This is an optimization exercise on Yosys and OpenROAD, whose aim is small area and a short achievable clock period, not a production implementation. The RTL was checked by simulation tests, not by an equivalence proof against the original design. The series may have gaps, and a smaller design here may also do less where the tests do not look.

### Signal wires by layer, run 1

Two of the layers only.
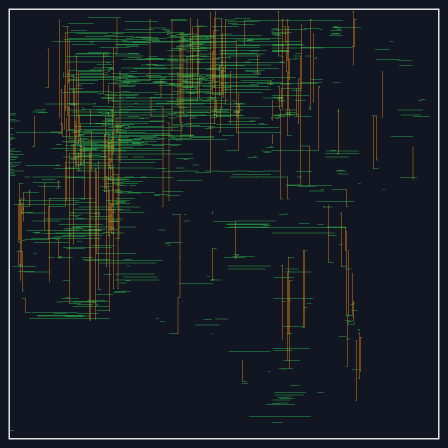
### Cell area per tile, run 1

Bar = 100 um. The die is cut into 40 by 40 equal tiles; dark blue is low, red is high, 0 to 100% covered.
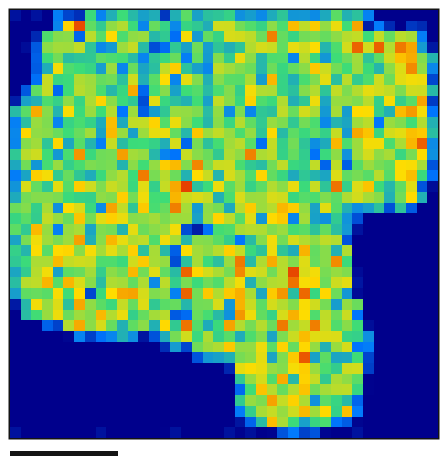
### Register map, names as in the netlist, run 1

Other sequential cells in the stronger grey, the rest of the logic in the fainter grey.
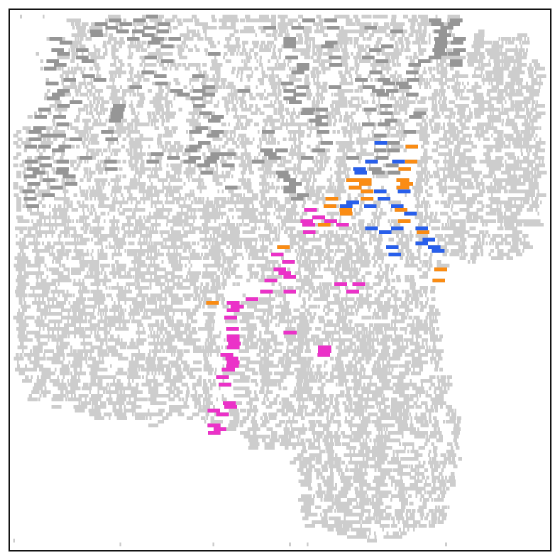
**flow/config.mk**
```make
export PLATFORM = sky130hd
export DESIGN_NAME = ntt_butterfly
export DESIGN_NICKNAME = ntt_butterfly
export VERILOG_FILES = /design/flow/design.v
export SDC_FILE = /design/flow/constraint.sdc
export NUM_CORES = 4
export LEC_CHECK = 0
export CAP_MARGIN = 20
export CORE_MARGIN = 2
export CORE_UTILIZATION = 40
export SLEW_MARGIN = 20
```
**flow/constraint.sdc**
```tcl
create_clock -name core_clock -period 13.0 [get_ports {clk}]
set_input_delay 2.6000 -clock core_clock [delete_from_list [all_inputs] [get_ports {clk}]]
set_output_delay 2.6000 -clock core_clock [all_outputs]
set_load 0.01 [all_outputs]
```
**flow/design.v**
```verilog
module abr_adder #(
    parameter RADIX          = 8
)
(
    input  wire [RADIX-1:0]  a_i,
    input  wire [RADIX-1:0]  b_i,
    input  wire              cin_i,
    output wire [RADIX-1:0]  s_o,
    output wire              cout_o
);
    logic [RADIX : 0]   s_full;
    always_comb begin
        s_full = a_i + b_i + cin_i;
    end
    assign s_o = s_full[RADIX-1 : 0];
    assign cout_o = s_full[RADIX];
endmodule
module abr_ntt_add_sub_mod 
    #(
    parameter REG_SIZE      = 384
    )
    (
    input wire           clk,
    input wire           reset_n,
    input wire           zeroize,
    input  wire                 add_en_i,
    input  wire                 sub_i,
    input  wire  [REG_SIZE-1:0] opa_i,
    input  wire  [REG_SIZE-1:0] opb_i,
    input  wire  [REG_SIZE-1:0] prime_i,
    input  wire                 mlkem,
    output logic [REG_SIZE-1:0] res_o,
    output logic                ready_o
);
    localparam MLKEM_REG_SIZE = 12;
    logic [REG_SIZE-1 : 0] opb0;
    logic [REG_SIZE-1 : 0] opb1;
    logic [REG_SIZE-1 : 0] r0;
    logic [REG_SIZE-1 : 0] r1;
    logic                  carry0; 
    logic                  carry0_int; 
    logic                  sub_n;
    logic [REG_SIZE-1 : 0] r0_reg;
    logic                  carry0_reg;
    logic                  carry1;
    logic                  carry1_int;
    logic [1 : 0]          push_result_reg;
    abr_adder #(
        .RADIX(REG_SIZE)
        ) 
        adder_inst_0(
        .a_i(opa_i),
        .b_i(mlkem ? {{(REG_SIZE-MLKEM_REG_SIZE){1'b0}}, opb0[MLKEM_REG_SIZE-1:0]} : opb0),
        .cin_i(sub_i),
        .s_o(r0),
        .cout_o(carry0_int)
    );
    abr_adder #(
        .RADIX(REG_SIZE)
        ) 
        adder_inst_1(
        .a_i(mlkem ? {{(REG_SIZE-MLKEM_REG_SIZE){1'b0}}, r0_reg[MLKEM_REG_SIZE-1:0]} : r0_reg),  
        .b_i(mlkem ? {{(REG_SIZE-MLKEM_REG_SIZE){1'b0}}, opb1[MLKEM_REG_SIZE-1:0]} : opb1),
        .cin_i(sub_n),
        .s_o(r1),
        .cout_o(carry1_int)
    );
    assign carry0 = mlkem ? r0[MLKEM_REG_SIZE] : carry0_int;
    assign carry1 = mlkem ? r1[MLKEM_REG_SIZE] : carry1_int;
    assign opb0 = sub_i ? ~opb_i : opb_i;
    always_ff @(posedge clk or negedge reset_n) 
    begin
        if(!reset_n) begin
            r0_reg <= '0;
            carry0_reg <= '0;
            sub_n <= '0;
            opb1 <= '0;
        end
        else if (zeroize) begin
            r0_reg <= '0;
            carry0_reg <= '0;
            sub_n <= '0;
            opb1 <= '0;
        end
        else if (add_en_i) begin 
            r0_reg <= r0;
            carry0_reg <= carry0;
            sub_n <= !sub_i;
            if (sub_i)
                opb1 <= prime_i;
            else
                opb1 <= ~prime_i;
        end
    end
    always_ff @(posedge clk or negedge reset_n) begin
        if (!reset_n)
            push_result_reg <= 2'b0;
        else if (zeroize)
            push_result_reg <= 2'b0;
        else
            push_result_reg <= {add_en_i, push_result_reg[1]};
    end
    assign ready_o = push_result_reg[0];
    always_comb begin
        if (mlkem)
            res_o = sub_n ? (carry0_reg ^ carry1)? {{(REG_SIZE-MLKEM_REG_SIZE){1'b0}}, r1[MLKEM_REG_SIZE-1:0]} : {{(REG_SIZE-MLKEM_REG_SIZE){1'b0}}, r0_reg[MLKEM_REG_SIZE-1:0]} : (carry0_reg) ? {{(REG_SIZE-MLKEM_REG_SIZE){1'b0}}, r0_reg[MLKEM_REG_SIZE-1:0]} : {{(REG_SIZE-MLKEM_REG_SIZE){1'b0}}, r1[MLKEM_REG_SIZE-1:0]};
        else
            res_o = sub_n ? (carry0_reg ^ carry1)? r1 : r0_reg : (carry0_reg) ? r0_reg : r1;
    end
endmodule
module ntt_mult_dsp #(
    parameter RADIX = 32
)
(
    input  wire  [RADIX-1 : 0]        A_i,
    input  wire  [RADIX-1 : 0]        B_i,
    output logic [(2*RADIX)-1 : 0]    P_o
);
    always_comb begin
        P_o = A_i * B_i;
    end
endmodule
module barrett_reduction #(
    parameter int prime = 3329,
    parameter int REG_SIZE = $clog2(prime)
)(
    input  logic [2*REG_SIZE-1:0]   x,
    output logic [REG_SIZE-1:0]     inv,  
    output logic [REG_SIZE-1:0]     r     
);
    localparam int K = 2*REG_SIZE;
    localparam logic [2*REG_SIZE:0] pow2K = (2*REG_SIZE+1)'(1) << K;
    localparam logic [REG_SIZE:0] m = pow2K / prime;
    logic [3*REG_SIZE:0]   mult_full;
    logic [REG_SIZE:0]     u_est, u_plus_one;
    logic [2*REG_SIZE:0]   u_prime, r_est, r_sub_prime;
    logic additional_reduction;
    assign mult_full = x * m;
    assign u_est = mult_full >> K;
    assign u_prime = u_est * prime;
    assign r_est = {1'b0, x} - u_prime;
    assign r_sub_prime = r_est - prime;
    assign u_plus_one = u_est + 1;
    assign additional_reduction = (r_est >= prime);
    assign r   = additional_reduction? r_sub_prime[REG_SIZE-1 : 0] : r_est[REG_SIZE-1 : 0];
    assign inv = additional_reduction? u_plus_one[REG_SIZE-1 : 0] : u_est[REG_SIZE-1 : 0];
endmodule
module ntt_div2
    #(
        parameter REG_SIZE      = 23,
        parameter PRIME   = 23'd8380417,
        parameter PRIME_DIV2_ODD = (PRIME + 1) / 2
    )
    (
        input  wire  [REG_SIZE-1:0] op_i,
        output logic [REG_SIZE-1:0] res_o
    );
    always_comb res_o = op_i[0] ? REG_SIZE'((op_i >> 1) + PRIME_DIV2_ODD)
                                             : REG_SIZE'(op_i >> 1);
endmodule
module ntt_butterfly 
#(
    parameter REG_SIZE  = 23,
    parameter MLDSA_Q     = 23'd8380417,
    parameter MLDSA_Q_DIV2_ODD = (MLDSA_Q + 1) / 2,
    parameter MLKEM_Q = 12'd3329,
    parameter MLKEM_Q_DIV2_ODD = (MLKEM_Q + 1) / 2
)
(
    input wire clk,
    input wire reset_n,
    input wire zeroize,
    input wire [2:0] mode,
    input wire accumulate,
    input wire mlkem,
    input wire   [REG_SIZE-1:0] opu_i,
    input wire   [REG_SIZE-1:0] opv_i,
    input wire   [REG_SIZE-1:0] opw_i,
    output logic [REG_SIZE-1:0]   u_o,
    output logic [REG_SIZE-1:0]   v_o,
    output logic [REG_SIZE-1:0]   pwm_res_o,
    output logic [REG_SIZE-1:0]   pairwm_mul_red_o
);
    localparam MLKEM_REG_SIZE = 12;
    localparam [2:0] ct     = 3'd0,
                     gs     = 3'd1,
                     pwm    = 3'd2,
                     pwa    = 3'd3,
                     pws    = 3'd4,
                     pairwm = 3'd5;
    logic [REG_SIZE-1:0] u_reg, u_reg_d2;
    logic [REG_SIZE-1:0] w_reg, w_reg_d2;  
    logic [(2*REG_SIZE)-1:0] vw, vw_reg, mul_res; 
    logic [(2*MLKEM_REG_SIZE)-1:0] mul_res_reg;  
    logic [MLKEM_REG_SIZE-1:0] mlkem_mul_res_reduced;
    logic [45:0] mldsa_mul_res_reg;
    logic [22:0] mldsa_mul_res_reduced_comb;
    logic [22:0] mldsa_mul_res_reduced;
    logic [MLKEM_REG_SIZE-1:0] mlkem_mul_res_reduced_reg;  
    logic [REG_SIZE-1:0] mul_opa, mul_opb;
    logic [REG_SIZE-1:0] u_minus_v, mldsa_u_minus_v_div2;
    logic [MLKEM_REG_SIZE-1:0] mlkem_u_minus_v_div2;
    logic [REG_SIZE-1:0] add_opa, add_opb;
    logic [REG_SIZE-1:0] add_res, add_res_d1, add_res_d2, sub_res;
    logic [REG_SIZE-1:0] mldsa_add_res_div2, sub_res_div2, mul_res_reduced_div2;
    logic [MLKEM_REG_SIZE-1:0] mlkem_add_res_div2;
    always_ff @(posedge clk or negedge reset_n) begin
        if (!reset_n) begin
            u_reg    <= 'h0;
            u_reg_d2 <= 'h0;
            w_reg    <= 'h0; 
            w_reg_d2 <= 'h0; 
            mul_res_reg <= '0;
            mlkem_mul_res_reduced_reg <= '0;
            mldsa_mul_res_reg <= '0;
            mldsa_mul_res_reduced <= '0;
        end
        else if (zeroize) begin
            u_reg    <= 'h0;
            u_reg_d2 <= 'h0;
            w_reg    <= 'h0; 
            w_reg_d2 <= 'h0; 
            mul_res_reg <= '0;
            mlkem_mul_res_reduced_reg <= '0;
            mldsa_mul_res_reg <= '0;
            mldsa_mul_res_reduced <= '0;
        end
        else begin
            u_reg    <= opu_i;
            u_reg_d2 <= u_reg;
            w_reg    <= opw_i; 
            w_reg_d2 <= w_reg; 
            mul_res_reg <= (2*MLKEM_REG_SIZE)'(mul_res);
            mlkem_mul_res_reduced_reg <= mlkem_mul_res_reduced;
            mldsa_mul_res_reg <= mlkem ? '0 : 46'(mul_res);
            mldsa_mul_res_reduced <= mldsa_mul_res_reduced_comb;
        end
    end
    always_ff @(posedge clk or negedge reset_n) begin
        if (!reset_n) begin
            add_res_d1 <= 'h0;
            add_res_d2 <= 'h0;
        end
        else if (zeroize) begin
            add_res_d1 <= 'h0;
            add_res_d2 <= 'h0;
        end
        else begin
            add_res_d1 <= add_res;
            add_res_d2 <= add_res_d1;
        end
    end
    always_comb begin
        unique case(mode)
            ct: begin
                u_o = add_res;
                v_o = sub_res;
                pwm_res_o = 'h0;
            end
            gs: begin
                u_o = mlkem ? REG_SIZE'(mlkem_add_res_div2) : mldsa_add_res_div2;
                v_o = mlkem ? REG_SIZE'(mlkem_mul_res_reduced_reg) : mldsa_mul_res_reduced[REG_SIZE-1:0];  
                pwm_res_o = 'h0;
            end
            pwm:begin
                u_o = 'h0;  
                v_o = 'h0;
                pwm_res_o = mlkem ? 'h0 : accumulate ? add_res : mldsa_mul_res_reduced[REG_SIZE-1:0];
            end
            pwa:begin
                u_o = 'h0;  
                v_o = 'h0;
                pwm_res_o = add_res;
            end
            pws:begin
                u_o = 'h0;  
                v_o = 'h0;
                pwm_res_o = u_minus_v;
            end
            pairwm: begin
                u_o = 'h0;
                v_o = 'h0;
                pwm_res_o = 'h0;
            end
            default: begin
                u_o = 'h0;
                v_o = 'h0;
                pwm_res_o = 'h0;
            end
        endcase
    end
    always_comb begin
        unique case(mode)
            ct: begin
                add_opa = u_reg_d2;
                add_opb = mlkem ? REG_SIZE'(mlkem_mul_res_reduced_reg) : mldsa_mul_res_reduced[REG_SIZE-1:0];
                mul_opa = opv_i;
                mul_opb = opw_i;
            end
            gs: begin
                add_opa = opu_i;
                add_opb = opv_i;
                mul_opa = mlkem ? REG_SIZE'(mlkem_u_minus_v_div2) : mldsa_u_minus_v_div2;  
                mul_opb = w_reg;
            end
            pwm:begin
                add_opa = mlkem ? 'h0 : w_reg_d2;
                add_opb = mlkem ? 'h0 : mldsa_mul_res_reduced[REG_SIZE-1:0];
                mul_opa = opu_i;
                mul_opb = opv_i;
            end
            pwa:begin
                add_opa = opu_i;
                add_opb = opv_i;
                mul_opa = 'h0;
                mul_opb = 'h0;
            end
            pairwm: begin  
                add_opa = 'h0;
                add_opb = 'h0;
                mul_opa = mlkem ? opu_i : 'h0;
                mul_opb = mlkem ? opv_i : 'h0;
            end
            default: begin
                add_opa = 'h0;
                add_opb = 'h0;
                mul_opa = 'h0;
                mul_opb = 'h0;
            end
        endcase
    end
    abr_ntt_add_sub_mod #(
        .REG_SIZE(REG_SIZE)
        )
        sub_inst_0(
        .clk(clk),
        .reset_n(reset_n),
        .zeroize(zeroize),
        .add_en_i(1'b1),
        .sub_i(1'b1),
        .opa_i(opu_i),
        .opb_i(opv_i),
        .prime_i(mlkem ? REG_SIZE'(MLKEM_Q) : REG_SIZE'(MLDSA_Q)),
        .mlkem(mlkem),
        .res_o(u_minus_v),
        .ready_o()
    );
    abr_ntt_add_sub_mod #(
        .REG_SIZE(REG_SIZE)
        )
        sub_inst_1(
        .clk(clk),
        .reset_n(reset_n),
        .zeroize(zeroize),
        .add_en_i(1'b1),
        .sub_i(1'b1),
        .opa_i(u_reg_d2),
        .opb_i(mlkem ? REG_SIZE'(mlkem_mul_res_reduced_reg) : mldsa_mul_res_reduced[REG_SIZE-1:0]),
        .prime_i(mlkem ? REG_SIZE'(MLKEM_Q) : REG_SIZE'(MLDSA_Q)),
        .mlkem(mlkem),
        .res_o(sub_res),
        .ready_o()
    );
    abr_ntt_add_sub_mod #(
        .REG_SIZE(REG_SIZE)
        )
        add_inst_0(
        .clk(clk),
        .reset_n(reset_n),
        .zeroize(zeroize),
        .add_en_i(1'b1),
        .sub_i(1'b0),
        .opa_i(add_opa),
        .opb_i(add_opb),
        .prime_i(mlkem ? REG_SIZE'(MLKEM_Q) : REG_SIZE'(MLDSA_Q)),
        .mlkem(mlkem),
        .res_o(add_res),
        .ready_o()
    );
    ntt_mult_dsp #(
        .RADIX(REG_SIZE)
        )
        mul_inst_0 (
        .A_i(mul_opa),
        .B_i(mul_opb),
        .P_o(mul_res)
    );
    barrett_reduction #(
        .REG_SIZE(23),
        .prime(MLDSA_Q)
        )
        mldsa_mul_redux_inst_0 (
        .x(mldsa_mul_res_reg),
        .inv(),
        .r(mldsa_mul_res_reduced_comb)
    );
    barrett_reduction #(
        .REG_SIZE(MLKEM_REG_SIZE),
        .prime(MLKEM_Q)
        )
        mlkem_mul_redux_inst_0 (
        .x(mlkem ? mul_res_reg : '0),
        .inv(),
        .r(mlkem_mul_res_reduced)
    );
    ntt_div2 #(
        .REG_SIZE(REG_SIZE),
        .PRIME(MLDSA_Q)
    )
    mldsa_div2_inst_0 (
        .op_i (add_res_d2),
        .res_o (mldsa_add_res_div2)
    );
    ntt_div2 #(
        .REG_SIZE(REG_SIZE),
        .PRIME(MLDSA_Q)
    )
    mldsa_div2_inst_2 (
        .op_i (u_minus_v),
        .res_o (mldsa_u_minus_v_div2)
    );
    ntt_div2 #(
        .REG_SIZE(MLKEM_REG_SIZE),
        .PRIME(MLKEM_Q)
    )
    mlkem_div2_inst_0 (
        .op_i (add_res_d2[MLKEM_REG_SIZE-1:0]),
        .res_o (mlkem_add_res_div2)
    );
    ntt_div2 #(
        .REG_SIZE(MLKEM_REG_SIZE),
        .PRIME(MLKEM_Q)
    )
    mlkem_div2_inst_2 (
        .op_i (u_minus_v[MLKEM_REG_SIZE-1:0]),
        .res_o (mlkem_u_minus_v_div2)
    );
    assign pairwm_mul_red_o = ((mode == pairwm) & mlkem)
                              ? REG_SIZE'(mlkem_mul_res_reduced_reg)
                              : 'h0;
endmodule
```
**flow/run.sh**
```bash
#!/bin/bash
# synth_recipe.tcl (not shown) runs the flow's synth.tcl, then flattens the netlist and writes it again
# the make line also repeats each setting of config.mk as NAME=value (left out here)
make -C /OpenROAD-flow-scripts/flow DESIGN_CONFIG=/design/flow/config.mk WORK_HOME=/design/flow/orfs CLKGATE_MAP_FILE= SYNTH_SCRIPT=/design/flow/synth_recipe.tcl finish
```
==> results.toml, run 1 <==
[yosys]
yosysTopAreaCell = "fa_1"
ys.flop_type = "dfrtp_1"
synth-xor-area-share_pct = 4.479
synth_top_family_by_area = "adder cells"
synthDistinctLibCells = 100
synthCells = 6778
synthArstFlopShare_pct = 100.0
ys_ff_latch = 318
yosys-mux-area-fraction_pct = 1.008
synth_fa_ha_area_share_pct = 47.26
ys_top_cells_by_area = "fa_1 (29%), ha_1 (18%), dfrtp_1 (13%), inv_1 (7.4%), nand2_1 (4.1%)"
avgSynthCellArea_um2 = 9.029
synth_compound_area_share_pct = 11.06
netlist_area_mm2 = 0.06120
synth_edf_count = 0
synth_simple_gate_area_share_pct = 14.27
synth.most_common_cell = "inv_1"
ys_seq_area_share_pct = 13.00
synth_common_cells = "inv_1 (1202), ha_1 (903), fa_1 (879)"
netlist.area_leader.share_pct = 28.75
yosys_warnings = 6

[clocking]
h-tree-depth = 2
clockRootBuffer = "clkbuf_16"
post_cts_buffers = 0
clk_path_buf_depth = 3
cts-resized-gates = 6
clock_latency_ns = 0.62
cts_buffers = 42
path_clk_slew_ns = 0.06
cts.sinks = 318
cts_tree = "yes"
holdBufCountCts = 0

[placement]
place_hpwl_mm = 166.6
placed_area_mm2 = 0.06605
io_buffers = 157
gp_congestion = 0.9930
placedCellCount = 8939
pre_cts_slack_ns = -0.3622

[sta]
holdWs_ns = 0.4571
setup-violations-final = 0
report.final.slew_viol_count = 0
max_clock_freq_mhz = 79.58
fin_crit_sh_pct = 96.67
finClkSkew_ns = 0.03611
rsz0062_at_grt = "true"
layout_setup_ws_ns = 0.4335
finalHoldViolCount = 0
worst_pin_slew_ns = 1.151
tns_ns = 0
min_period_ns = 12.57
max_slew_margin_pct = 23.28

[critical_path]
crit_family = "adder cells"
cp_num_buf_inv = 7
cp-startpoint = "mldsa_mul_res_reg[14]$_DFF_PN0_"
rr_startpoint = "mldsa_mul_res_reg[14]$_DFF_PN0_"
endpoint_kind = "register"
criticalPathCategory = "register to register"
crit_slowest_cell = "fa_1"
cp.depth = 49
reg2reg_depth = 49
cp.required_ns = 13.51
critPathLaunchType = "register"
slowest_delay_ns = 0.55
crit_fanout = 19
rr_endpoint = "mldsa_mul_res_reduced[3]$_DFF_PN0_"
cp_common_cell = "fa_1"
crit_end = "mldsa_mul_res_reduced[3]$_DFF_PN0_"
rrSetupSlack_ns = 0.43
critical_path_arrival_ns = 13.08

[grt]
grtUsageMet1_pct = 35.39
grt_max_degree = 144
top_usage_layer = "met2"
overflow = 0
use_met3_pct = 4.255
grt_pass1_vias = 49720
grtUsageTotal_pct = 25.13
use_met2_pct = 38.82
antenna_found_initial = 8
grt_pass1_wl_mm = 301.3

[drt]
top_layer = "met5"
antenna_left = 0
viasPerCell = 5.415
first_iter_violations = 4150
dr.pass1.iters = 6
wl_met2_mm = 86.90
routedWlPerCell_um = 21.83
drc = 0
wl_met1_mm = 86.37
wl_met3_mm = 15.89
num_vias = 48910
wl_mm = 197.2

[final_layout]
largest_reg_flops = 46
multiInputGateArea_mm2 = 0.04817
insertedDiodeCount = 8
layout-drive-gt1-share_pct = 6.019
stdcell_count = 9032
layout_commonest_cell = "inv_1"
clock_area_share_pct = 2.121
seq_area_mm2 = 0.007965
fillCellCount = 14790
design_area_mm2 = 0.06789
multi_input_area_share_pct = 70.95
n_clock_buffer = 55
buf_share_pct = 4.749
areaGrowthSynthToFinish_pct = 10.93
n_all_buffers = 368
flops_and_latches = 318
largestClassByArea = "multi-input gates"
final_nets = 8827
layout_common_cells = "inv_1 (1182), ha_1 (896), fa_1 (877)"
fin_util_pct = 44.69
num-nonclk-inverters = 1205
comb.multi_input.count = 5033
sh_seq_area_pct = 11.73

[floorplan]
tap_cells = 2030
core_mm2 = 0.1519
initial_utilization_pct = 40.29
dieArea_mm2 = 0.1561
die_w_um = 395.2
die_y_um = 395.2
ioPinCount = 169
rows = 143

[min_path]
hold-path-endpoint = "add_res_d2[3]$_DFF_PN0_"
worstHoldStart = "add_res_d1[3]$_DFF_PN0_"
hold_depth = 1
hold_class = "register to register"

[flow_run]
drv_cap = 0

[status]
outcome = "complete, no violations"
## Picture notes: 'Signal wires by layer'
layer	colour	wire length
met4	orange	8040 um
met3	green	15900 um

## Picture notes: 'Cell area per tile'
tiles over 75% full	8.1%
emptiest ninth of the die	bottom left
mean over tiles	42%
nearly empty tiles	23%

## Picture notes: 'Register map, names as in the netlist'
signal	colour	placed flops
mldsa_mul_res_reg	magenta	46
mldsa_mul_res_reduced	blue	23
mul_res_reg	orange	24
not coloured	225

### Placement by cell class, run 1

Bar = 100 um. Fill, decap, tap and diode cells in grey.
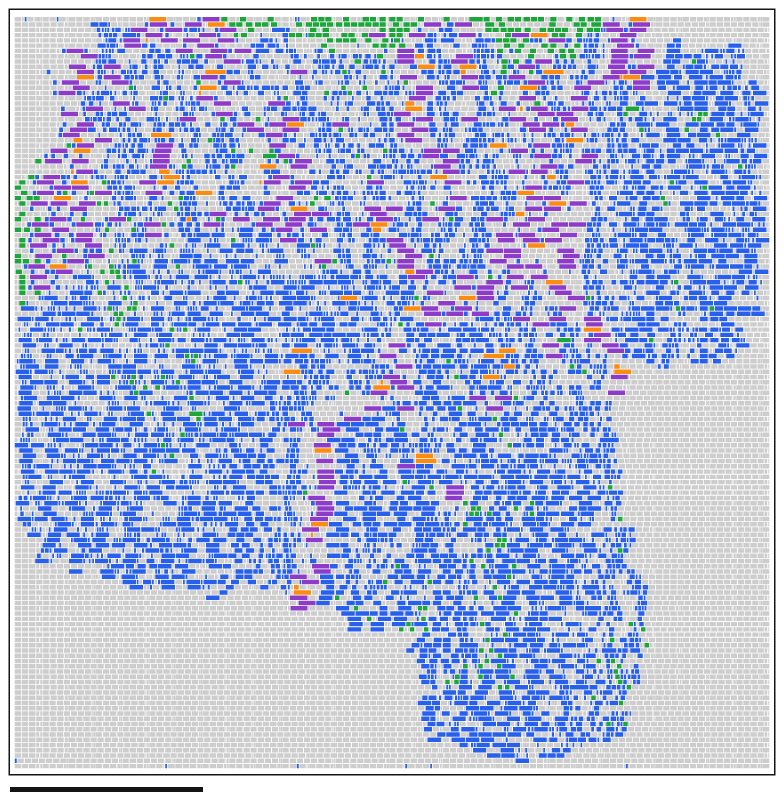

--- run 2: outline of the changes from run 1 ---
flow/design.v: 441 -> 2053 lines; modules unchanged: 0
  ntt_butterfly: edited, 281 -> 2053 lines
  removed: abr_adder, abr_ntt_add_sub_mod, ntt_mult_dsp, barrett_reduction, ntt_div2
--- a/flow/config.mk
+++ b/flow/config.mk
@@ -6,6 +6,8 @@
 export NUM_CORES = 4
 export LEC_CHECK = 0
+export ABC_CLOCK_PERIOD_IN_PS = 5000
 export CAP_MARGIN = 20
 export CORE_MARGIN = 2
 export CORE_UTILIZATION = 40
+export SETUP_SLACK_MARGIN = 5
 export SLEW_MARGIN = 20
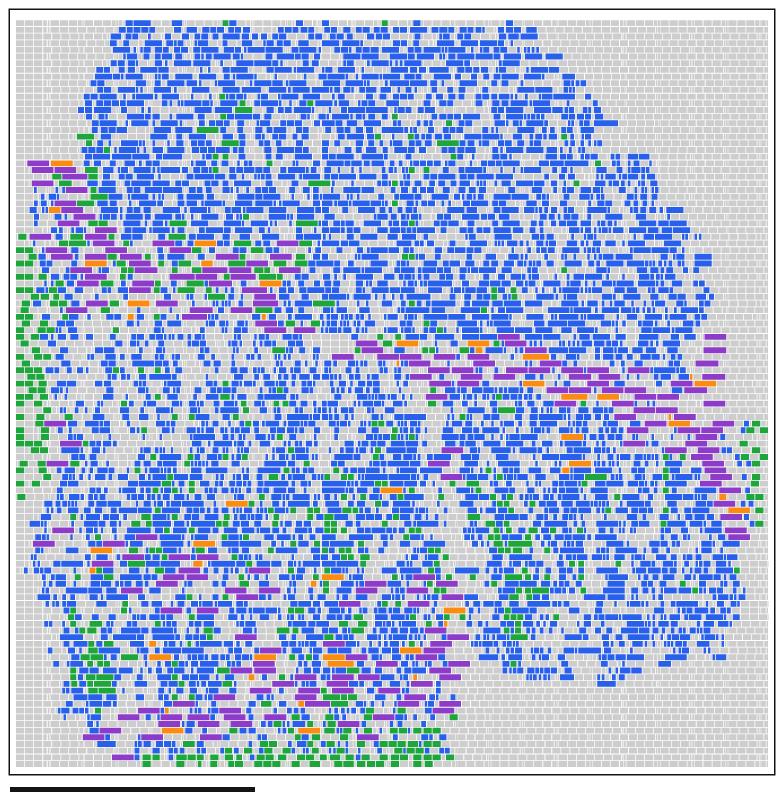
*Placement by cell class, run 2*
Bar = 100 um. Fill, decap, tap and diode cells in grey.
class	colour	cells
other buffers and delay cells	green	553
flip-flops	purple	204
clock drivers and dummy loads	orange	48
all other logic	blue	4151

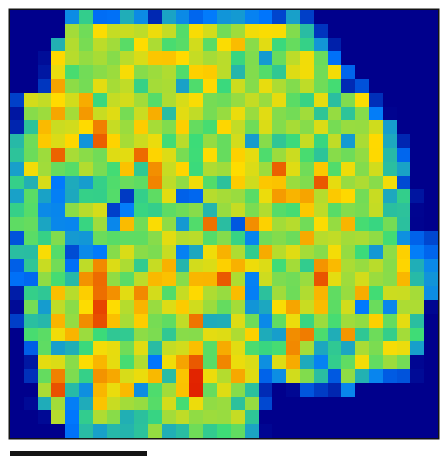
*Cell area per tile, run 2*
Bar = 100 um. The die is cut into 31 by 31 equal tiles; dark blue is low, red is high, 0 to 100% covered.
tiles over 75% full	12%
fullest tile	96%
emptiest ninth of the die	top right
mean over tiles	48%

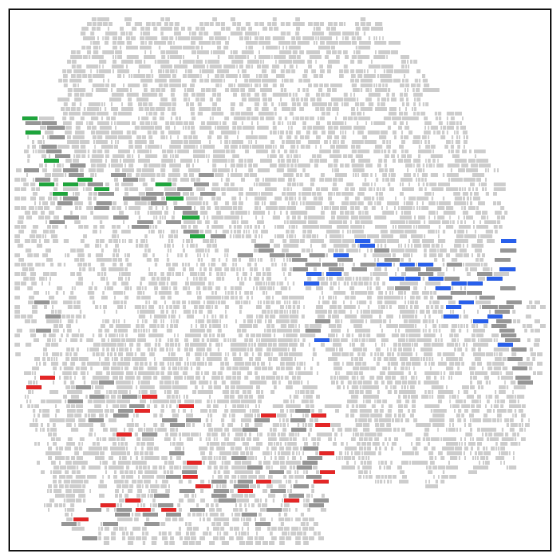
*Register map, names as in the netlist, run 2*
Other sequential cells in the stronger grey, the rest of the logic in the fainter grey.
signal	colour	placed flops
btwo_r	green	12
c_d	red	23
t_c	blue	25
not coloured	144

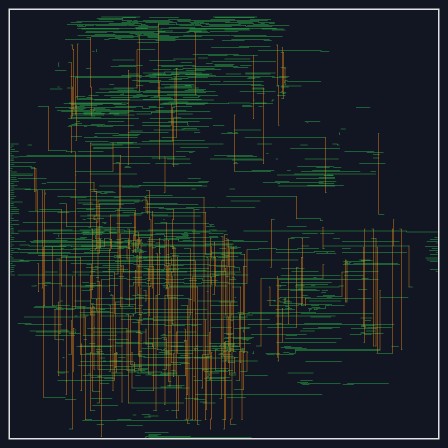
*Signal wires by layer, run 2*
Two of the layers only.
layer	colour	wire length
met4	orange	9400 um
met3	green	17600 um

==> results.toml, run 2 <==
[status]
outcome = "complete, no violations"

[floorplan]
tap_cells = 1254
die_y_um = 311.4
die_w_um = 311.4
core_mm2 = 0.09347
dieArea_mm2 = 0.09695
rows = 112
ioPinCount = 169

[drt]
top_layer = "met5"
num_vias = 37940
routedWlPerCell_um = 26.36
dr.pass1.iters = 8
antenna_left = 0
viasPerCell = 6.105
wl_mm = 163.8
drc = 0
wl_met1_mm = 66.65
wl_met2_mm = 70.10
first_iter_violations = 3849
wl_met3_mm = 17.64

[sta]
rsz0062_at_grt = "true"
holdWs_ns = 0.4979
report.final.slew_viol_count = 0
finClkSkew_ns = 0.07153
max_slew_margin_pct = 11.31
worst_pin_slew_ns = 1.319
max_clock_freq_mhz = 120.3
tns_ns = 0
finalHoldViolCount = 0
layout_setup_ws_ns = 4.686
fin_crit_sh_pct = 63.95

[final_layout]
multiInputGateArea_mm2 = 0.03299
layout_commonest_cell = "inv_1"
largestClassByArea = "multi-input gates"
stdcell_count = 6215
fin_util_pct = 51.46
final_nets = 5667
fillCellCount = 8794
clock_area_share_pct = 1.836
buf_share_pct = 11.12
layout_common_cells = "inv_1 (502), xnor2_1 (365), nand2_1 (321)"
areaGrowthSynthToFinish_pct = 27.28
insertedDiodeCount = 5
multi_input_area_share_pct = 68.59
seq_area_mm2 = 0.005146
num-nonclk-inverters = 545
n_clock_buffer = 31
n_all_buffers = 553
comb.multi_input.count = 3606
flops_and_latches = 204

[min_path]
hold-path-endpoint = "uo_r[5]$_DFF_PN0_"
worstHoldStart = "c_d[5]$_DFF_PN0_"
hold_class = "register to register"

[yosys]
ys_seq_area_share_pct = 13.51
ys_top_cells_by_area = "fa_1 (17%), dfrtp_1 (14%), ha_1 (11%), xnor2_1 (9.2%), a22oi_1 (5.3%)"
synth-xor-area-share_pct = 11.49
synth_fa_ha_area_share_pct = 28.02
synth_compound_area_share_pct = 22.90
yosys_warnings = 2
synth_edf_count = 0
avgSynthCellArea_um2 = 8.148
ys_ff_latch = 204
ys.flop_type = "dfrtp_1"
synthDistinctLibCells = 98
synth.most_common_cell = "inv_1"
netlist.area_leader.share_pct = 16.69
netlist_area_mm2 = 0.03779
synthCells = 4638
yosys-mux-area-fraction_pct = 2.238
synthArstFlopShare_pct = 100.0
synth_common_cells = "inv_1 (531), xnor2_1 (398), nand2_1 (340)"
synth_simple_gate_area_share_pct = 13.46

[grt]
antenna_found_initial = 11
use_met2_pct = 47.29
grtUsageTotal_pct = 31.87
overflow = 0
grt_pass1_wl_mm = 235.0
grt_max_degree = 77
grt_pass1_vias = 35960

[clocking]
holdBufCountCts = 0
clockRootBuffer = "clkbuf_16"
cts_buffers = 26
h-tree-depth = 1
cts-resized-gates = 404
clock_latency_ns = 0.63
path_clk_slew_ns = 0.07
post_cts_buffers = 144
cts_tree = "yes"
clk_path_buf_depth = 3

[critical_path]
criticalPathCategory = "register to register"
endpoint_kind = "register"
rr_startpoint = "mlkem_r$_DFF_PN0_"
critical_path_arrival_ns = 8.82
critPathLaunchType = "register"
crit_slowest_cell = "dfrtp_4"
crit_family = "compound AO/OA/AOI/OAI gates"
cp.required_ns = 13.50
cp_num_buf_inv = 5
reg2reg_depth = 35
cp-startpoint = "mlkem_r$_DFF_PN0_"
crit_fanout = 8
rrSetupSlack_ns = 4.69

[placement]
pre_cts_slack_ns = 1.995
placed_area_mm2 = 0.04098
gp_congestion = 1.013
place_hpwl_mm = 118.9
io_buffers = 168

[flow_run]
drv_cap = 0
==> run 2 -> run 3 <==
--- a/flow/config.mk
+++ b/flow/config.mk
@@ -10,4 +10,3 @@
 export CORE_MARGIN = 2
 export CORE_UTILIZATION = 40
-export SETUP_SLACK_MARGIN = 5
 export SLEW_MARGIN = 20
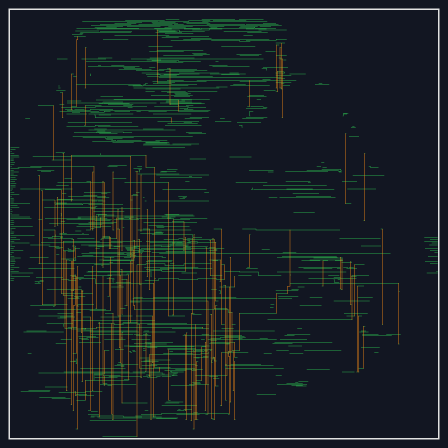
*Signal wires by layer, run 3*
Two of the layers only.
layer	colour	wire length
met4	orange	6580 um
met3	green	13900 um

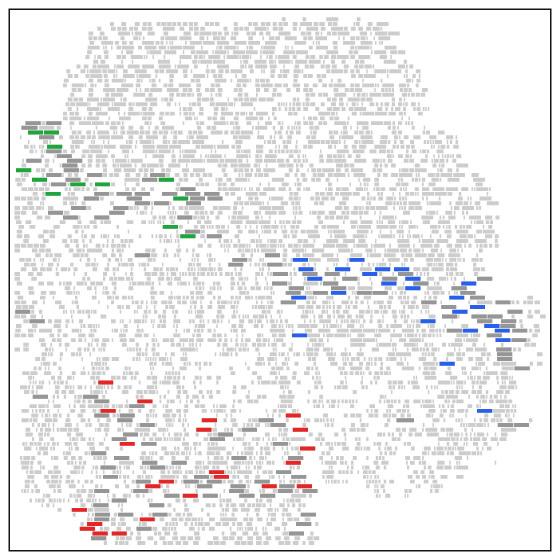
*Register map, names as in the netlist, run 3*
Other sequential cells in the stronger grey, the rest of the logic in the fainter grey.
signal	colour	placed flops
btwo_r	green	12
t_c	blue	25
c_d	red	23
not coloured	144

==> results.toml, run 3 <==
[critical_path]
crit_fanout = 32
criticalPathCategory = "register to register"
rr_startpoint = "mlkem_r$_DFF_PN0_"
reg2reg_depth = 33
endpoint_kind = "register"
rrSetupSlack_ns = 1.56
cp_num_buf_inv = 3

[yosys]
netlist.area_leader.share_pct = 16.69
synth-xor-area-share_pct = 11.49
synth_simple_gate_area_share_pct = 13.46
synth_edf_count = 0
ys_seq_area_share_pct = 13.51
synth_common_cells = "inv_1 (531), xnor2_1 (398), nand2_1 (340)"
avgSynthCellArea_um2 = 8.148
synthCells = 4638
ys_ff_latch = 204
yosys-mux-area-fraction_pct = 2.238
synth_compound_area_share_pct = 22.90
synthArstFlopShare_pct = 100.0
yosys_warnings = 2

[clocking]
cts-resized-gates = 0
holdBufCountCts = 0
cts_buffers = 25
post_cts_buffers = 0

[placement]
gp_congestion = 0.9883
pre_cts_slack_ns = 1.795

[floorplan]
core_mm2 = 0.09347
die_y_um = 311.4

[drt]
first_iter_violations = 4100
routedWlPerCell_um = 25.50
wl_met3_mm = 13.88
drc = 0
viasPerCell = 6.055

[final_layout]
n_all_buffers = 271
flops_and_latches = 204
seq_area_mm2 = 0.005110
insertedDiodeCount = 3
layout_common_cells = "inv_1 (530), xnor2_1 (398), nand2_1 (339), ha_1 (339), nor2_1 (334)"
stdcell_count = 5920
fillCellCount = 9413
n_clock_buffer = 29
largestClassByArea = "multi-input gates"
fin_util_pct = 44.44
multiInputGateArea_mm2 = 0.02956

[grt]
grt_pass1_wl_mm = 224.4

[sta]
fin_crit_sh_pct = 88.02
max_clock_freq_mhz = 87.39
holdWs_ns = 0.4987

[flow_run]
drv_cap = 0

[status]
outcome = "complete, no violations"
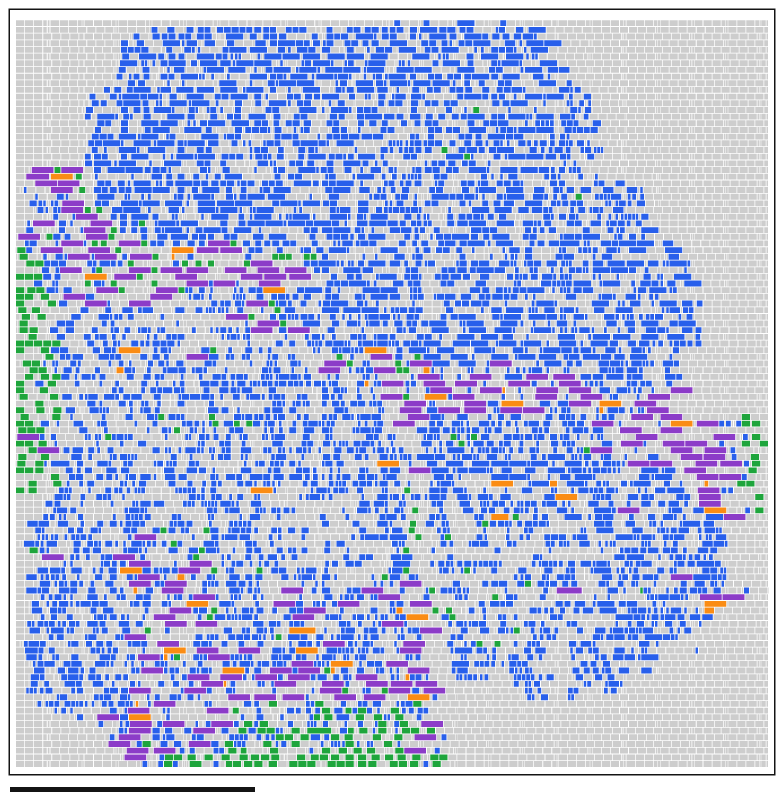
*Placement by cell class, run 3*
Bar = 100 um. Fill, decap, tap and diode cells in grey.
class	colour	cells
flip-flops	purple	204
all other logic	blue	4144
other buffers and delay cells	green	271
clock drivers and dummy loads	orange	44

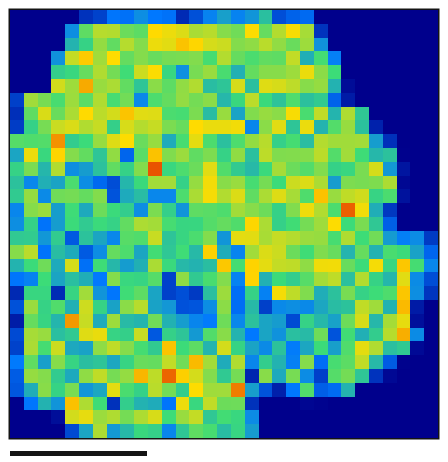
*Cell area per tile, run 3*
Bar = 100 um. The die is cut into 31 by 31 equal tiles; dark blue is low, red is high, 0 to 100% covered.
emptiest ninth of the die	top right
tiles over 75% full	3.2%
fullest tile	91%

==> run 3 -> run 4 <==
--- a/flow/config.mk
+++ b/flow/config.mk
@@ -6,5 +6,4 @@
 export NUM_CORES = 4
 export LEC_CHECK = 0
-export ABC_CLOCK_PERIOD_IN_PS = 5000
 export CAP_MARGIN = 20
 export CORE_MARGIN = 2
==> results.toml, run 4 <==
[clocking]
path_clk_slew_ns = 0.08
post_cts_buffers = 0
cts_buffers = 25
cts_tree = "yes"
clockRootBuffer = "clkbuf_16"
h-tree-depth = 1
clock_latency_ns = 0.61
holdBufCountCts = 0
cts.sinks = 204
cts-resized-gates = 0
clk_path_buf_depth = 3

[drt]
wl_mm = 151.0
viasPerCell = 6.055
antenna_left = 0
wl_met1_mm = 64.72
routedWlPerCell_um = 25.50
first_iter_violations = 4100
dr.pass1.iters = 6
top_layer = "met5"
num_vias = 35850
wl_met3_mm = 13.88
drc = 0
wl_met2_mm = 65.75

[yosys]
yosysTopAreaCell = "fa_1"
ys_top_cells_by_area = "fa_1 (17%), dfrtp_1 (14%), ha_1 (11%), xnor2_1 (9.2%), a22oi_1 (5.3%)"
synth.most_common_cell = "inv_1"
netlist.area_leader.share_pct = 16.69
synth_simple_gate_area_share_pct = 13.46
ys_seq_area_share_pct = 13.51
synth_top_family_by_area = "adder cells"
synth_compound_area_share_pct = 22.90
synth_common_cells = "inv_1 (531), xnor2_1 (398), nand2_1 (340)"
synthCells = 4638
avgSynthCellArea_um2 = 8.148
synth_edf_count = 0
yosys-mux-area-fraction_pct = 2.238
synth-xor-area-share_pct = 11.49
synthArstFlopShare_pct = 100.0
ys_ff_latch = 204
netlist_area_mm2 = 0.03779
synth_fa_ha_area_share_pct = 28.02
yosys_warnings = 2
ys.flop_type = "dfrtp_1"
synthDistinctLibCells = 98

[placement]
placed_area_mm2 = 0.04072
pre_cts_slack_ns = 1.795
io_buffers = 168
gp_congestion = 0.9883
place_hpwl_mm = 117.2
placedCellCount = 5872

[floorplan]
die_w_um = 311.4
ioPinCount = 169
tap_cells = 1254
core_mm2 = 0.09347
dieArea_mm2 = 0.09695
die_y_um = 311.4
rows = 112
initial_utilization_pct = 40.43

[final_layout]
design_area_mm2 = 0.04154
seq_area_mm2 = 0.005110
comb.multi_input.count = 3601
multi_input_area_share_pct = 71.17
multiInputGateArea_mm2 = 0.02956
largestClassByArea = "multi-input gates"
final_nets = 5377
clock_area_share_pct = 1.874
n_all_buffers = 271
fillCellCount = 9413
sh_seq_area_pct = 12.30
flops_and_latches = 204
stdcell_count = 5920
fin_util_pct = 44.44
layout-drive-gt1-share_pct = 5.061
layout_common_cells = "inv_1 (530), xnor2_1 (398), nand2_1 (339), ha_1 (339), nor2_1 (334)"
layout_commonest_cell = "inv_1"
n_clock_buffer = 29
areaGrowthSynthToFinish_pct = 9.916
insertedDiodeCount = 3
num-nonclk-inverters = 543
buf_share_pct = 5.952

[sta]
finClkSkew_ns = 0.05394
min_period_ns = 11.44
tns_ns = 0
report.final.slew_viol_count = 0
holdWs_ns = 0.4987
finalHoldViolCount = 0
worst_pin_slew_ns = 1.209
rsz0062_at_grt = "false"
fin_crit_sh_pct = 88.02
max_clock_freq_mhz = 87.39
layout_setup_ws_ns = 1.557
max_slew_margin_pct = 19.40
setup-violations-final = 0

[grt]
top_usage_layer = "met2"
grt_pass1_vias = 34450
grt_pass1_wl_mm = 224.4
use_met2_pct = 46.10
antenna_found_initial = 10
grtUsageTotal_pct = 30.17
grtUsageMet1_pct = 42.15
overflow = 0
use_met3_pct = 5.797
grt_max_degree = 75

[critical_path]
slowest_delay_ns = 0.92
critical_path_arrival_ns = 11.87
cp.required_ns = 13.43
criticalPathCategory = "register to register"
critPathLaunchType = "register"
crit_slowest_cell = "dfrtp_4"
crit_fanout = 32
rrSetupSlack_ns = 1.56
rr_endpoint = "c_r[5]$_DFF_PN0_"
crit_family = "compound AO/OA/AOI/OAI gates"
cp_num_buf_inv = 3
endpoint_kind = "register"
rr_startpoint = "mlkem_r$_DFF_PN0_"
reg2reg_depth = 33
crit_end = "c_r[5]$_DFF_PN0_"
cp-startpoint = "mlkem_r$_DFF_PN0_"
cp.depth = 33

[min_path]
worstHoldStart = "c_r[1]$_DFF_PN0_"
hold-path-endpoint = "c_d[1]$_DFF_PN0_"
hold_class = "register to register"
hold_depth = 1

[flow_run]
drv_cap = 0

[status]
outcome = "complete, no violations"
==> run 4 -> run 5 <==
==> flow/flow/run.sh (new file) <==
#!/bin/bash
# Standard layout, with repair_timing aiming for a larger setup slack margin.
set -euo pipefail
bash standard.sh SETUP_SLACK_MARGIN=7 finish > standard.log 2>&1
==> flow/standard.sh (new file) <==
#!/bin/bash
# synth_recipe.tcl (not shown) runs the flow's synth.tcl, then flattens the netlist and writes it again
# the make line also repeats each setting of config.mk as NAME=value (left out here)
make -C /OpenROAD-flow-scripts/flow DESIGN_CONFIG=/design/flow/config.mk WORK_HOME=/design/flow/orfs CLKGATE_MAP_FILE= SYNTH_SCRIPT=/design/flow/synth_recipe.tcl "${@:-finish}"
removed: flow/run.sh
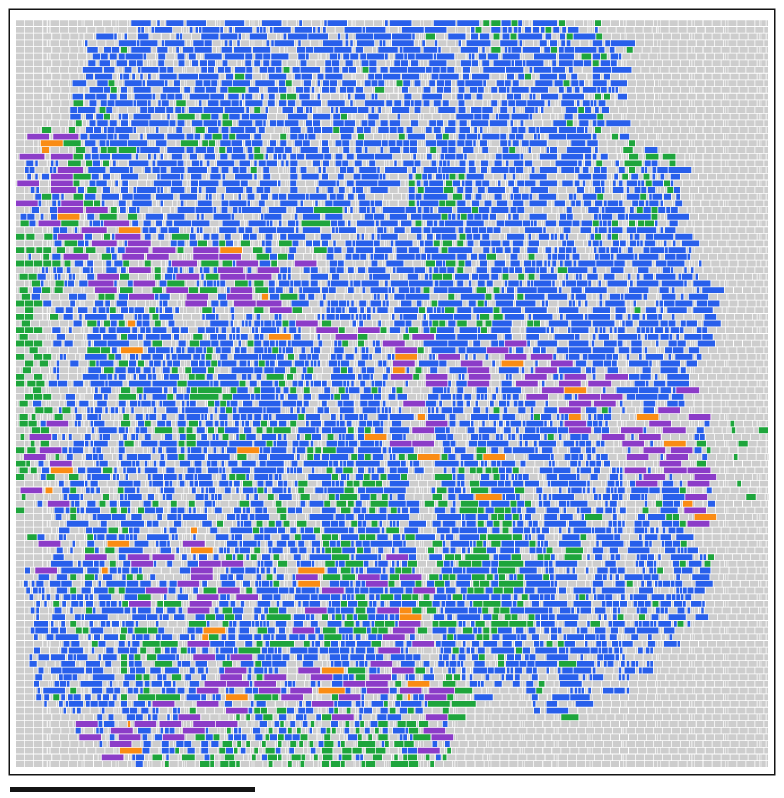
*Placement by cell class, run 5*
Bar = 100 um. Fill, decap, tap and diode cells in grey.
class	colour	cells
all other logic	blue	4151
flip-flops	purple	204
other buffers and delay cells	green	833
clock drivers and dummy loads	orange	43

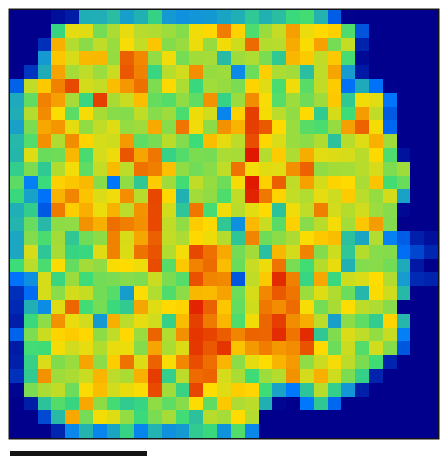
*Cell area per tile, run 5*
Bar = 100 um. The die is cut into 31 by 31 equal tiles; dark blue is low, red is high, 0 to 100% covered.
tiles over 75% full	24%
nearly empty tiles	14%
fullest tile	97%
mean over tiles	54%

==> results.toml, run 5 <==
[final_layout]
num-nonclk-inverters = 546
largestClassByArea = "multi-input gates"
flops_and_latches = 204
fillCellCount = 8057
seq_area_mm2 = 0.005201
insertedDiodeCount = 5
final_nets = 5947
sh_seq_area_pct = 9.630
layout_common_cells = "inv_1 (451), buf_4 (409), xnor2_1 (340)"
design_area_mm2 = 0.05401
multiInputGateArea_mm2 = 0.03603
stdcell_count = 6490

[critical_path]
endpoint_kind = "register"
cp.required_ns = 13.53
criticalPathCategory = "register to register"
slowest_delay_ns = 0.62
rrSetupSlack_ns = 4.87
reg2reg_depth = 40
cp-startpoint = "mlkem_r$_DFF_PN0_"
rr_endpoint = "c_r[11]$_DFF_PN0_"

[clocking]
path_clk_slew_ns = 0.07
clk_path_buf_depth = 3
post_cts_buffers = 403
h-tree-depth = 1
cts.sinks = 204
holdBufCountCts = 0
cts_buffers = 26
cts-resized-gates = 1383

[sta]
finalHoldViolCount = 0
setup-violations-final = 0
max_slew_margin_pct = 17.01
tns_ns = 0
min_period_ns = 8.126
max_clock_freq_mhz = 123.1
worst_pin_slew_ns = 1.236
finClkSkew_ns = 0.07040
holdWs_ns = 0.4981

[floorplan]
dieArea_mm2 = 0.09695
tap_cells = 1254
rows = 112
ioPinCount = 169
core_mm2 = 0.09347

[drt]
wl_met2_mm = 75.02
viasPerCell = 6.122
routedWlPerCell_um = 26.85
top_layer = "met5"
wl_met3_mm = 18.80

[yosys]
yosys-mux-area-fraction_pct = 2.238
synth_compound_area_share_pct = 22.90
synth_edf_count = 0
netlist.area_leader.share_pct = 16.69
synth_common_cells = "inv_1 (531), xnor2_1 (398), nand2_1 (340)"
synth-xor-area-share_pct = 11.49
synth_top_family_by_area = "adder cells"
ys_seq_area_share_pct = 13.51
synth_simple_gate_area_share_pct = 13.46
synth_fa_ha_area_share_pct = 28.02
synthArstFlopShare_pct = 100.0
ys.flop_type = "dfrtp_1"

[grt]
top_usage_layer = "met2"
grt_pass1_wl_mm = 248.3
grt_pass1_vias = 38250
grtUsageTotal_pct = 33.75
grt_max_degree = 76

[placement]
place_hpwl_mm = 118.2
io_buffers = 168
placed_area_mm2 = 0.04182

[status]
outcome = "complete, no violations"

[min_path]
hold_class = "register to register"
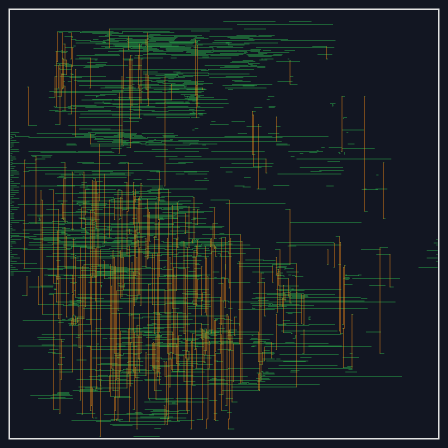
*Signal wires by layer, run 5*
Two of the layers only.
layer	colour	wire length
met3	green	18800 um
met4	orange	11000 um

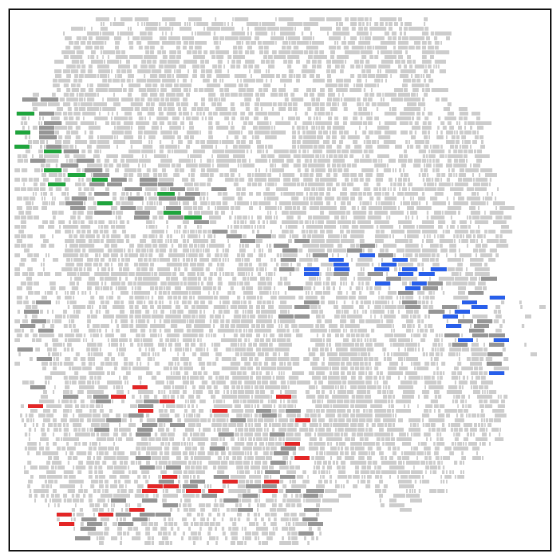
*Register map, names as in the netlist, run 5*
Other sequential cells in the stronger grey, the rest of the logic in the fainter grey.
signal	colour	placed flops
c_d	red	23
t_c	blue	25
btwo_r	green	12
not coloured	144

==> run 5 -> run 6 <==
--- a/flow/design.v
+++ b/flow/design.v
@@ -36,21 +36,19 @@
     wire m_pws = (mode_r == PWS);
     wire [24:0] q1  = mlkem_r ? 25'd3329 : 25'd8380417;
-    wire [24:0] q2  = mlkem_r ? 25'd6658 : 25'd16760834;
+    wire [22:0] hq  = mlkem_r ? 23'd1665 : 23'd4190209;        
     wire [24:0] qn  = mlkem_r ? (25'h1000000 - 25'd3329 + 25'h1000000) : (25'h1000000 - 25'd8380417 + 25'h1000000);
     logic [22:0] c_d, red;
     wire         share = m_ct | m_pwm;
-    wire [22:0]  ax = share ? c_d : opu_i;
-    wire [22:0]  ay = share ? red : opv_i;
+    wire [22:0]  hu = {1'b0, opu_i[22:1]} + (opu_i[0] ? hq : 23'd0);
+    wire [22:0]  hv = {1'b0, opv_i[22:1]} + (opv_i[0] ? hq : 23'd0);
+    wire [22:0]  ax = share ? c_d : m_gs ? hu : opu_i;
+    wire [22:0]  ay = share ? red : m_gs ? hv : opv_i;
     wire [24:0] s_a = {2'b0, ax} + {2'b0, ay};                  
     wire [24:0] s_m = {2'b0, ax} + {2'b0, ay} + qn;             
-    wire [24:0] s_p = {2'b0, ax} + {2'b0, ay} + q1;             
     wire [24:0] d_a = {2'b0, ax} + {2'b11, ~ay} + 25'd1;        
     wire [24:0] d_p = {2'b0, ax} + {2'b11, ~ay} + 25'd1 + q1;   
-    wire [24:0] d_2 = {2'b0, ax} + {2'b11, ~ay} + 25'd1 + q2;   
     wire [22:0] addm = s_m[24] ? s_a[22:0] : s_m[22:0];        
     wire [22:0] subm = d_a[24] ? d_p[22:0] : d_a[22:0];        
-    wire [22:0] addh = !s_a[0] ? s_a[23:1] : (s_m[24] ? s_p[23:1] : s_m[23:1]);
-    wire [22:0] subh = d_a[0] ? d_p[23:1] : (d_a[24] ? d_2[23:1] : d_a[23:1]);
-    wire [22:0] a_n = m_ct ? opv_i : m_gs ? subh : opu_i;
+    wire [22:0] a_n = m_ct ? opv_i : m_gs ? subm : opu_i;
     wire [22:0] b_n = (m_ct | m_gs) ? opw_i : opv_i;
     logic [22:0] c_n;
@@ -58,5 +56,5 @@
         case (mode_r)
             CT:      c_n = opu_i;
-            GS:      c_n = addh;
+            GS:      c_n = addm;
             PWM:     c_n = opw_i;
             PWA:     c_n = addm;
@@ -98,23 +96,23 @@
     wire [45:0] mul_s, mul_c;
     wire [26:0] dsa_s, dsa_c, kem_s, kem_c;
-    logic [11:0] kt0;
+    logic [12:0] kt0;
     always_comb begin
         case (prod[15:12])
-            4'd0: kt0 = 12'd2056;
-            4'd1: kt0 = 12'd2823;
-            4'd2: kt0 = 12'd261;
-            4'd3: kt0 = 12'd1028;
-            4'd4: kt0 = 12'd1795;
-            4'd5: kt0 = 12'd2562;
-            4'd6: kt0 = 12'd0;
-            4'd7: kt0 = 12'd767;
-            4'd8: kt0 = 12'd1534;
-            4'd9: kt0 = 12'd2301;
-            4'd10: kt0 = 12'd3068;
-            4'd11: kt0 = 12'd506;
-            4'd12: kt0 = 12'd1273;
-            4'd13: kt0 = 12'd2040;
-            4'd14: kt0 = 12'd2807;
-            4'd15: kt0 = 12'd245;
+            4'd0: kt0 = 13'd7307;
+            4'd1: kt0 = 13'd8074;
+            4'd2: kt0 = 13'd5512;
+            4'd3: kt0 = 13'd6279;
+            4'd4: kt0 = 13'd7046;
+            4'd5: kt0 = 13'd7813;
+            4'd6: kt0 = 13'd5251;
+            4'd7: kt0 = 13'd6018;
+            4'd8: kt0 = 13'd6785;
+            4'd9: kt0 = 13'd7552;
+            4'd10: kt0 = 13'd127;
+            4'd11: kt0 = 13'd5757;
+            4'd12: kt0 = 13'd6524;
+            4'd13: kt0 = 13'd7291;
+            4'd14: kt0 = 13'd8058;
+            4'd15: kt0 = 13'd5496;
         endcase
     end
@@ -1587,104 +1585,56 @@
     wire fk_48;
     wire fk_49;
-    wire fk_50;
-    wire fk_51;
-    wire fk_52;
-    wire fk_53;
-    wire fk_54;
-    wire fk_55;
-    wire fk_56;
-    wire fk_57;
-    wire fk_58;
-    wire fk_59;
-    wire fk_60;
-    wire fk_61;
-    wire fk_62;
-    wire fk_63;
-    wire fk_64;
-    wire fk_65;
-    wire fk_66;
-    wire fk_67;
-    wire fk_68;
-    wire fk_69;
-    wire fk_70;
-    wire fk_71;
-    wire fk_72;
-    wire fk_73;
     assign fk_0 = prod[0] ^ kt0[0];
     assign fk_1 = prod[0] & kt0[0];
     assign fk_2 = prod[1] ^ kt0[1] ^ kt1[1];
     assign fk_3 = (prod[1] & kt0[1]) | (prod[1] & kt1[1]) | (kt0[1] & kt1[1]);
-    assign fk_4 = prod[2] ^ kt0[2];
-    assign fk_5 = prod[2] & kt0[2];
-    assign fk_6 = prod[3] ^ kt0[3];
-    assign fk_7 = prod[3] & kt0[3];
-    assign fk_8 = prod[4] ^ kt0[4];
-    assign fk_9 = prod[4] & kt0[4];
-    assign fk_10 = prod[5] ^ kt0[5];
-    assign fk_11 = prod[5] & kt0[5];
-    assign fk_12 = prod[6] ^ kt0[6];
-    assign fk_13 = prod[6] & kt0[6];
+    assign fk_4 = prod[2] ^ kt0[2] ^ kt1[2];
+    assign fk_5 = (prod[2] & kt0[2]) | (prod[2] & kt1[2]) | (kt0[2] & kt1[2]);
+    assign fk_6 = prod[3] ^ kt0[3] ^ kt1[3];
+    assign fk_7 = (prod[3] & kt0[3]) | (prod[3] & kt1[3]) | (kt0[3] & kt1[3]);
+    assign fk_8 = prod[4] ^ kt0[4] ^ kt1[4];
+    assign fk_9 = (prod[4] & kt0[4]) | (prod[4] & kt1[4]) | (kt0[4] & kt1[4]);
+    assign fk_10 = prod[5] ^ kt0[5] ^ kt1[5];
+    assign fk_11 = (prod[5] & kt0[5]) | (prod[5] & kt1[5]) | (kt0[5] & kt1[5]);
+    assign fk_12 = prod[6] ^ kt0[6] ^ kt1[6];
+    assign fk_13 = (prod[6] & kt0[6]) | (prod[6] & kt1[6]) | (kt0[6] & kt1[6]);
     assign fk_14 = prod[7] ^ kt0[7] ^ kt1[7];
     assign fk_15 = (prod[7] & kt0[7]) | (prod[7] & kt1[7]) | (kt0[7] & kt1[7]);
-    assign fk_16 = prod[8] ^ kt0[8];
-    assign fk_17 = prod[8] & kt0[8];
-    assign fk_18 = prod[9] ^ kt0[9];
-    assign fk_19 = prod[9] & kt0[9];
+    assign fk_16 = prod[8] ^ kt0[8] ^ kt1[8];
+    assign fk_17 = (prod[8] & kt0[8]) | (prod[8] & kt1[8]) | (kt0[8] & kt1[8]);
+    assign fk_18 = prod[9] ^ kt0[9] ^ kt1[9];
+    assign fk_19 = (prod[9] & kt0[9]) | (prod[9] & kt1[9]) | (kt0[9] & kt1[9]);
     assign fk_20 = prod[10] ^ kt0[10] ^ kt1[10];
     assign fk_21 = (prod[10] & kt0[10]) | (prod[10] & kt1[10]) | (kt0[10] & kt1[10]);
-    assign fk_22 = prod[11] ^ kt0[11];
-    assign fk_23 = prod[11] & kt0[11];
+    assign fk_22 = prod[11] ^ kt0[11] ^ kt1[11];
+    assign fk_23 = (prod[11] & kt0[11]) | (prod[11] & kt1[11]) | (kt0[11] & kt1[11]);
     assign fk_24 = fk_0 ^ kt1[0];
     assign fk_25 = fk_0 & kt1[0];
     assign fk_26 = fk_1 ^ fk_2 ^ kt2[1];
     assign fk_27 = (fk_1 & fk_2) | (fk_1 & kt2[1]) | (fk_2 & kt2[1]);
-    assign fk_28 = fk_3 ^ fk_4 ^ kt1[2];
-    assign fk_29 = (fk_3 & fk_4) | (fk_3 & kt1[2]) | (fk_4 & kt1[2]);
-    assign fk_30 = fk_5 ^ fk_6 ^ kt1[3];
-    assign fk_31 = (fk_5 & fk_6) | (fk_5 & kt1[3]) | (fk_6 & kt1[3]);
-    assign fk_32 = fk_7 ^ fk_8 ^ kt1[4];
-    assign fk_33 = (fk_7 & fk_8) | (fk_7 & kt1[4]) | (fk_8 & kt1[4]);
-    assign fk_34 = fk_9 ^ fk_10 ^ kt1[5];
-    assign fk_35 = (fk_9 & fk_10) | (fk_9 & kt1[5]) | (fk_10 & kt1[5]);
-    assign fk_36 = fk_11 ^ fk_12 ^ kt1[6];
-    assign fk_37 = (fk_11 & fk_12) | (fk_11 & kt1[6]) | (fk_12 & kt1[6]);
+    assign fk_28 = fk_3 ^ fk_4 ^ kt2[2];
+    assign fk_29 = (fk_3 & fk_4) | (fk_3 & kt2[2]) | (fk_4 & kt2[2]);
+    assign fk_30 = fk_5 ^ fk_6 ^ kt2[3];
+    assign fk_31 = (fk_5 & fk_6) | (fk_5 & kt2[3]) | (fk_6 & kt2[3]);
+    assign fk_32 = fk_7 ^ fk_8 ^ kt2[4];
+    assign fk_33 = (fk_7 & fk_8) | (fk_7 & kt2[4]) | (fk_8 & kt2[4]);
+    assign fk_34 = fk_9 ^ fk_10 ^ kt2[5];
+    assign fk_35 = (fk_9 & fk_10) | (fk_9 & kt2[5]) | (fk_10 & kt2[5]);
+    assign fk_36 = fk_11 ^ fk_12 ^ kt2[6];
+    assign fk_37 = (fk_11 & fk_12) | (fk_11 & kt2[6]) | (fk_12 & kt2[6]);
     assign fk_38 = fk_13 ^ fk_14 ^ kt2[7];
     assign fk_39 = (fk_13 & fk_14) | (fk_13 & kt2[7]) | (fk_14 & kt2[7]);
-    assign fk_40 = fk_15 ^ fk_16 ^ kt1[8];
-    assign fk_41 = (fk_15 & fk_16) | (fk_15 & kt1[8]) | (fk_16 & kt1[8]);
-    assign fk_42 = fk_17 ^ fk_18 ^ kt1[9];
-    assign fk_43 = (fk_17 & fk_18) | (fk_17 & kt1[9]) | (fk_18 & kt1[9]);
+    assign fk_40 = fk_15 ^ fk_16 ^ kt2[8];
+    assign fk_41 = (fk_15 & fk_16) | (fk_15 & kt2[8]) | (fk_16 & kt2[8]);
+    assign fk_42 = fk_17 ^ fk_18 ^ kt2[9];
+    assign fk_43 = (fk_17 & fk_18) | (fk_17 & kt2[9]) | (fk_18 & kt2[9]);
     assign fk_44 = fk_19 ^ fk_20 ^ kt2[10];
     assign fk_45 = (fk_19 & fk_20) | (fk_19 & kt2[10]) | (fk_20 & kt2[10]);
-    assign fk_46 = fk_21 ^ fk_22 ^ kt1[11];
-    assign fk_47 = (fk_21 & fk_22) | (fk_21 & kt1[11]) | (fk_22 & kt1[11]);
-    assign fk_48 = fk_24 ^ kt2[0];
-    assign fk_49 = fk_24 & kt2[0];
-    assign fk_50 = fk_25 ^ fk_26 ^ 1'b1;
-    assign fk_51 = (fk_25 & fk_26) | (fk_25 & 1'b1) | (fk_26 & 1'b1);
-    assign fk_52 = fk_27 ^ fk_28 ^ kt2[2];
-    assign fk_53 = (fk_27 & fk_28) | (fk_27 & kt2[2]) | (fk_28 & kt2[2]);
-    assign fk_54 = fk_29 ^ fk_30 ^ kt2[3];
-    assign fk_55 = (fk_29 & fk_30) | (fk_29 & kt2[3]) | (fk_30 & kt2[3]);
-    assign fk_56 = fk_31 ^ fk_32 ^ kt2[4];
-    assign fk_57 = (fk_31 & fk_32) | (fk_31 & kt2[4]) | (fk_32 & kt2[4]);
-    assign fk_58 = fk_33 ^ fk_34 ^ kt2[5];
-    assign fk_59 = (fk_33 & fk_34) | (fk_33 & kt2[5]) | (fk_34 & kt2[5]);
-    assign fk_60 = fk_35 ^ fk_36 ^ kt2[6];
-    assign fk_61 = (fk_35 & fk_36) | (fk_35 & kt2[6]) | (fk_36 & kt2[6]);
-    assign fk_62 = fk_37 ^ fk_38 ^ 1'b1;
-    assign fk_63 = (fk_37 & fk_38) | (fk_37 & 1'b1) | (fk_38 & 1'b1);
-    assign fk_64 = fk_39 ^ fk_40 ^ kt2[8];
-    assign fk_65 = (fk_39 & fk_40) | (fk_39 & kt2[8]) | (fk_40 & kt2[8]);
-    assign fk_66 = fk_41 ^ fk_42 ^ kt2[9];
-    assign fk_67 = (fk_41 & fk_42) | (fk_41 & kt2[9]) | (fk_42 & kt2[9]);
-    assign fk_68 = fk_43 ^ fk_44 ^ 1'b1;
-    assign fk_69 = (fk_43 & fk_44) | (fk_43 & 1'b1) | (fk_44 & 1'b1);
-    assign fk_70 = fk_45 ^ fk_46 ^ kt2[11];
-    assign fk_71 = (fk_45 & fk_46) | (fk_45 & kt2[11]) | (fk_46 & kt2[11]);
-    assign fk_72 = fk_47 ^ fk_23 ^ 1'b1;
-    assign fk_73 = (fk_47 & fk_23) | (fk_47 & 1'b1) | (fk_23 & 1'b1);
-    assign kem_s = {1'b1, 1'b1, 1'b1, 1'b1, 1'b1, 1'b1, 1'b1, 1'b1, 1'b1, 1'b1, 1'b1, 1'b1, 1'b1, fk_73, fk_71, fk_69, fk_67, fk_65, fk_63, fk_61, fk_59, fk_57, fk_55, fk_53, fk_51, fk_49, fk_48};
-    assign kem_c = {1'b0, 1'b0, 1'b0, 1'b0, 1'b0, 1'b0, 1'b0, 1'b0, 1'b0, 1'b0, 1'b0, 1'b0, 1'b0, 1'b1, fk_72, fk_70, fk_68, fk_66, fk_64, fk_62, fk_60, fk_58, fk_56, fk_54, fk_52, fk_50, 1'b1};
+    assign fk_46 = fk_21 ^ fk_22 ^ kt2[11];
+    assign fk_47 = (fk_21 & fk_22) | (fk_21 & kt2[11]) | (fk_22 & kt2[11]);
+    assign fk_48 = fk_23 ^ kt0[12];
+    assign fk_49 = fk_23 & kt0[12];
+    assign kem_s = {kt0[12], kt0[12], kt0[12], kt0[12], kt0[12], kt0[12], kt0[12], kt0[12], kt0[12], kt0[12], kt0[12], kt0[12], kt0[12], fk_49, fk_47, fk_45, fk_43, fk_41, fk_39, fk_37, fk_35, fk_33, fk_31, fk_29, fk_27, fk_25, fk_24};
+    assign kem_c = {1'b0, 1'b0, 1'b0, 1'b0, 1'b0, 1'b0, 1'b0, 1'b0, 1'b0, 1'b0, 1'b0, 1'b0, 1'b0, kt0[12], fk_48, fk_46, fk_44, fk_42, fk_40, fk_38, fk_36, fk_34, fk_32, fk_30, fk_28, fk_26, kt2[0]};
     wire [45:0] prod = mul_s + mul_c;
     logic [26:0] t_s, t_c;
==> flow/run.sh (new file) <==
#!/bin/bash
# synth_recipe.tcl (not shown) runs the flow's synth.tcl, then flattens the netlist and writes it again
# the make line also repeats each setting of config.mk as NAME=value (left out here)
make -C /OpenROAD-flow-scripts/flow DESIGN_CONFIG=/design/flow/config.mk WORK_HOME=/design/flow/orfs CLKGATE_MAP_FILE= SYNTH_SCRIPT=/design/flow/synth_recipe.tcl finish
--- a/flow/config.mk
+++ b/flow/config.mk
@@ -8,4 +8,5 @@
 export CAP_MARGIN = 20
 export CORE_MARGIN = 2
-export CORE_UTILIZATION = 40
+export CORE_UTILIZATION = 65
+export SETUP_SLACK_MARGIN = 5
 export SLEW_MARGIN = 20
removed: flow/flow/run.sh
removed: flow/standard.sh
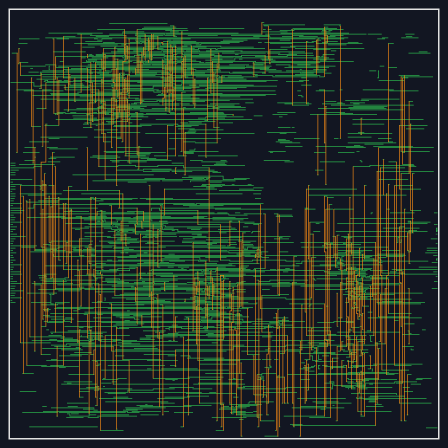
*Signal wires by layer, run 6*
Two of the layers only.
layer	colour	wire length
met3	green	22.5 mm
met4	orange	11600 um

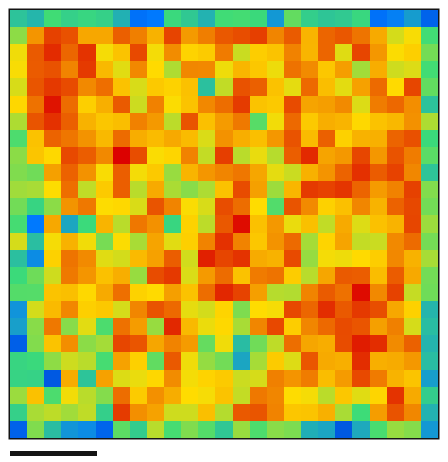
*Cell area per tile, run 6*
Bar = 50 um. The die is cut into 25 by 25 equal tiles; dark blue is low, red is high, 0 to 100% covered.
fullest tile	100%
tiles over 75% full	61%
mean over tiles	74%

==> results.toml, run 6 <==
[placement]
placed_area_mm2 = 0.04053
pre_cts_slack_ns = 2.941
io_buffers = 168
gp_congestion = 1.042
place_hpwl_mm = 108.3

[final_layout]
design_area_mm2 = 0.04578
insertedDiodeCount = 3
n_all_buffers = 463
num-nonclk-inverters = 533
layout_common_cells = "inv_1 (512), nor2_1 (336), xnor2_1 (335)"
sh_seq_area_pct = 11.24
multiInputGateArea_mm2 = 0.03251
areaGrowthSynthToFinish_pct = 20.11
seq_area_mm2 = 0.005147
fillCellCount = 3968
stdcell_count = 5644
largestClassByArea = "multi-input gates"
final_nets = 5589
fin_util_pct = 79.19
flops_and_latches = 205

[status]
outcome = "complete, no violations"

[yosys]
synth_compound_area_share_pct = 23.07
ys.flop_type = "dfrtp_1"
ys_seq_area_share_pct = 13.46
synthArstFlopShare_pct = 100.0
synth_top_family_by_area = "adder cells"
synth_common_cells = "inv_1 (521), xnor2_1 (355), nor2_1 (351)"
yosys_warnings = 2
netlist.area_leader.share_pct = 16.55
synth_fa_ha_area_share_pct = 27.75
ys_top_cells_by_area = "fa_1 (17%), dfrtp_1 (13%), ha_1 (11%), xnor2_1 (8.2%), a22oi_1 (5.3%)"
ys_ff_latch = 205
synth_edf_count = 0
synth_simple_gate_area_share_pct = 13.91
synth-xor-area-share_pct = 10.94
yosys-mux-area-fraction_pct = 2.741

[clocking]
cts-resized-gates = 259
cts.sinks = 205
post_cts_buffers = 79
path_clk_slew_ns = 0.08
cts_buffers = 23
h-tree-depth = 1
holdBufCountCts = 0
clk_path_buf_depth = 3

[grt]
grt_max_degree = 132
grt_pass1_vias = 35840
top_usage_layer = "met2"
grt_pass1_wl_mm = 218.2
antenna_found_initial = 2
grtUsageMet1_pct = 62.88
grtUsageTotal_pct = 47.52

[critical_path]
critPathLaunchType = "primary input"
rrSetupSlack_ns = 4.75
cp-startpoint = "opv_i[0]"
rr_endpoint = "c_r[5]$_DFF_PN0_"
reg2reg_depth = 34
cp.depth = 30
cp.required_ns = 13.48
slowest_delay_ns = 0.45
criticalPathCategory = "primary input to register"
endpoint_kind = "register"

[min_path]
worstHoldStart = "c_r[19]$_DFF_PN0_"
hold_class = "register to register"
hold-path-endpoint = "c_d[19]$_DFF_PN0_"

[sta]
setup-violations-final = 0
max_clock_freq_mhz = 121.0
min_period_ns = 8.266
max_slew_margin_pct = 21.01
tns_ns = 0
finalHoldViolCount = 0
worst_pin_slew_ns = 1.185
layout_setup_ws_ns = 4.734
finClkSkew_ns = 0.03206
holdWs_ns = 0.4920

[drt]
viasPerCell = 6.915
wl_met3_mm = 22.45
top_layer = "met5"
wl_met2_mm = 63.15
routedWlPerCell_um = 27.09
wl_met1_mm = 55.62

[floorplan]
tap_cells = 765
die_y_um = 246.1
dieArea_mm2 = 0.06059
ioPinCount = 169
core_mm2 = 0.05781
rows = 88

[flow_run]
drv_cap = 0
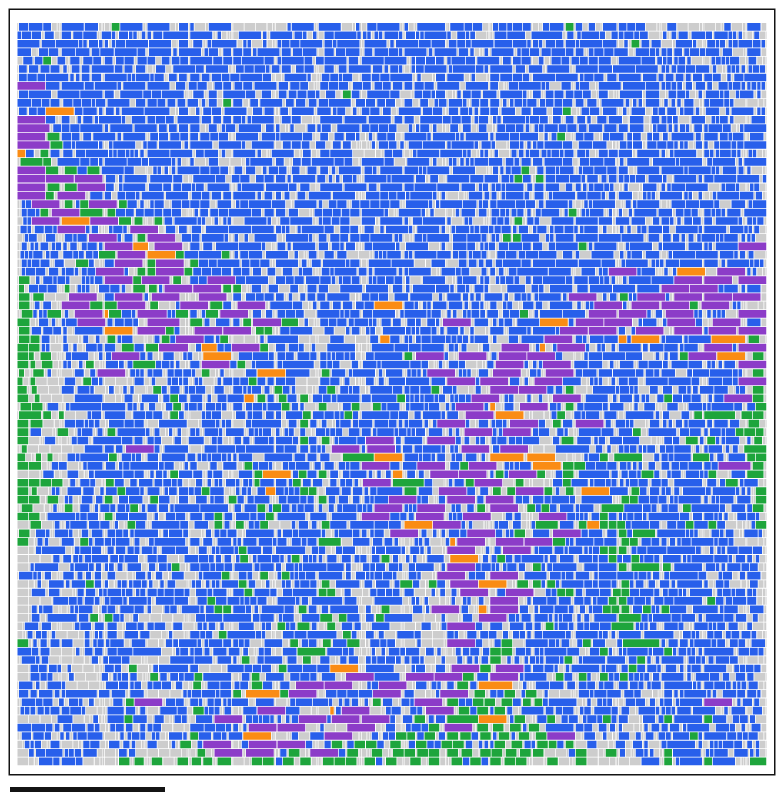
*Placement by cell class, run 6*
Bar = 50 um. Fill, decap, tap and diode cells in grey.
class	colour	cells
flip-flops	purple	205
all other logic	blue	4166
other buffers and delay cells	green	463
clock drivers and dummy loads	orange	42

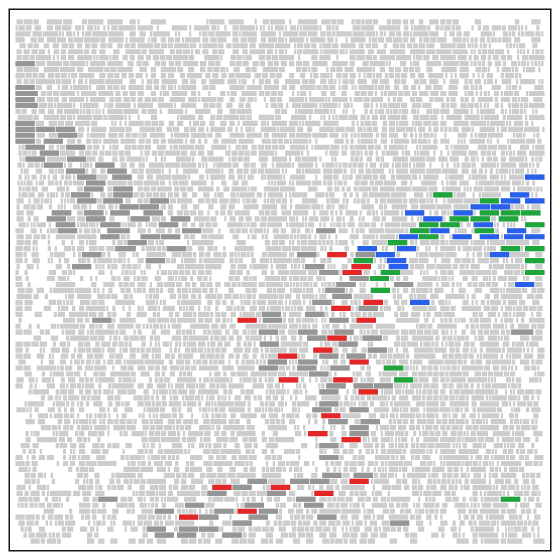
*Register map, names as in the netlist, run 6*
Other sequential cells in the stronger grey, the rest of the logic in the fainter grey.
signal	colour	placed flops
t_c	blue	25
c_d	red	23
t_s	green	26
not coloured	131

==> run 6 -> run 7 <==
--- a/flow/config.mk
+++ b/flow/config.mk
@@ -8,5 +8,5 @@
 export CAP_MARGIN = 20
 export CORE_MARGIN = 2
-export CORE_UTILIZATION = 65
+export CORE_UTILIZATION = 40
 export SETUP_SLACK_MARGIN = 5
 export SLEW_MARGIN = 20
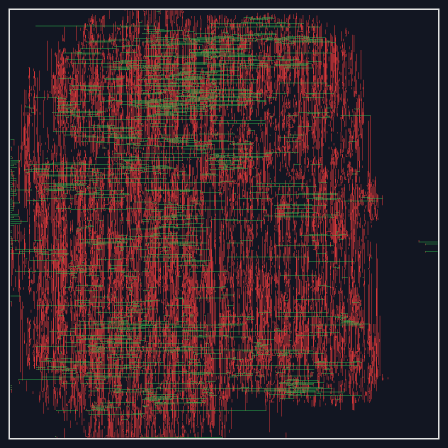
*Signal wires by layer, run 7*
Two of the layers only.
layer	colour	wire length
met2	red	68.9 mm
met3	green	14000 um

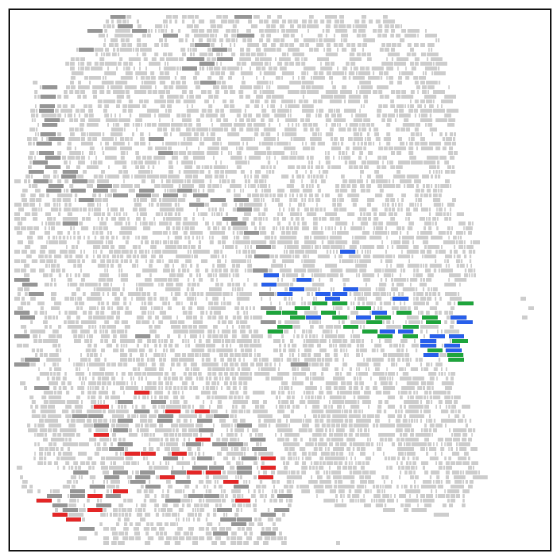
*Register map, names as in the netlist, run 7*
Other sequential cells in the stronger grey, the rest of the logic in the fainter grey.
signal	colour	placed flops
c_d	red	23
t_s	green	26
t_c	blue	25
not coloured	131

==> results.toml, run 7 <==
[drt]
top_layer = "met4"
num_vias = 37040
wl_met1_mm = 62.31
viasPerCell = 6.022
dr.pass1.iters = 6
routedWlPerCell_um = 25.65
antenna_left = 0
wl_met2_mm = 68.93
wl_met3_mm = 14.04

[final_layout]
num-nonclk-inverters = 533
fin_util_pct = 49.22
largestClassByArea = "multi-input gates"
areaGrowthSynthToFinish_pct = 22.34
design_area_mm2 = 0.04663
largest_reg_flops = 26
multiInputGateArea_mm2 = 0.03259
n_all_buffers = 461
layout_common_cells = "inv_1 (515), xnor2_1 (338), nor2_1 (334)"
insertedDiodeCount = 2
sh_seq_area_pct = 11.08
fillCellCount = 9100
final_nets = 5593
flops_and_latches = 205

[clocking]
post_cts_buffers = 121
cts-resized-gates = 315
cts.sinks = 205
cts_buffers = 27
holdBufCountCts = 0
path_clk_slew_ns = 0.07
clk_path_buf_depth = 3

[floorplan]
ioPinCount = 169
rows = 113
die_y_um = 312.7
dieArea_mm2 = 0.09777
core_mm2 = 0.09473
tap_cells = 1265

[sta]
max_slew_margin_pct = 23.71
finClkSkew_ns = 0.03813
holdWs_ns = 0.4894
layout_setup_ws_ns = 4.832
worst_pin_slew_ns = 1.140
finalHoldViolCount = 0
min_period_ns = 8.168
setup-violations-final = 0

[yosys]
synth_compound_area_share_pct = 23.07
synth_fa_ha_area_share_pct = 27.75
synth_common_cells = "inv_1 (521), xnor2_1 (355), nor2_1 (351)"
ys.flop_type = "dfrtp_1"
yosys_warnings = 2
synthArstFlopShare_pct = 100.0
synth_simple_gate_area_share_pct = 13.91
synth-xor-area-share_pct = 10.94
yosys-mux-area-fraction_pct = 2.741
ys_top_cells_by_area = "fa_1 (17%), dfrtp_1 (13%), ha_1 (11%), xnor2_1 (8.2%), a22oi_1 (5.3%)"
ys_ff_latch = 205
netlist.area_leader.share_pct = 16.55
synth_edf_count = 0
ys_seq_area_share_pct = 13.46
netlist_area_mm2 = 0.03811

[grt]
top_usage_layer = "met2"
antenna_found_initial = 2
grt_pass1_vias = 36130
grtUsageMet1_pct = 39.87
grt_pass1_wl_mm = 230.0
grtUsageTotal_pct = 30.87

[critical_path]
cp.required_ns = 13.45
rr_endpoint = "c_r[9]$_DFF_PN0_"
endpoint_kind = "register"
cp-startpoint = "opv_i[11]"
critPathLaunchType = "primary input"
reg2reg_depth = 39
criticalPathCategory = "primary input to register"
cp.depth = 30
rrSetupSlack_ns = 4.87
cp_num_buf_inv = 4

[placement]
io_buffers = 168
placed_area_mm2 = 0.04124
pre_cts_slack_ns = 2.828
placedCellCount = 5904
place_hpwl_mm = 114.7
gp_congestion = 0.9578

[min_path]
hold_class = "register to register"
hold-path-endpoint = "c_d[8]$_DFF_PN0_"
worstHoldStart = "c_r[8]$_DFF_PN0_"

[status]
outcome = "complete, no violations"

[flow_run]
drv_cap = 0
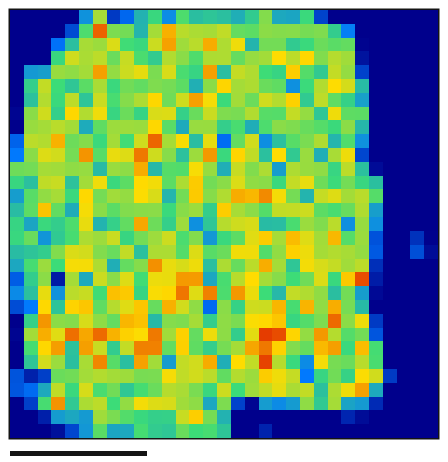
*Cell area per tile, run 7*
Bar = 100 um. The die is cut into 31 by 31 equal tiles; dark blue is low, red is high, 0 to 100% covered.
emptiest ninth of the die	top right
fullest tile	93%
tiles over 75% full	9.7%
mean over tiles	46%
nearly empty tiles	20%

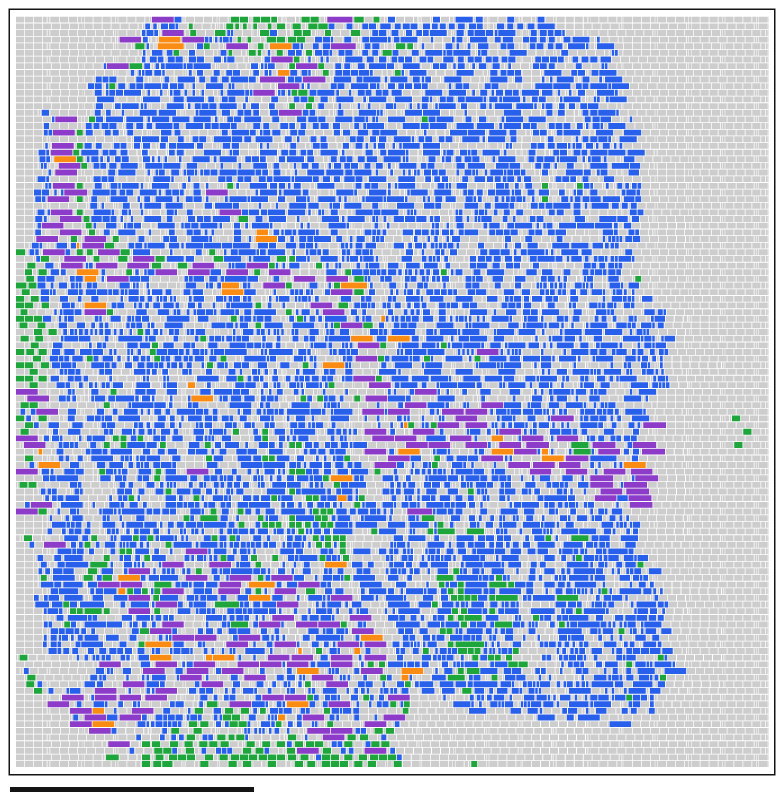
*Placement by cell class, run 7*
Bar = 100 um. Fill, decap, tap and diode cells in grey.
class	colour	cells
flip-flops	purple	205
clock drivers and dummy loads	orange	50
other buffers and delay cells	green	461
all other logic	blue	4168

==> run 7 -> run 8 <==
==> flow/flow/run.sh (new file) <==
#!/bin/bash
# Standard layout, with repair_timing aiming for a larger setup slack margin.
set -euo pipefail
bash standard.sh SETUP_SLACK_MARGIN=6 finish > standard.log 2>&1
==> flow/standard.sh (new file) <==
#!/bin/bash
# synth_recipe.tcl (not shown) runs the flow's synth.tcl, then flattens the netlist and writes it again
# the make line also repeats each setting of config.mk as NAME=value (left out here)
make -C /OpenROAD-flow-scripts/flow DESIGN_CONFIG=/design/flow/config.mk WORK_HOME=/design/flow/orfs CLKGATE_MAP_FILE= SYNTH_SCRIPT=/design/flow/synth_recipe.tcl "${@:-finish}"
--- a/flow/config.mk
+++ b/flow/config.mk
@@ -9,4 +9,3 @@
 export CORE_MARGIN = 2
 export CORE_UTILIZATION = 40
-export SETUP_SLACK_MARGIN = 5
 export SLEW_MARGIN = 20
removed: flow/run.sh
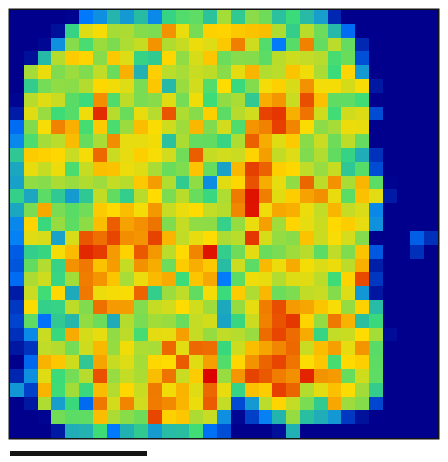
*Cell area per tile, run 8*
Bar = 100 um. The die is cut into 31 by 31 equal tiles; dark blue is low, red is high, 0 to 100% covered.
fullest tile	100%
tiles over 75% full	24%
emptiest ninth of the die	top right

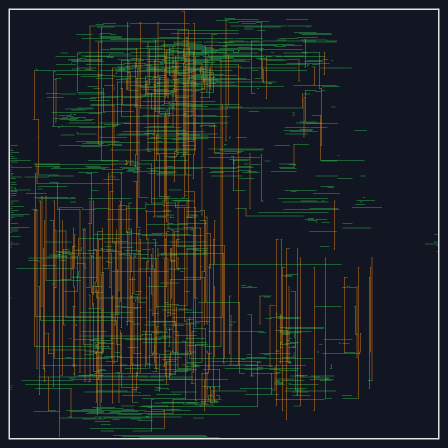
*Signal wires by layer, run 8*
Two of the layers only.
layer	colour	wire length
met4	orange	14300 um
met3	green	15200 um

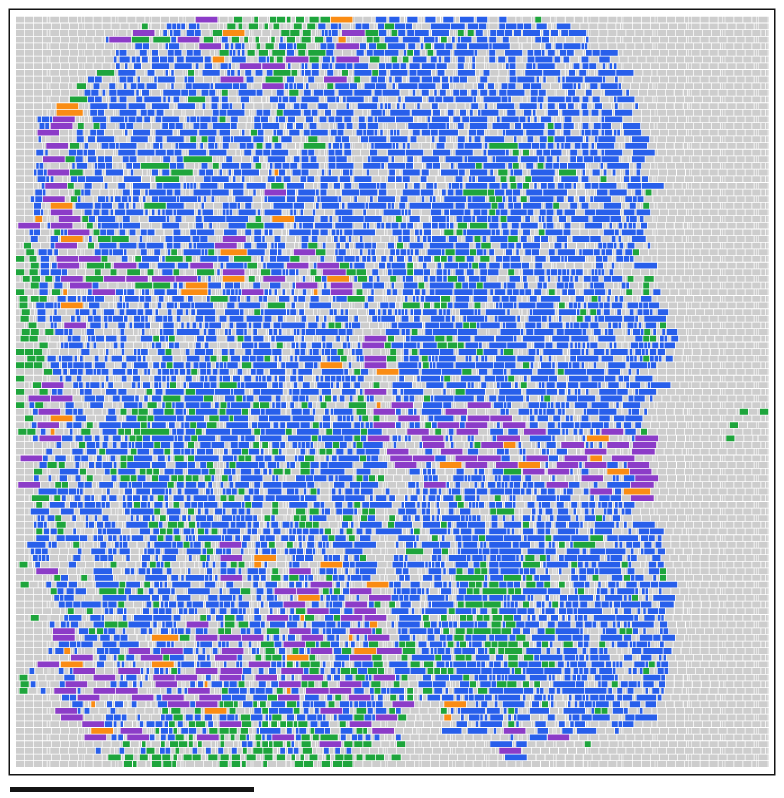
*Placement by cell class, run 8*
Bar = 100 um. Fill, decap, tap and diode cells in grey.
class	colour	cells
other buffers and delay cells	green	798
clock drivers and dummy loads	orange	52
all other logic	blue	4172
flip-flops	purple	205

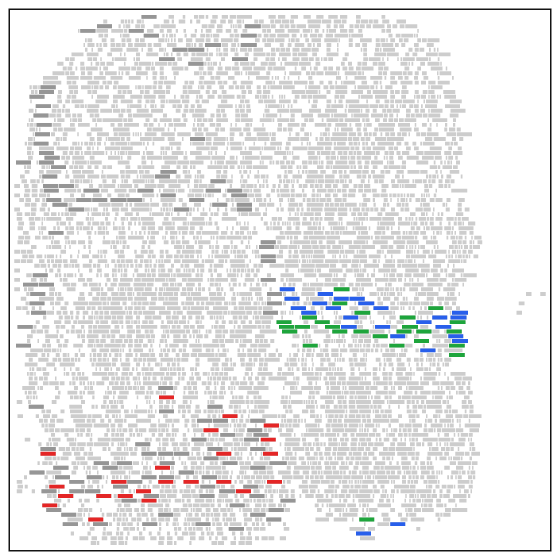
*Register map, names as in the netlist, run 8*
Other sequential cells in the stronger grey, the rest of the logic in the fainter grey.
signal	colour	placed flops
c_d	red	23
t_c	blue	25
t_s	green	26
not coloured	131

==> results.toml, run 8 <==
[yosys]
ys.flop_type = "dfrtp_1"
netlist.area_leader.share_pct = 16.55
synthDistinctLibCells = 103
synth_fa_ha_area_share_pct = 27.75
yosysTopAreaCell = "fa_1"
avgSynthCellArea_um2 = 8.200
netlist_area_mm2 = 0.03811
synth.most_common_cell = "inv_1"
yosys_warnings = 2
synth_common_cells = "inv_1 (521), xnor2_1 (355), nor2_1 (351)"
synthArstFlopShare_pct = 100.0
ys_seq_area_share_pct = 13.46
ys_ff_latch = 205
synth_simple_gate_area_share_pct = 13.91
synth_top_family_by_area = "adder cells"
synth_edf_count = 0
synthCells = 4648
synth_compound_area_share_pct = 23.07
synth-xor-area-share_pct = 10.94
ys_top_cells_by_area = "fa_1 (17%), dfrtp_1 (13%), ha_1 (11%), xnor2_1 (8.2%), a22oi_1 (5.3%)"
yosys-mux-area-fraction_pct = 2.741

[drt]
wl_met2_mm = 73.67
antenna_left = 0
wl_met3_mm = 15.22
drc = 0
first_iter_violations = 3933
num_vias = 39030
viasPerCell = 6.009
top_layer = "met5"
dr.pass1.iters = 7
routedWlPerCell_um = 25.85
wl_met1_mm = 64.69
wl_mm = 167.9

[critical_path]
cp.depth = 32
reg2reg_depth = 38
rrSetupSlack_ns = 4.92
rr_endpoint = "c_r[3]$_DFF_PN0_"
crit_slowest_cell = "a311oi_4"
crit_end = "c_r[3]$_DFF_PN0_"
slowest_delay_ns = 0.43
cp_num_buf_inv = 4
cp-startpoint = "opv_i[1]"
endpoint_kind = "register"
criticalPathCategory = "primary input to register"
cp.required_ns = 13.47
crit_family = "compound AO/OA/AOI/OAI gates"
critical_path_arrival_ns = 8.56
cp_common_cell = "ha_4"
rr_startpoint = "mlkem_r$_DFF_PN0_"
crit_fanout = 7
critPathLaunchType = "primary input"

[floorplan]
core_mm2 = 0.09473
tap_cells = 1265
die_y_um = 312.7
dieArea_mm2 = 0.09777
die_w_um = 312.7
ioPinCount = 169
initial_utilization_pct = 40.23
rows = 113

[sta]
finalHoldViolCount = 0
max_clock_freq_mhz = 123.6
rsz0062_at_grt = "true"
worst_pin_slew_ns = 1.144
finClkSkew_ns = 0.03807
report.final.slew_viol_count = 0
fin_crit_sh_pct = 62.25
max_slew_margin_pct = 23.74
holdWs_ns = 0.5077
setup-violations-final = 0
tns_ns = 0
min_period_ns = 8.093
layout_setup_ws_ns = 4.907

[placement]
place_hpwl_mm = 115.7
placedCellCount = 5904
placed_area_mm2 = 0.04170
pre_cts_slack_ns = 3.105
gp_congestion = 0.9371
io_buffers = 168

[final_layout]
num-nonclk-inverters = 533
areaGrowthSynthToFinish_pct = 38.82
comb.multi_input.count = 3639
n_clock_buffer = 32
layout_common_cells = "inv_1 (473), buf_4 (445), xnor2_1 (309)"
n_all_buffers = 798
insertedDiodeCount = 4
multi_input_area_share_pct = 67.12
fin_util_pct = 55.85
sh_seq_area_pct = 9.767
multiInputGateArea_mm2 = 0.03551
layout-drive-gt1-share_pct = 31.89
flops_and_latches = 205
design_area_mm2 = 0.05291
final_nets = 5935
fillCellCount = 8454
layout_commonest_cell = "inv_1"
stdcell_count = 6496
clock_area_share_pct = 1.875
seq_area_mm2 = 0.005167
largest_reg_flops = 26
largestClassByArea = "multi-input gates"

[clocking]
cts-resized-gates = 1104
clk_path_buf_depth = 3
clock_latency_ns = 0.62
cts.sinks = 205
post_cts_buffers = 343
cts_buffers = 28
path_clk_slew_ns = 0.07
cts_tree = "yes"
clockRootBuffer = "clkbuf_16"
h-tree-depth = 1
holdBufCountCts = 0

[min_path]
worstHoldStart = "c_r[6]$_DFF_PN0_"
hold_depth = 1
hold-path-endpoint = "c_d[6]$_DFF_PN0_"
hold_class = "register to register"

[grt]
grt_pass1_wl_mm = 241.1
overflow = 0
antenna_found_initial = 8
grtUsageMet1_pct = 41.43
use_met3_pct = 5.942
grt_pass1_vias = 37850
top_usage_layer = "met2"
grt_max_degree = 76
grtUsageTotal_pct = 32.42

[status]
outcome = "complete, no violations"

[flow_run]
drv_cap = 0
==> run 8 -> run 9 <==
--- a/flow/design.v
+++ b/flow/design.v
@@ -40,8 +40,6 @@
     logic [22:0] c_d, red;
     wire         share = m_ct | m_pwm;
-    wire [22:0]  hu = {1'b0, opu_i[22:1]} + (opu_i[0] ? hq : 23'd0);
-    wire [22:0]  hv = {1'b0, opv_i[22:1]} + (opv_i[0] ? hq : 23'd0);
-    wire [22:0]  ax = share ? c_d : m_gs ? hu : opu_i;
-    wire [22:0]  ay = share ? red : m_gs ? hv : opv_i;
+    wire [22:0]  ax = share ? c_d : opu_i;
+    wire [22:0]  ay = share ? red : opv_i;
     wire [24:0] s_a = {2'b0, ax} + {2'b0, ay};                  
     wire [24:0] s_m = {2'b0, ax} + {2'b0, ay} + qn;             
@@ -1981,4 +1979,6 @@
                  !cm1[26] ? cm1[22:0] :
                  !c00[26] ? c00[22:0] : cp1[22:0];
+    wire [22:0] hc = {1'b0, c_d[22:1]} + (c_d[0] ? hq : 23'd0);
+    wire [22:0] hr = {1'b0, red[22:1]} + (red[0] ? hq : 23'd0);
     logic [22:0] uo_r, vo_r;
     always_ff @(posedge clk or negedge reset_n) begin
@@ -1988,6 +1988,6 @@
             uo_r <= '0; vo_r <= '0;
         end else begin
-            uo_r <= m_gs ? c_d : addm;
-            vo_r <= m_gs ? red : subm;
+            uo_r <= m_gs ? hc : addm;
+            vo_r <= m_gs ? hr : subm;
         end
     end
==> flow/run.sh (new file) <==
#!/bin/bash
# synth_recipe.tcl (not shown) runs the flow's synth.tcl, then flattens the netlist and writes it again
# the make line also repeats each setting of config.mk as NAME=value (left out here)
make -C /OpenROAD-flow-scripts/flow DESIGN_CONFIG=/design/flow/config.mk WORK_HOME=/design/flow/orfs CLKGATE_MAP_FILE= SYNTH_SCRIPT=/design/flow/synth_recipe.tcl finish
--- a/flow/config.mk
+++ b/flow/config.mk
@@ -6,6 +6,8 @@
 export NUM_CORES = 4
 export LEC_CHECK = 0
+export ABC_AREA = 1
 export CAP_MARGIN = 20
 export CORE_MARGIN = 2
 export CORE_UTILIZATION = 40
+export SETUP_SLACK_MARGIN = 5
 export SLEW_MARGIN = 20
removed: flow/flow/run.sh
removed: flow/standard.sh
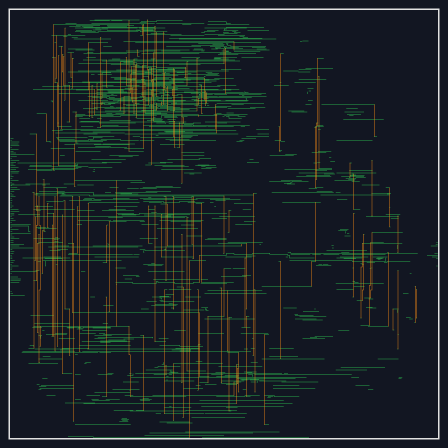
*Signal wires by layer, run 9*
Two of the layers only.
layer	colour	wire length
met3	green	16300 um
met4	orange	7230 um

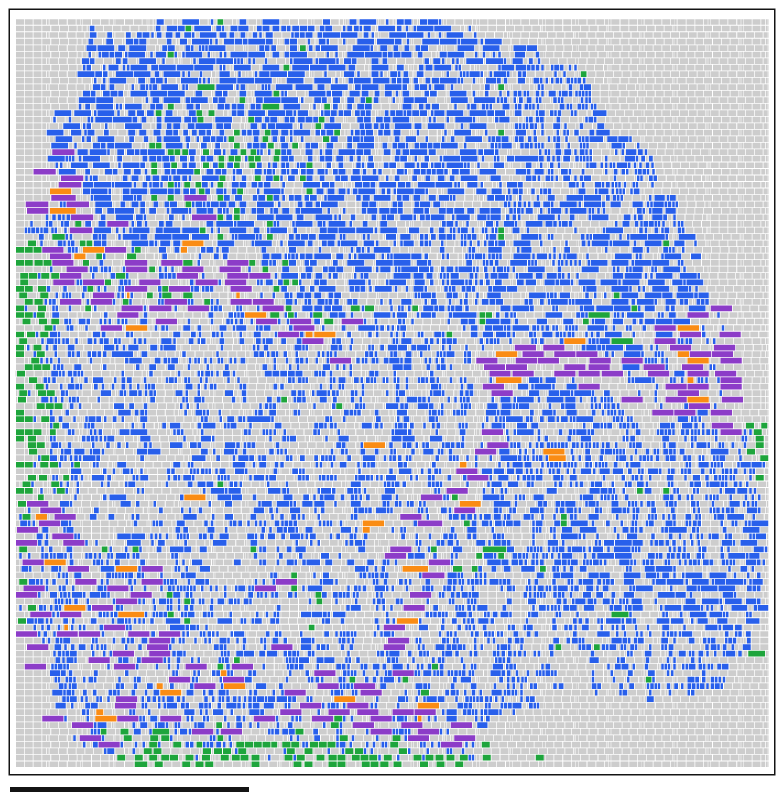
*Placement by cell class, run 9*
Bar = 100 um. Fill, decap, tap and diode cells in grey.
class	colour	cells
other buffers and delay cells	green	341
all other logic	blue	5313
flip-flops	purple	205
clock drivers and dummy loads	orange	45

==> results.toml, run 9 <==
[final_layout]
multiInputGateArea_mm2 = 0.02994
largestClassByArea = "multi-input gates"
stdcell_count = 7193
comb.multi_input.count = 4166
multi_input_area_share_pct = 66.23
fillCellCount = 10290
n_all_buffers = 341
num-nonclk-inverters = 1147
design_area_mm2 = 0.04520
areaGrowthSynthToFinish_pct = 13.76
layout_common_cells = "inv_1 (1076), nand2_1 (1008), nor2_1 (465)"
sh_seq_area_pct = 11.42
layout_commonest_cell = "inv_1"
layout-drive-gt1-share_pct = 9.180
clock_area_share_pct = 1.971
seq_area_mm2 = 0.005160
insertedDiodeCount = 2
flops_and_latches = 205

[drt]
wl_met2_mm = 74.43
dr.pass1.iters = 6
wl_met1_mm = 75.10
antenna_left = 0
wl_met3_mm = 16.25
num_vias = 40650
drc = 0

[min_path]
hold_depth = 2
hold-path-endpoint = "c_d[5]$_DFF_PN0_"

[yosys]
netlist.area_leader.share_pct = 15.87
yosysTopAreaCell = "fa_1"
synthCells = 5735
synth.most_common_cell = "inv_1"
yosys_warnings = 2
yosys-mux-area-fraction_pct = 0.05353
synth_top_family_by_area = "adder cells"
ys_top_cells_by_area = "fa_1 (16%), dfrtp_1 (13%), ha_1 (11%), inv_1 (10%), nand2_1 (9.6%)"
synth_common_cells = "inv_1 (1102), nand2_1 (1018), nor2_1 (474)"
synthDistinctLibCells = 71
ys.flop_type = "dfrtp_1"
avgSynthCellArea_um2 = 6.928
synth_simple_gate_area_share_pct = 21.12
synth_compound_area_share_pct = 16.15
synthArstFlopShare_pct = 100.0

[sta]
rsz0062_at_grt = "true"
layout_setup_ws_ns = 5.177
report.final.slew_viol_count = 0
worst_pin_slew_ns = 1.174
min_period_ns = 7.823
max_clock_freq_mhz = 127.8
setup-violations-final = 0
finalHoldViolCount = 0
max_slew_margin_pct = 19.48

[clocking]
cts_buffers = 25
cts.sinks = 205
h-tree-depth = 1
cts_tree = "yes"
clock_latency_ns = 0.62
clockRootBuffer = "clkbuf_16"

[critical_path]
cp_common_cell = "fa_1"
endpoint_kind = "register"
crit_fanout = 17
cp.depth = 25
reg2reg_depth = 25
critical_path_arrival_ns = 8.25
crit_family = "adder cells"
cp.required_ns = 13.43
slowest_delay_ns = 0.93
rr_startpoint = "bneg_r[10]$_DFF_PN0_"
rr_endpoint = "t_s[20]$_DFF_PN0_"
rrSetupSlack_ns = 5.18

[floorplan]
die_y_um = 319.2
core_mm2 = 0.09842
dieArea_mm2 = 0.1019
rows = 115
ioPinCount = 169
tap_cells = 1287
initial_utilization_pct = 40.37
die_w_um = 319.2

[grt]
grtUsageTotal_pct = 32.96
grt_pass1_wl_mm = 253.2
top_usage_layer = "met2"
grt_max_degree = 80
grt_pass1_vias = 38810
use_met3_pct = 6.503
overflow = 0
grtUsageMet1_pct = 46.55
antenna_found_initial = 5

[placement]
pre_cts_slack_ns = 3.452
io_buffers = 168
placed_area_mm2 = 0.04256
gp_congestion = 0.9894

[status]
outcome = "complete, no violations"

[flow_run]
drv_cap = 0
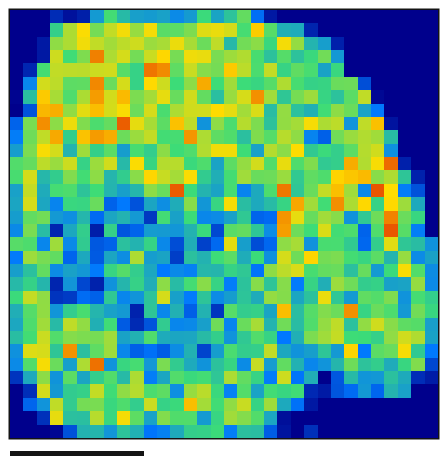
*Cell area per tile, run 9*
Bar = 100 um. The die is cut into 32 by 32 equal tiles; dark blue is low, red is high, 0 to 100% covered.
densest ninth of the die	top middle
fullest tile	90%
mean over tiles	43%
nearly empty tiles	12%
tiles over 75% full	5.0%
emptiest ninth of the die	top right

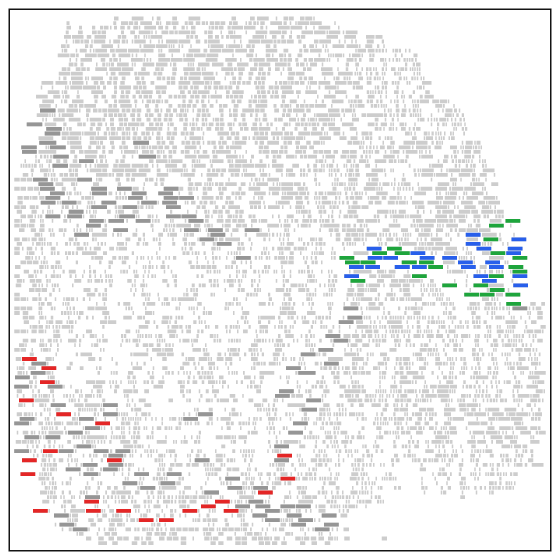
*Register map, names as in the netlist, run 9*
Other sequential cells in the stronger grey, the rest of the logic in the fainter grey.
signal	colour	placed flops	where
t_s	green	26	right middle
t_c	blue	25	right middle
c_d	red	23	bottom left
not coloured	131

==> run 9 -> run 10 <==
--- a/flow/config.mk
+++ b/flow/config.mk
@@ -6,5 +6,4 @@
 export NUM_CORES = 4
 export LEC_CHECK = 0
-export ABC_AREA = 1
 export CAP_MARGIN = 20
 export CORE_MARGIN = 2
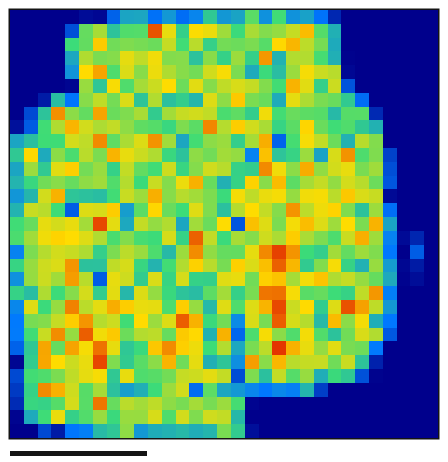
*Cell area per tile, run 10*
Bar = 100 um. The die is cut into 31 by 31 equal tiles; dark blue is low, red is high, 0 to 100% covered.
nearly empty tiles	20%
fullest tile	94%
tiles over 75% full	10%
mean over tiles	46%

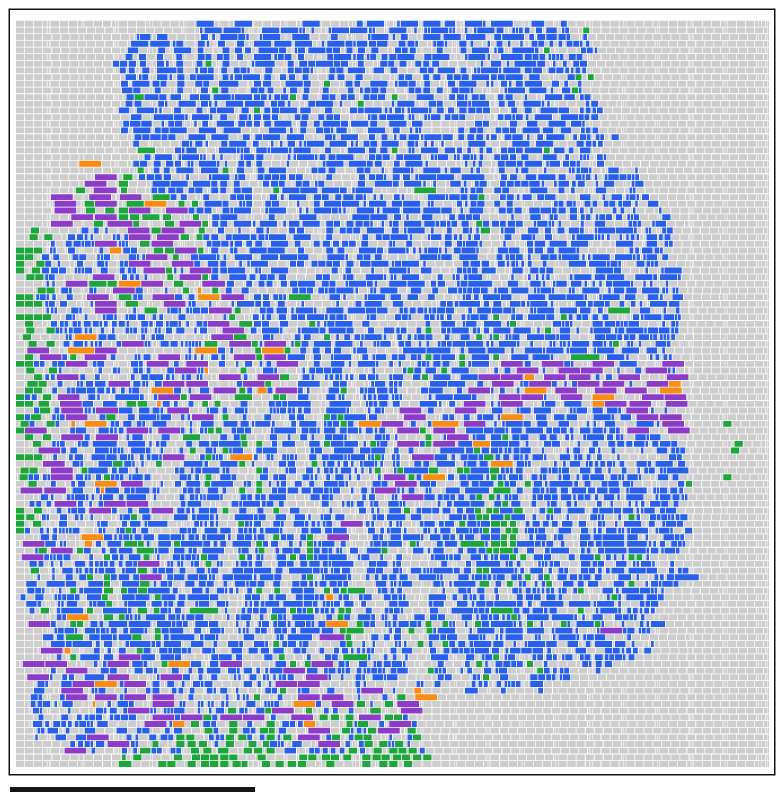
*Placement by cell class, run 10*
Bar = 100 um. Fill, decap, tap and diode cells in grey.
class	colour	cells
other buffers and delay cells	green	466
all other logic	blue	4121
flip-flops	purple	205
clock drivers and dummy loads	orange	45

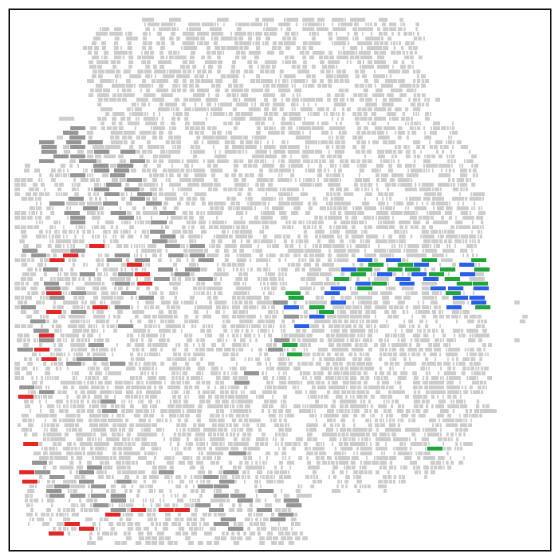
*Register map, names as in the netlist, run 10*
Other sequential cells in the stronger grey, the rest of the logic in the fainter grey.
signal	colour	placed flops
t_c	blue	25
t_s	green	26
c_d	red	23

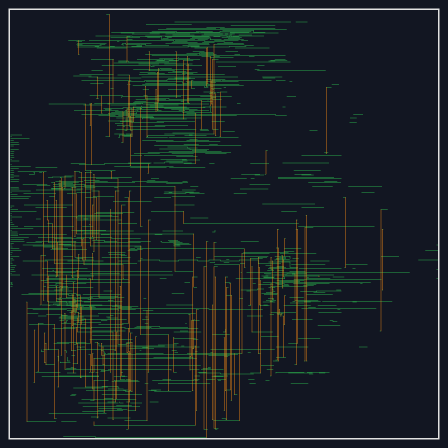
*Signal wires by layer, run 10*
Two of the layers only.
layer	colour	wire length
met3	green	14600 um
met4	orange	7770 um

==> results.toml, run 10 <==
[final_layout]
seq_area_mm2 = 0.005145
stdcell_count = 6093
sh_seq_area_pct = 11.12
num-nonclk-inverters = 563
layout_common_cells = "inv_1 (547), xnor2_1 (341), fa_1 (303)"
layout_commonest_cell = "inv_1"
clock_area_share_pct = 1.858
fillCellCount = 8979
n_all_buffers = 466
design_area_mm2 = 0.04627
largestClassByArea = "multi-input gates"
areaGrowthSynthToFinish_pct = 22.26
multiInputGateArea_mm2 = 0.03210
flops_and_latches = 205
layout-drive-gt1-share_pct = 16.25

[grt]
grtUsageTotal_pct = 29.04
grtUsageMet1_pct = 40.28
grt_pass1_vias = 34430

[critical_path]
reg2reg_depth = 35
rrSetupSlack_ns = 4.75
cp.required_ns = 13.41
rr_endpoint = "c_r[7]$_DFF_PN0_"
cp_common_cell = "ha_4"
critical_path_arrival_ns = 8.66
rr_startpoint = "mlkem_r$_DFF_PN0_"
endpoint_kind = "register"
crit_fanout = 6
slowest_delay_ns = 0.58

[drt]
antenna_left = 0
wl_met1_mm = 62.85
wl_met2_mm = 64.24
wl_met3_mm = 14.60

[yosys]
synthArstFlopShare_pct = 100.0
ys.flop_type = "dfrtp_1"
ys_top_cells_by_area = "fa_1 (17%), dfrtp_1 (14%), ha_1 (11%), xnor2_1 (8.4%), inv_1 (5.5%)"
synth_compound_area_share_pct = 23.09
avgSynthCellArea_um2 = 8.245
synth.most_common_cell = "inv_1"
synth_simple_gate_area_share_pct = 14.10
synthDistinctLibCells = 116

[floorplan]
die_y_um = 311.6
ioPinCount = 169
initial_utilization_pct = 40.43
core_mm2 = 0.09361

[sta]
setup-violations-final = 0
worst_pin_slew_ns = 1.520
rsz0062_at_grt = "true"
finalHoldViolCount = 0
report.final.slew_viol_count = 10
min_period_ns = 8.250

[status]
failed_checks = "max-capacitance violations, max-slew violations"
outcome = "complete, but fails checks"

[clocking]
cts_tree = "yes"
h-tree-depth = 1
clockRootBuffer = "clkbuf_16"
cts_buffers = 25
clock_latency_ns = 0.60

[placement]
placed_area_mm2 = 0.04105
io_buffers = 168

[flow_run]
drv_cap = 1

[min_path]
hold_depth = 1
==> run 10 -> run 11 <==
--- a/flow/config.mk
+++ b/flow/config.mk
@@ -6,7 +6,7 @@
 export NUM_CORES = 4
 export LEC_CHECK = 0
-export CAP_MARGIN = 20
+export CAP_MARGIN = 25
 export CORE_MARGIN = 2
 export CORE_UTILIZATION = 40
 export SETUP_SLACK_MARGIN = 5
-export SLEW_MARGIN = 20
+export SLEW_MARGIN = 30
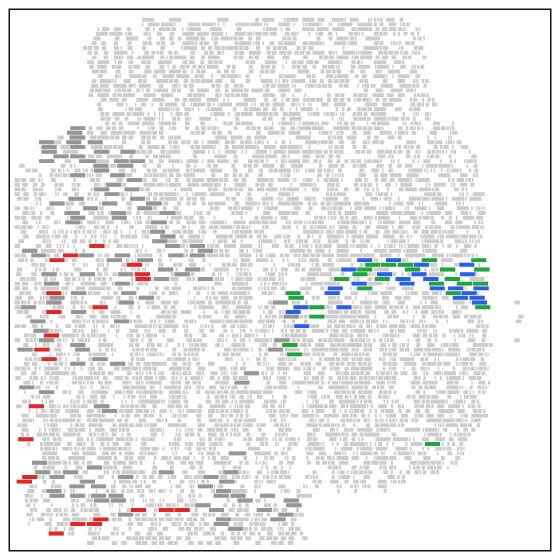
*Register map, names as in the netlist, run 11*
Other sequential cells in the stronger grey, the rest of the logic in the fainter grey.
signal	colour	placed flops
c_d	red	23
t_c	blue	25
t_s	green	26
not coloured	131

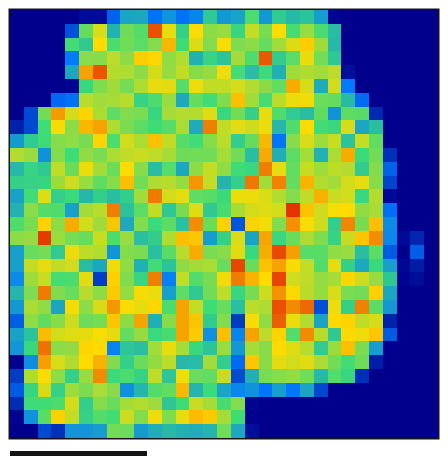
*Cell area per tile, run 11*
Bar = 100 um. The die is cut into 31 by 31 equal tiles; dark blue is low, red is high, 0 to 100% covered.
mean over tiles	46%
fullest tile	94%
nearly empty tiles	20%
densest ninth of the die	middle

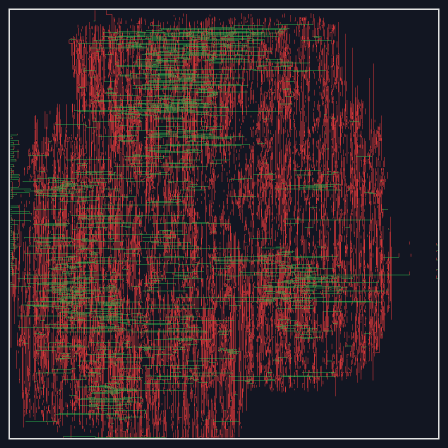
*Signal wires by layer, run 11*
Two of the layers only.
layer	colour	wire length
met3	green	14000 um
met2	red	64.3 mm

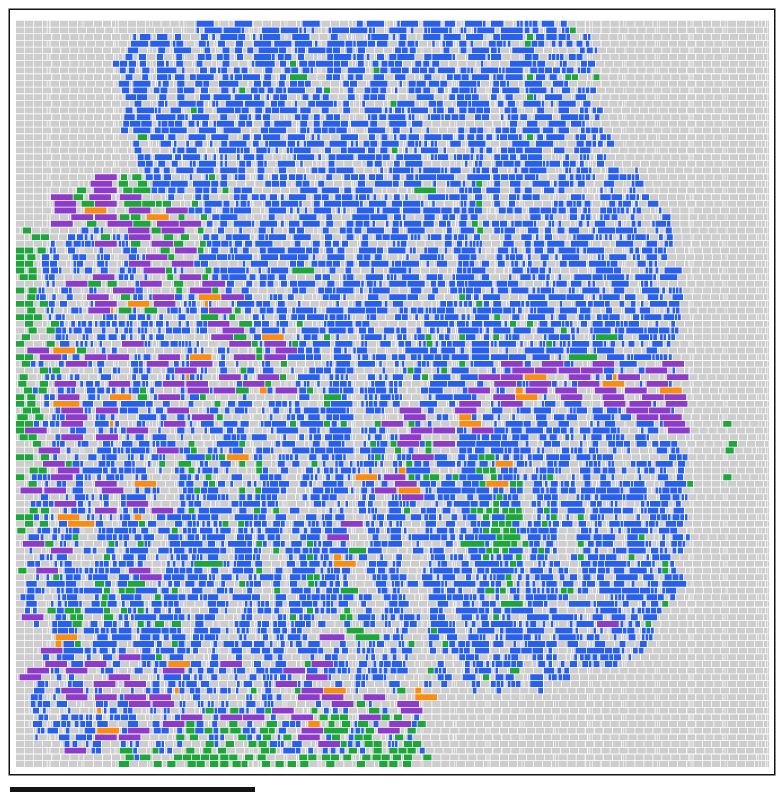
*Placement by cell class, run 11*
Bar = 100 um. Fill, decap, tap and diode cells in grey.
class	colour	cells
clock drivers and dummy loads	orange	44
other buffers and delay cells	green	447
all other logic	blue	4118
flip-flops	purple	205

==> results.toml, run 11 <==
[sta]
layout_setup_ws_ns = 4.823
min_period_ns = 8.177
fin_crit_sh_pct = 62.90
report.final.slew_viol_count = 0
finalHoldViolCount = 0
setup-violations-final = 0
rsz0062_at_grt = "true"
tns_ns = 0
worst_pin_slew_ns = 1.255

[critical_path]
cp-startpoint = "mlkem_r$_DFF_PN0_"
cp_common_cell = "a21oi_4"
endpoint_kind = "register"
reg2reg_depth = 34
crit_slowest_cell = "fa_1"
rrSetupSlack_ns = 4.82
slowest_delay_ns = 0.52
crit_fanout = 7
rr_endpoint = "c_r[7]$_DFF_PN0_"
rr_startpoint = "mlkem_r$_DFF_PN0_"
cp.required_ns = 13.46

[yosys]
synthDistinctLibCells = 116
synth_compound_area_share_pct = 23.09
avgSynthCellArea_um2 = 8.245
ys_ff_latch = 205
ys_top_cells_by_area = "fa_1 (17%), dfrtp_1 (14%), ha_1 (11%), xnor2_1 (8.4%), inv_1 (5.5%)"
netlist_area_mm2 = 0.03785
synthArstFlopShare_pct = 100.0
synth.most_common_cell = "inv_1"
ys.flop_type = "dfrtp_1"

[min_path]
hold_depth = 1

[drt]
antenna_left = 0
wl_met3_mm = 13.97
wl_met1_mm = 62.81
top_layer = "met4"
wl_met2_mm = 64.35

[final_layout]
seq_area_mm2 = 0.005145
layout_commonest_cell = "inv_1"
fillCellCount = 9063
layout-drive-gt1-share_pct = 15.58
flops_and_latches = 205
num-nonclk-inverters = 563
largestClassByArea = "multi-input gates"
clock_area_share_pct = 1.800
n_all_buffers = 447
sh_seq_area_pct = 11.23
design_area_mm2 = 0.04582
areaGrowthSynthToFinish_pct = 21.06
stdcell_count = 6069
buf_share_pct = 9.452
layout_common_cells = "inv_1 (543), xnor2_1 (343), fa_1 (302)"

[grt]
top_usage_layer = "met2"
grt_pass1_vias = 34220
grtUsageMet1_pct = 40.49

[clocking]
cts_buffers = 25
cts_tree = "yes"
clockRootBuffer = "clkbuf_16"
h-tree-depth = 1
post_cts_buffers = 39

[floorplan]
core_mm2 = 0.09361
ioPinCount = 169
die_y_um = 311.6
initial_utilization_pct = 40.43

[flow_run]
drv_cap = 0

[placement]
placed_area_mm2 = 0.04107
io_buffers = 168

[status]
outcome = "complete, no violations"

## what the ideal ports hide
The flow's constraints put no driver on any port. The routed layouts listed below were extracted and timed again, unchanged, in two steps.
Step 1 sets driving cells, clkbuf_16 on the clock port and buf_2 on the other inputs (assumed; they add their load-dependent delay and slew).
Step 2 times the ports against the registers' clock, not the clock port: input delays grow and output delays shrink by t, the midpoint of the rising clock arrivals with the driver on.
a / b / c = ideal ports / drivers / drivers and shift; a / b = the first two.
| run | t, ns | setup slack, ns | cell pins on the clock port's net |
|---|---|---|---|
| run 1 | 0.660 | 0.433 / 0.433 / 0.014 | 1 |
| run 2 | 0.659 | 4.686 / 4.686 / 4.617 | 1 |
| run 3 | 0.641 | 1.557 / 1.557 / 1.557 | 1 |
| run 4 | 0.641 | 1.557 / 1.557 / 1.557 | 1 |
| run 5 | 0.653 | 4.874 / 4.874 / 4.626 | 1 |
| run 6 | 0.617 | 4.734 / 4.749 / 4.139 | 1 |
| run 7 | 0.677 | 4.832 / 4.843 / 4.165 | 1 |
| run 8 | 0.674 | 4.907 / 4.868 / 4.193 | 1 |
| run 9 | 0.650 | 5.177 / 5.135 / 5.177 | 1 |
| run 10 | 0.647 | 4.750 / 4.750 / 4.520 | 1 |
| run 11 | 0.640 | 4.823 / 4.823 / 4.595 | 1 |
The setup slack of run 8, which loses most, moves by -0.039 ns with the drivers and by -0.714 ns with both steps.
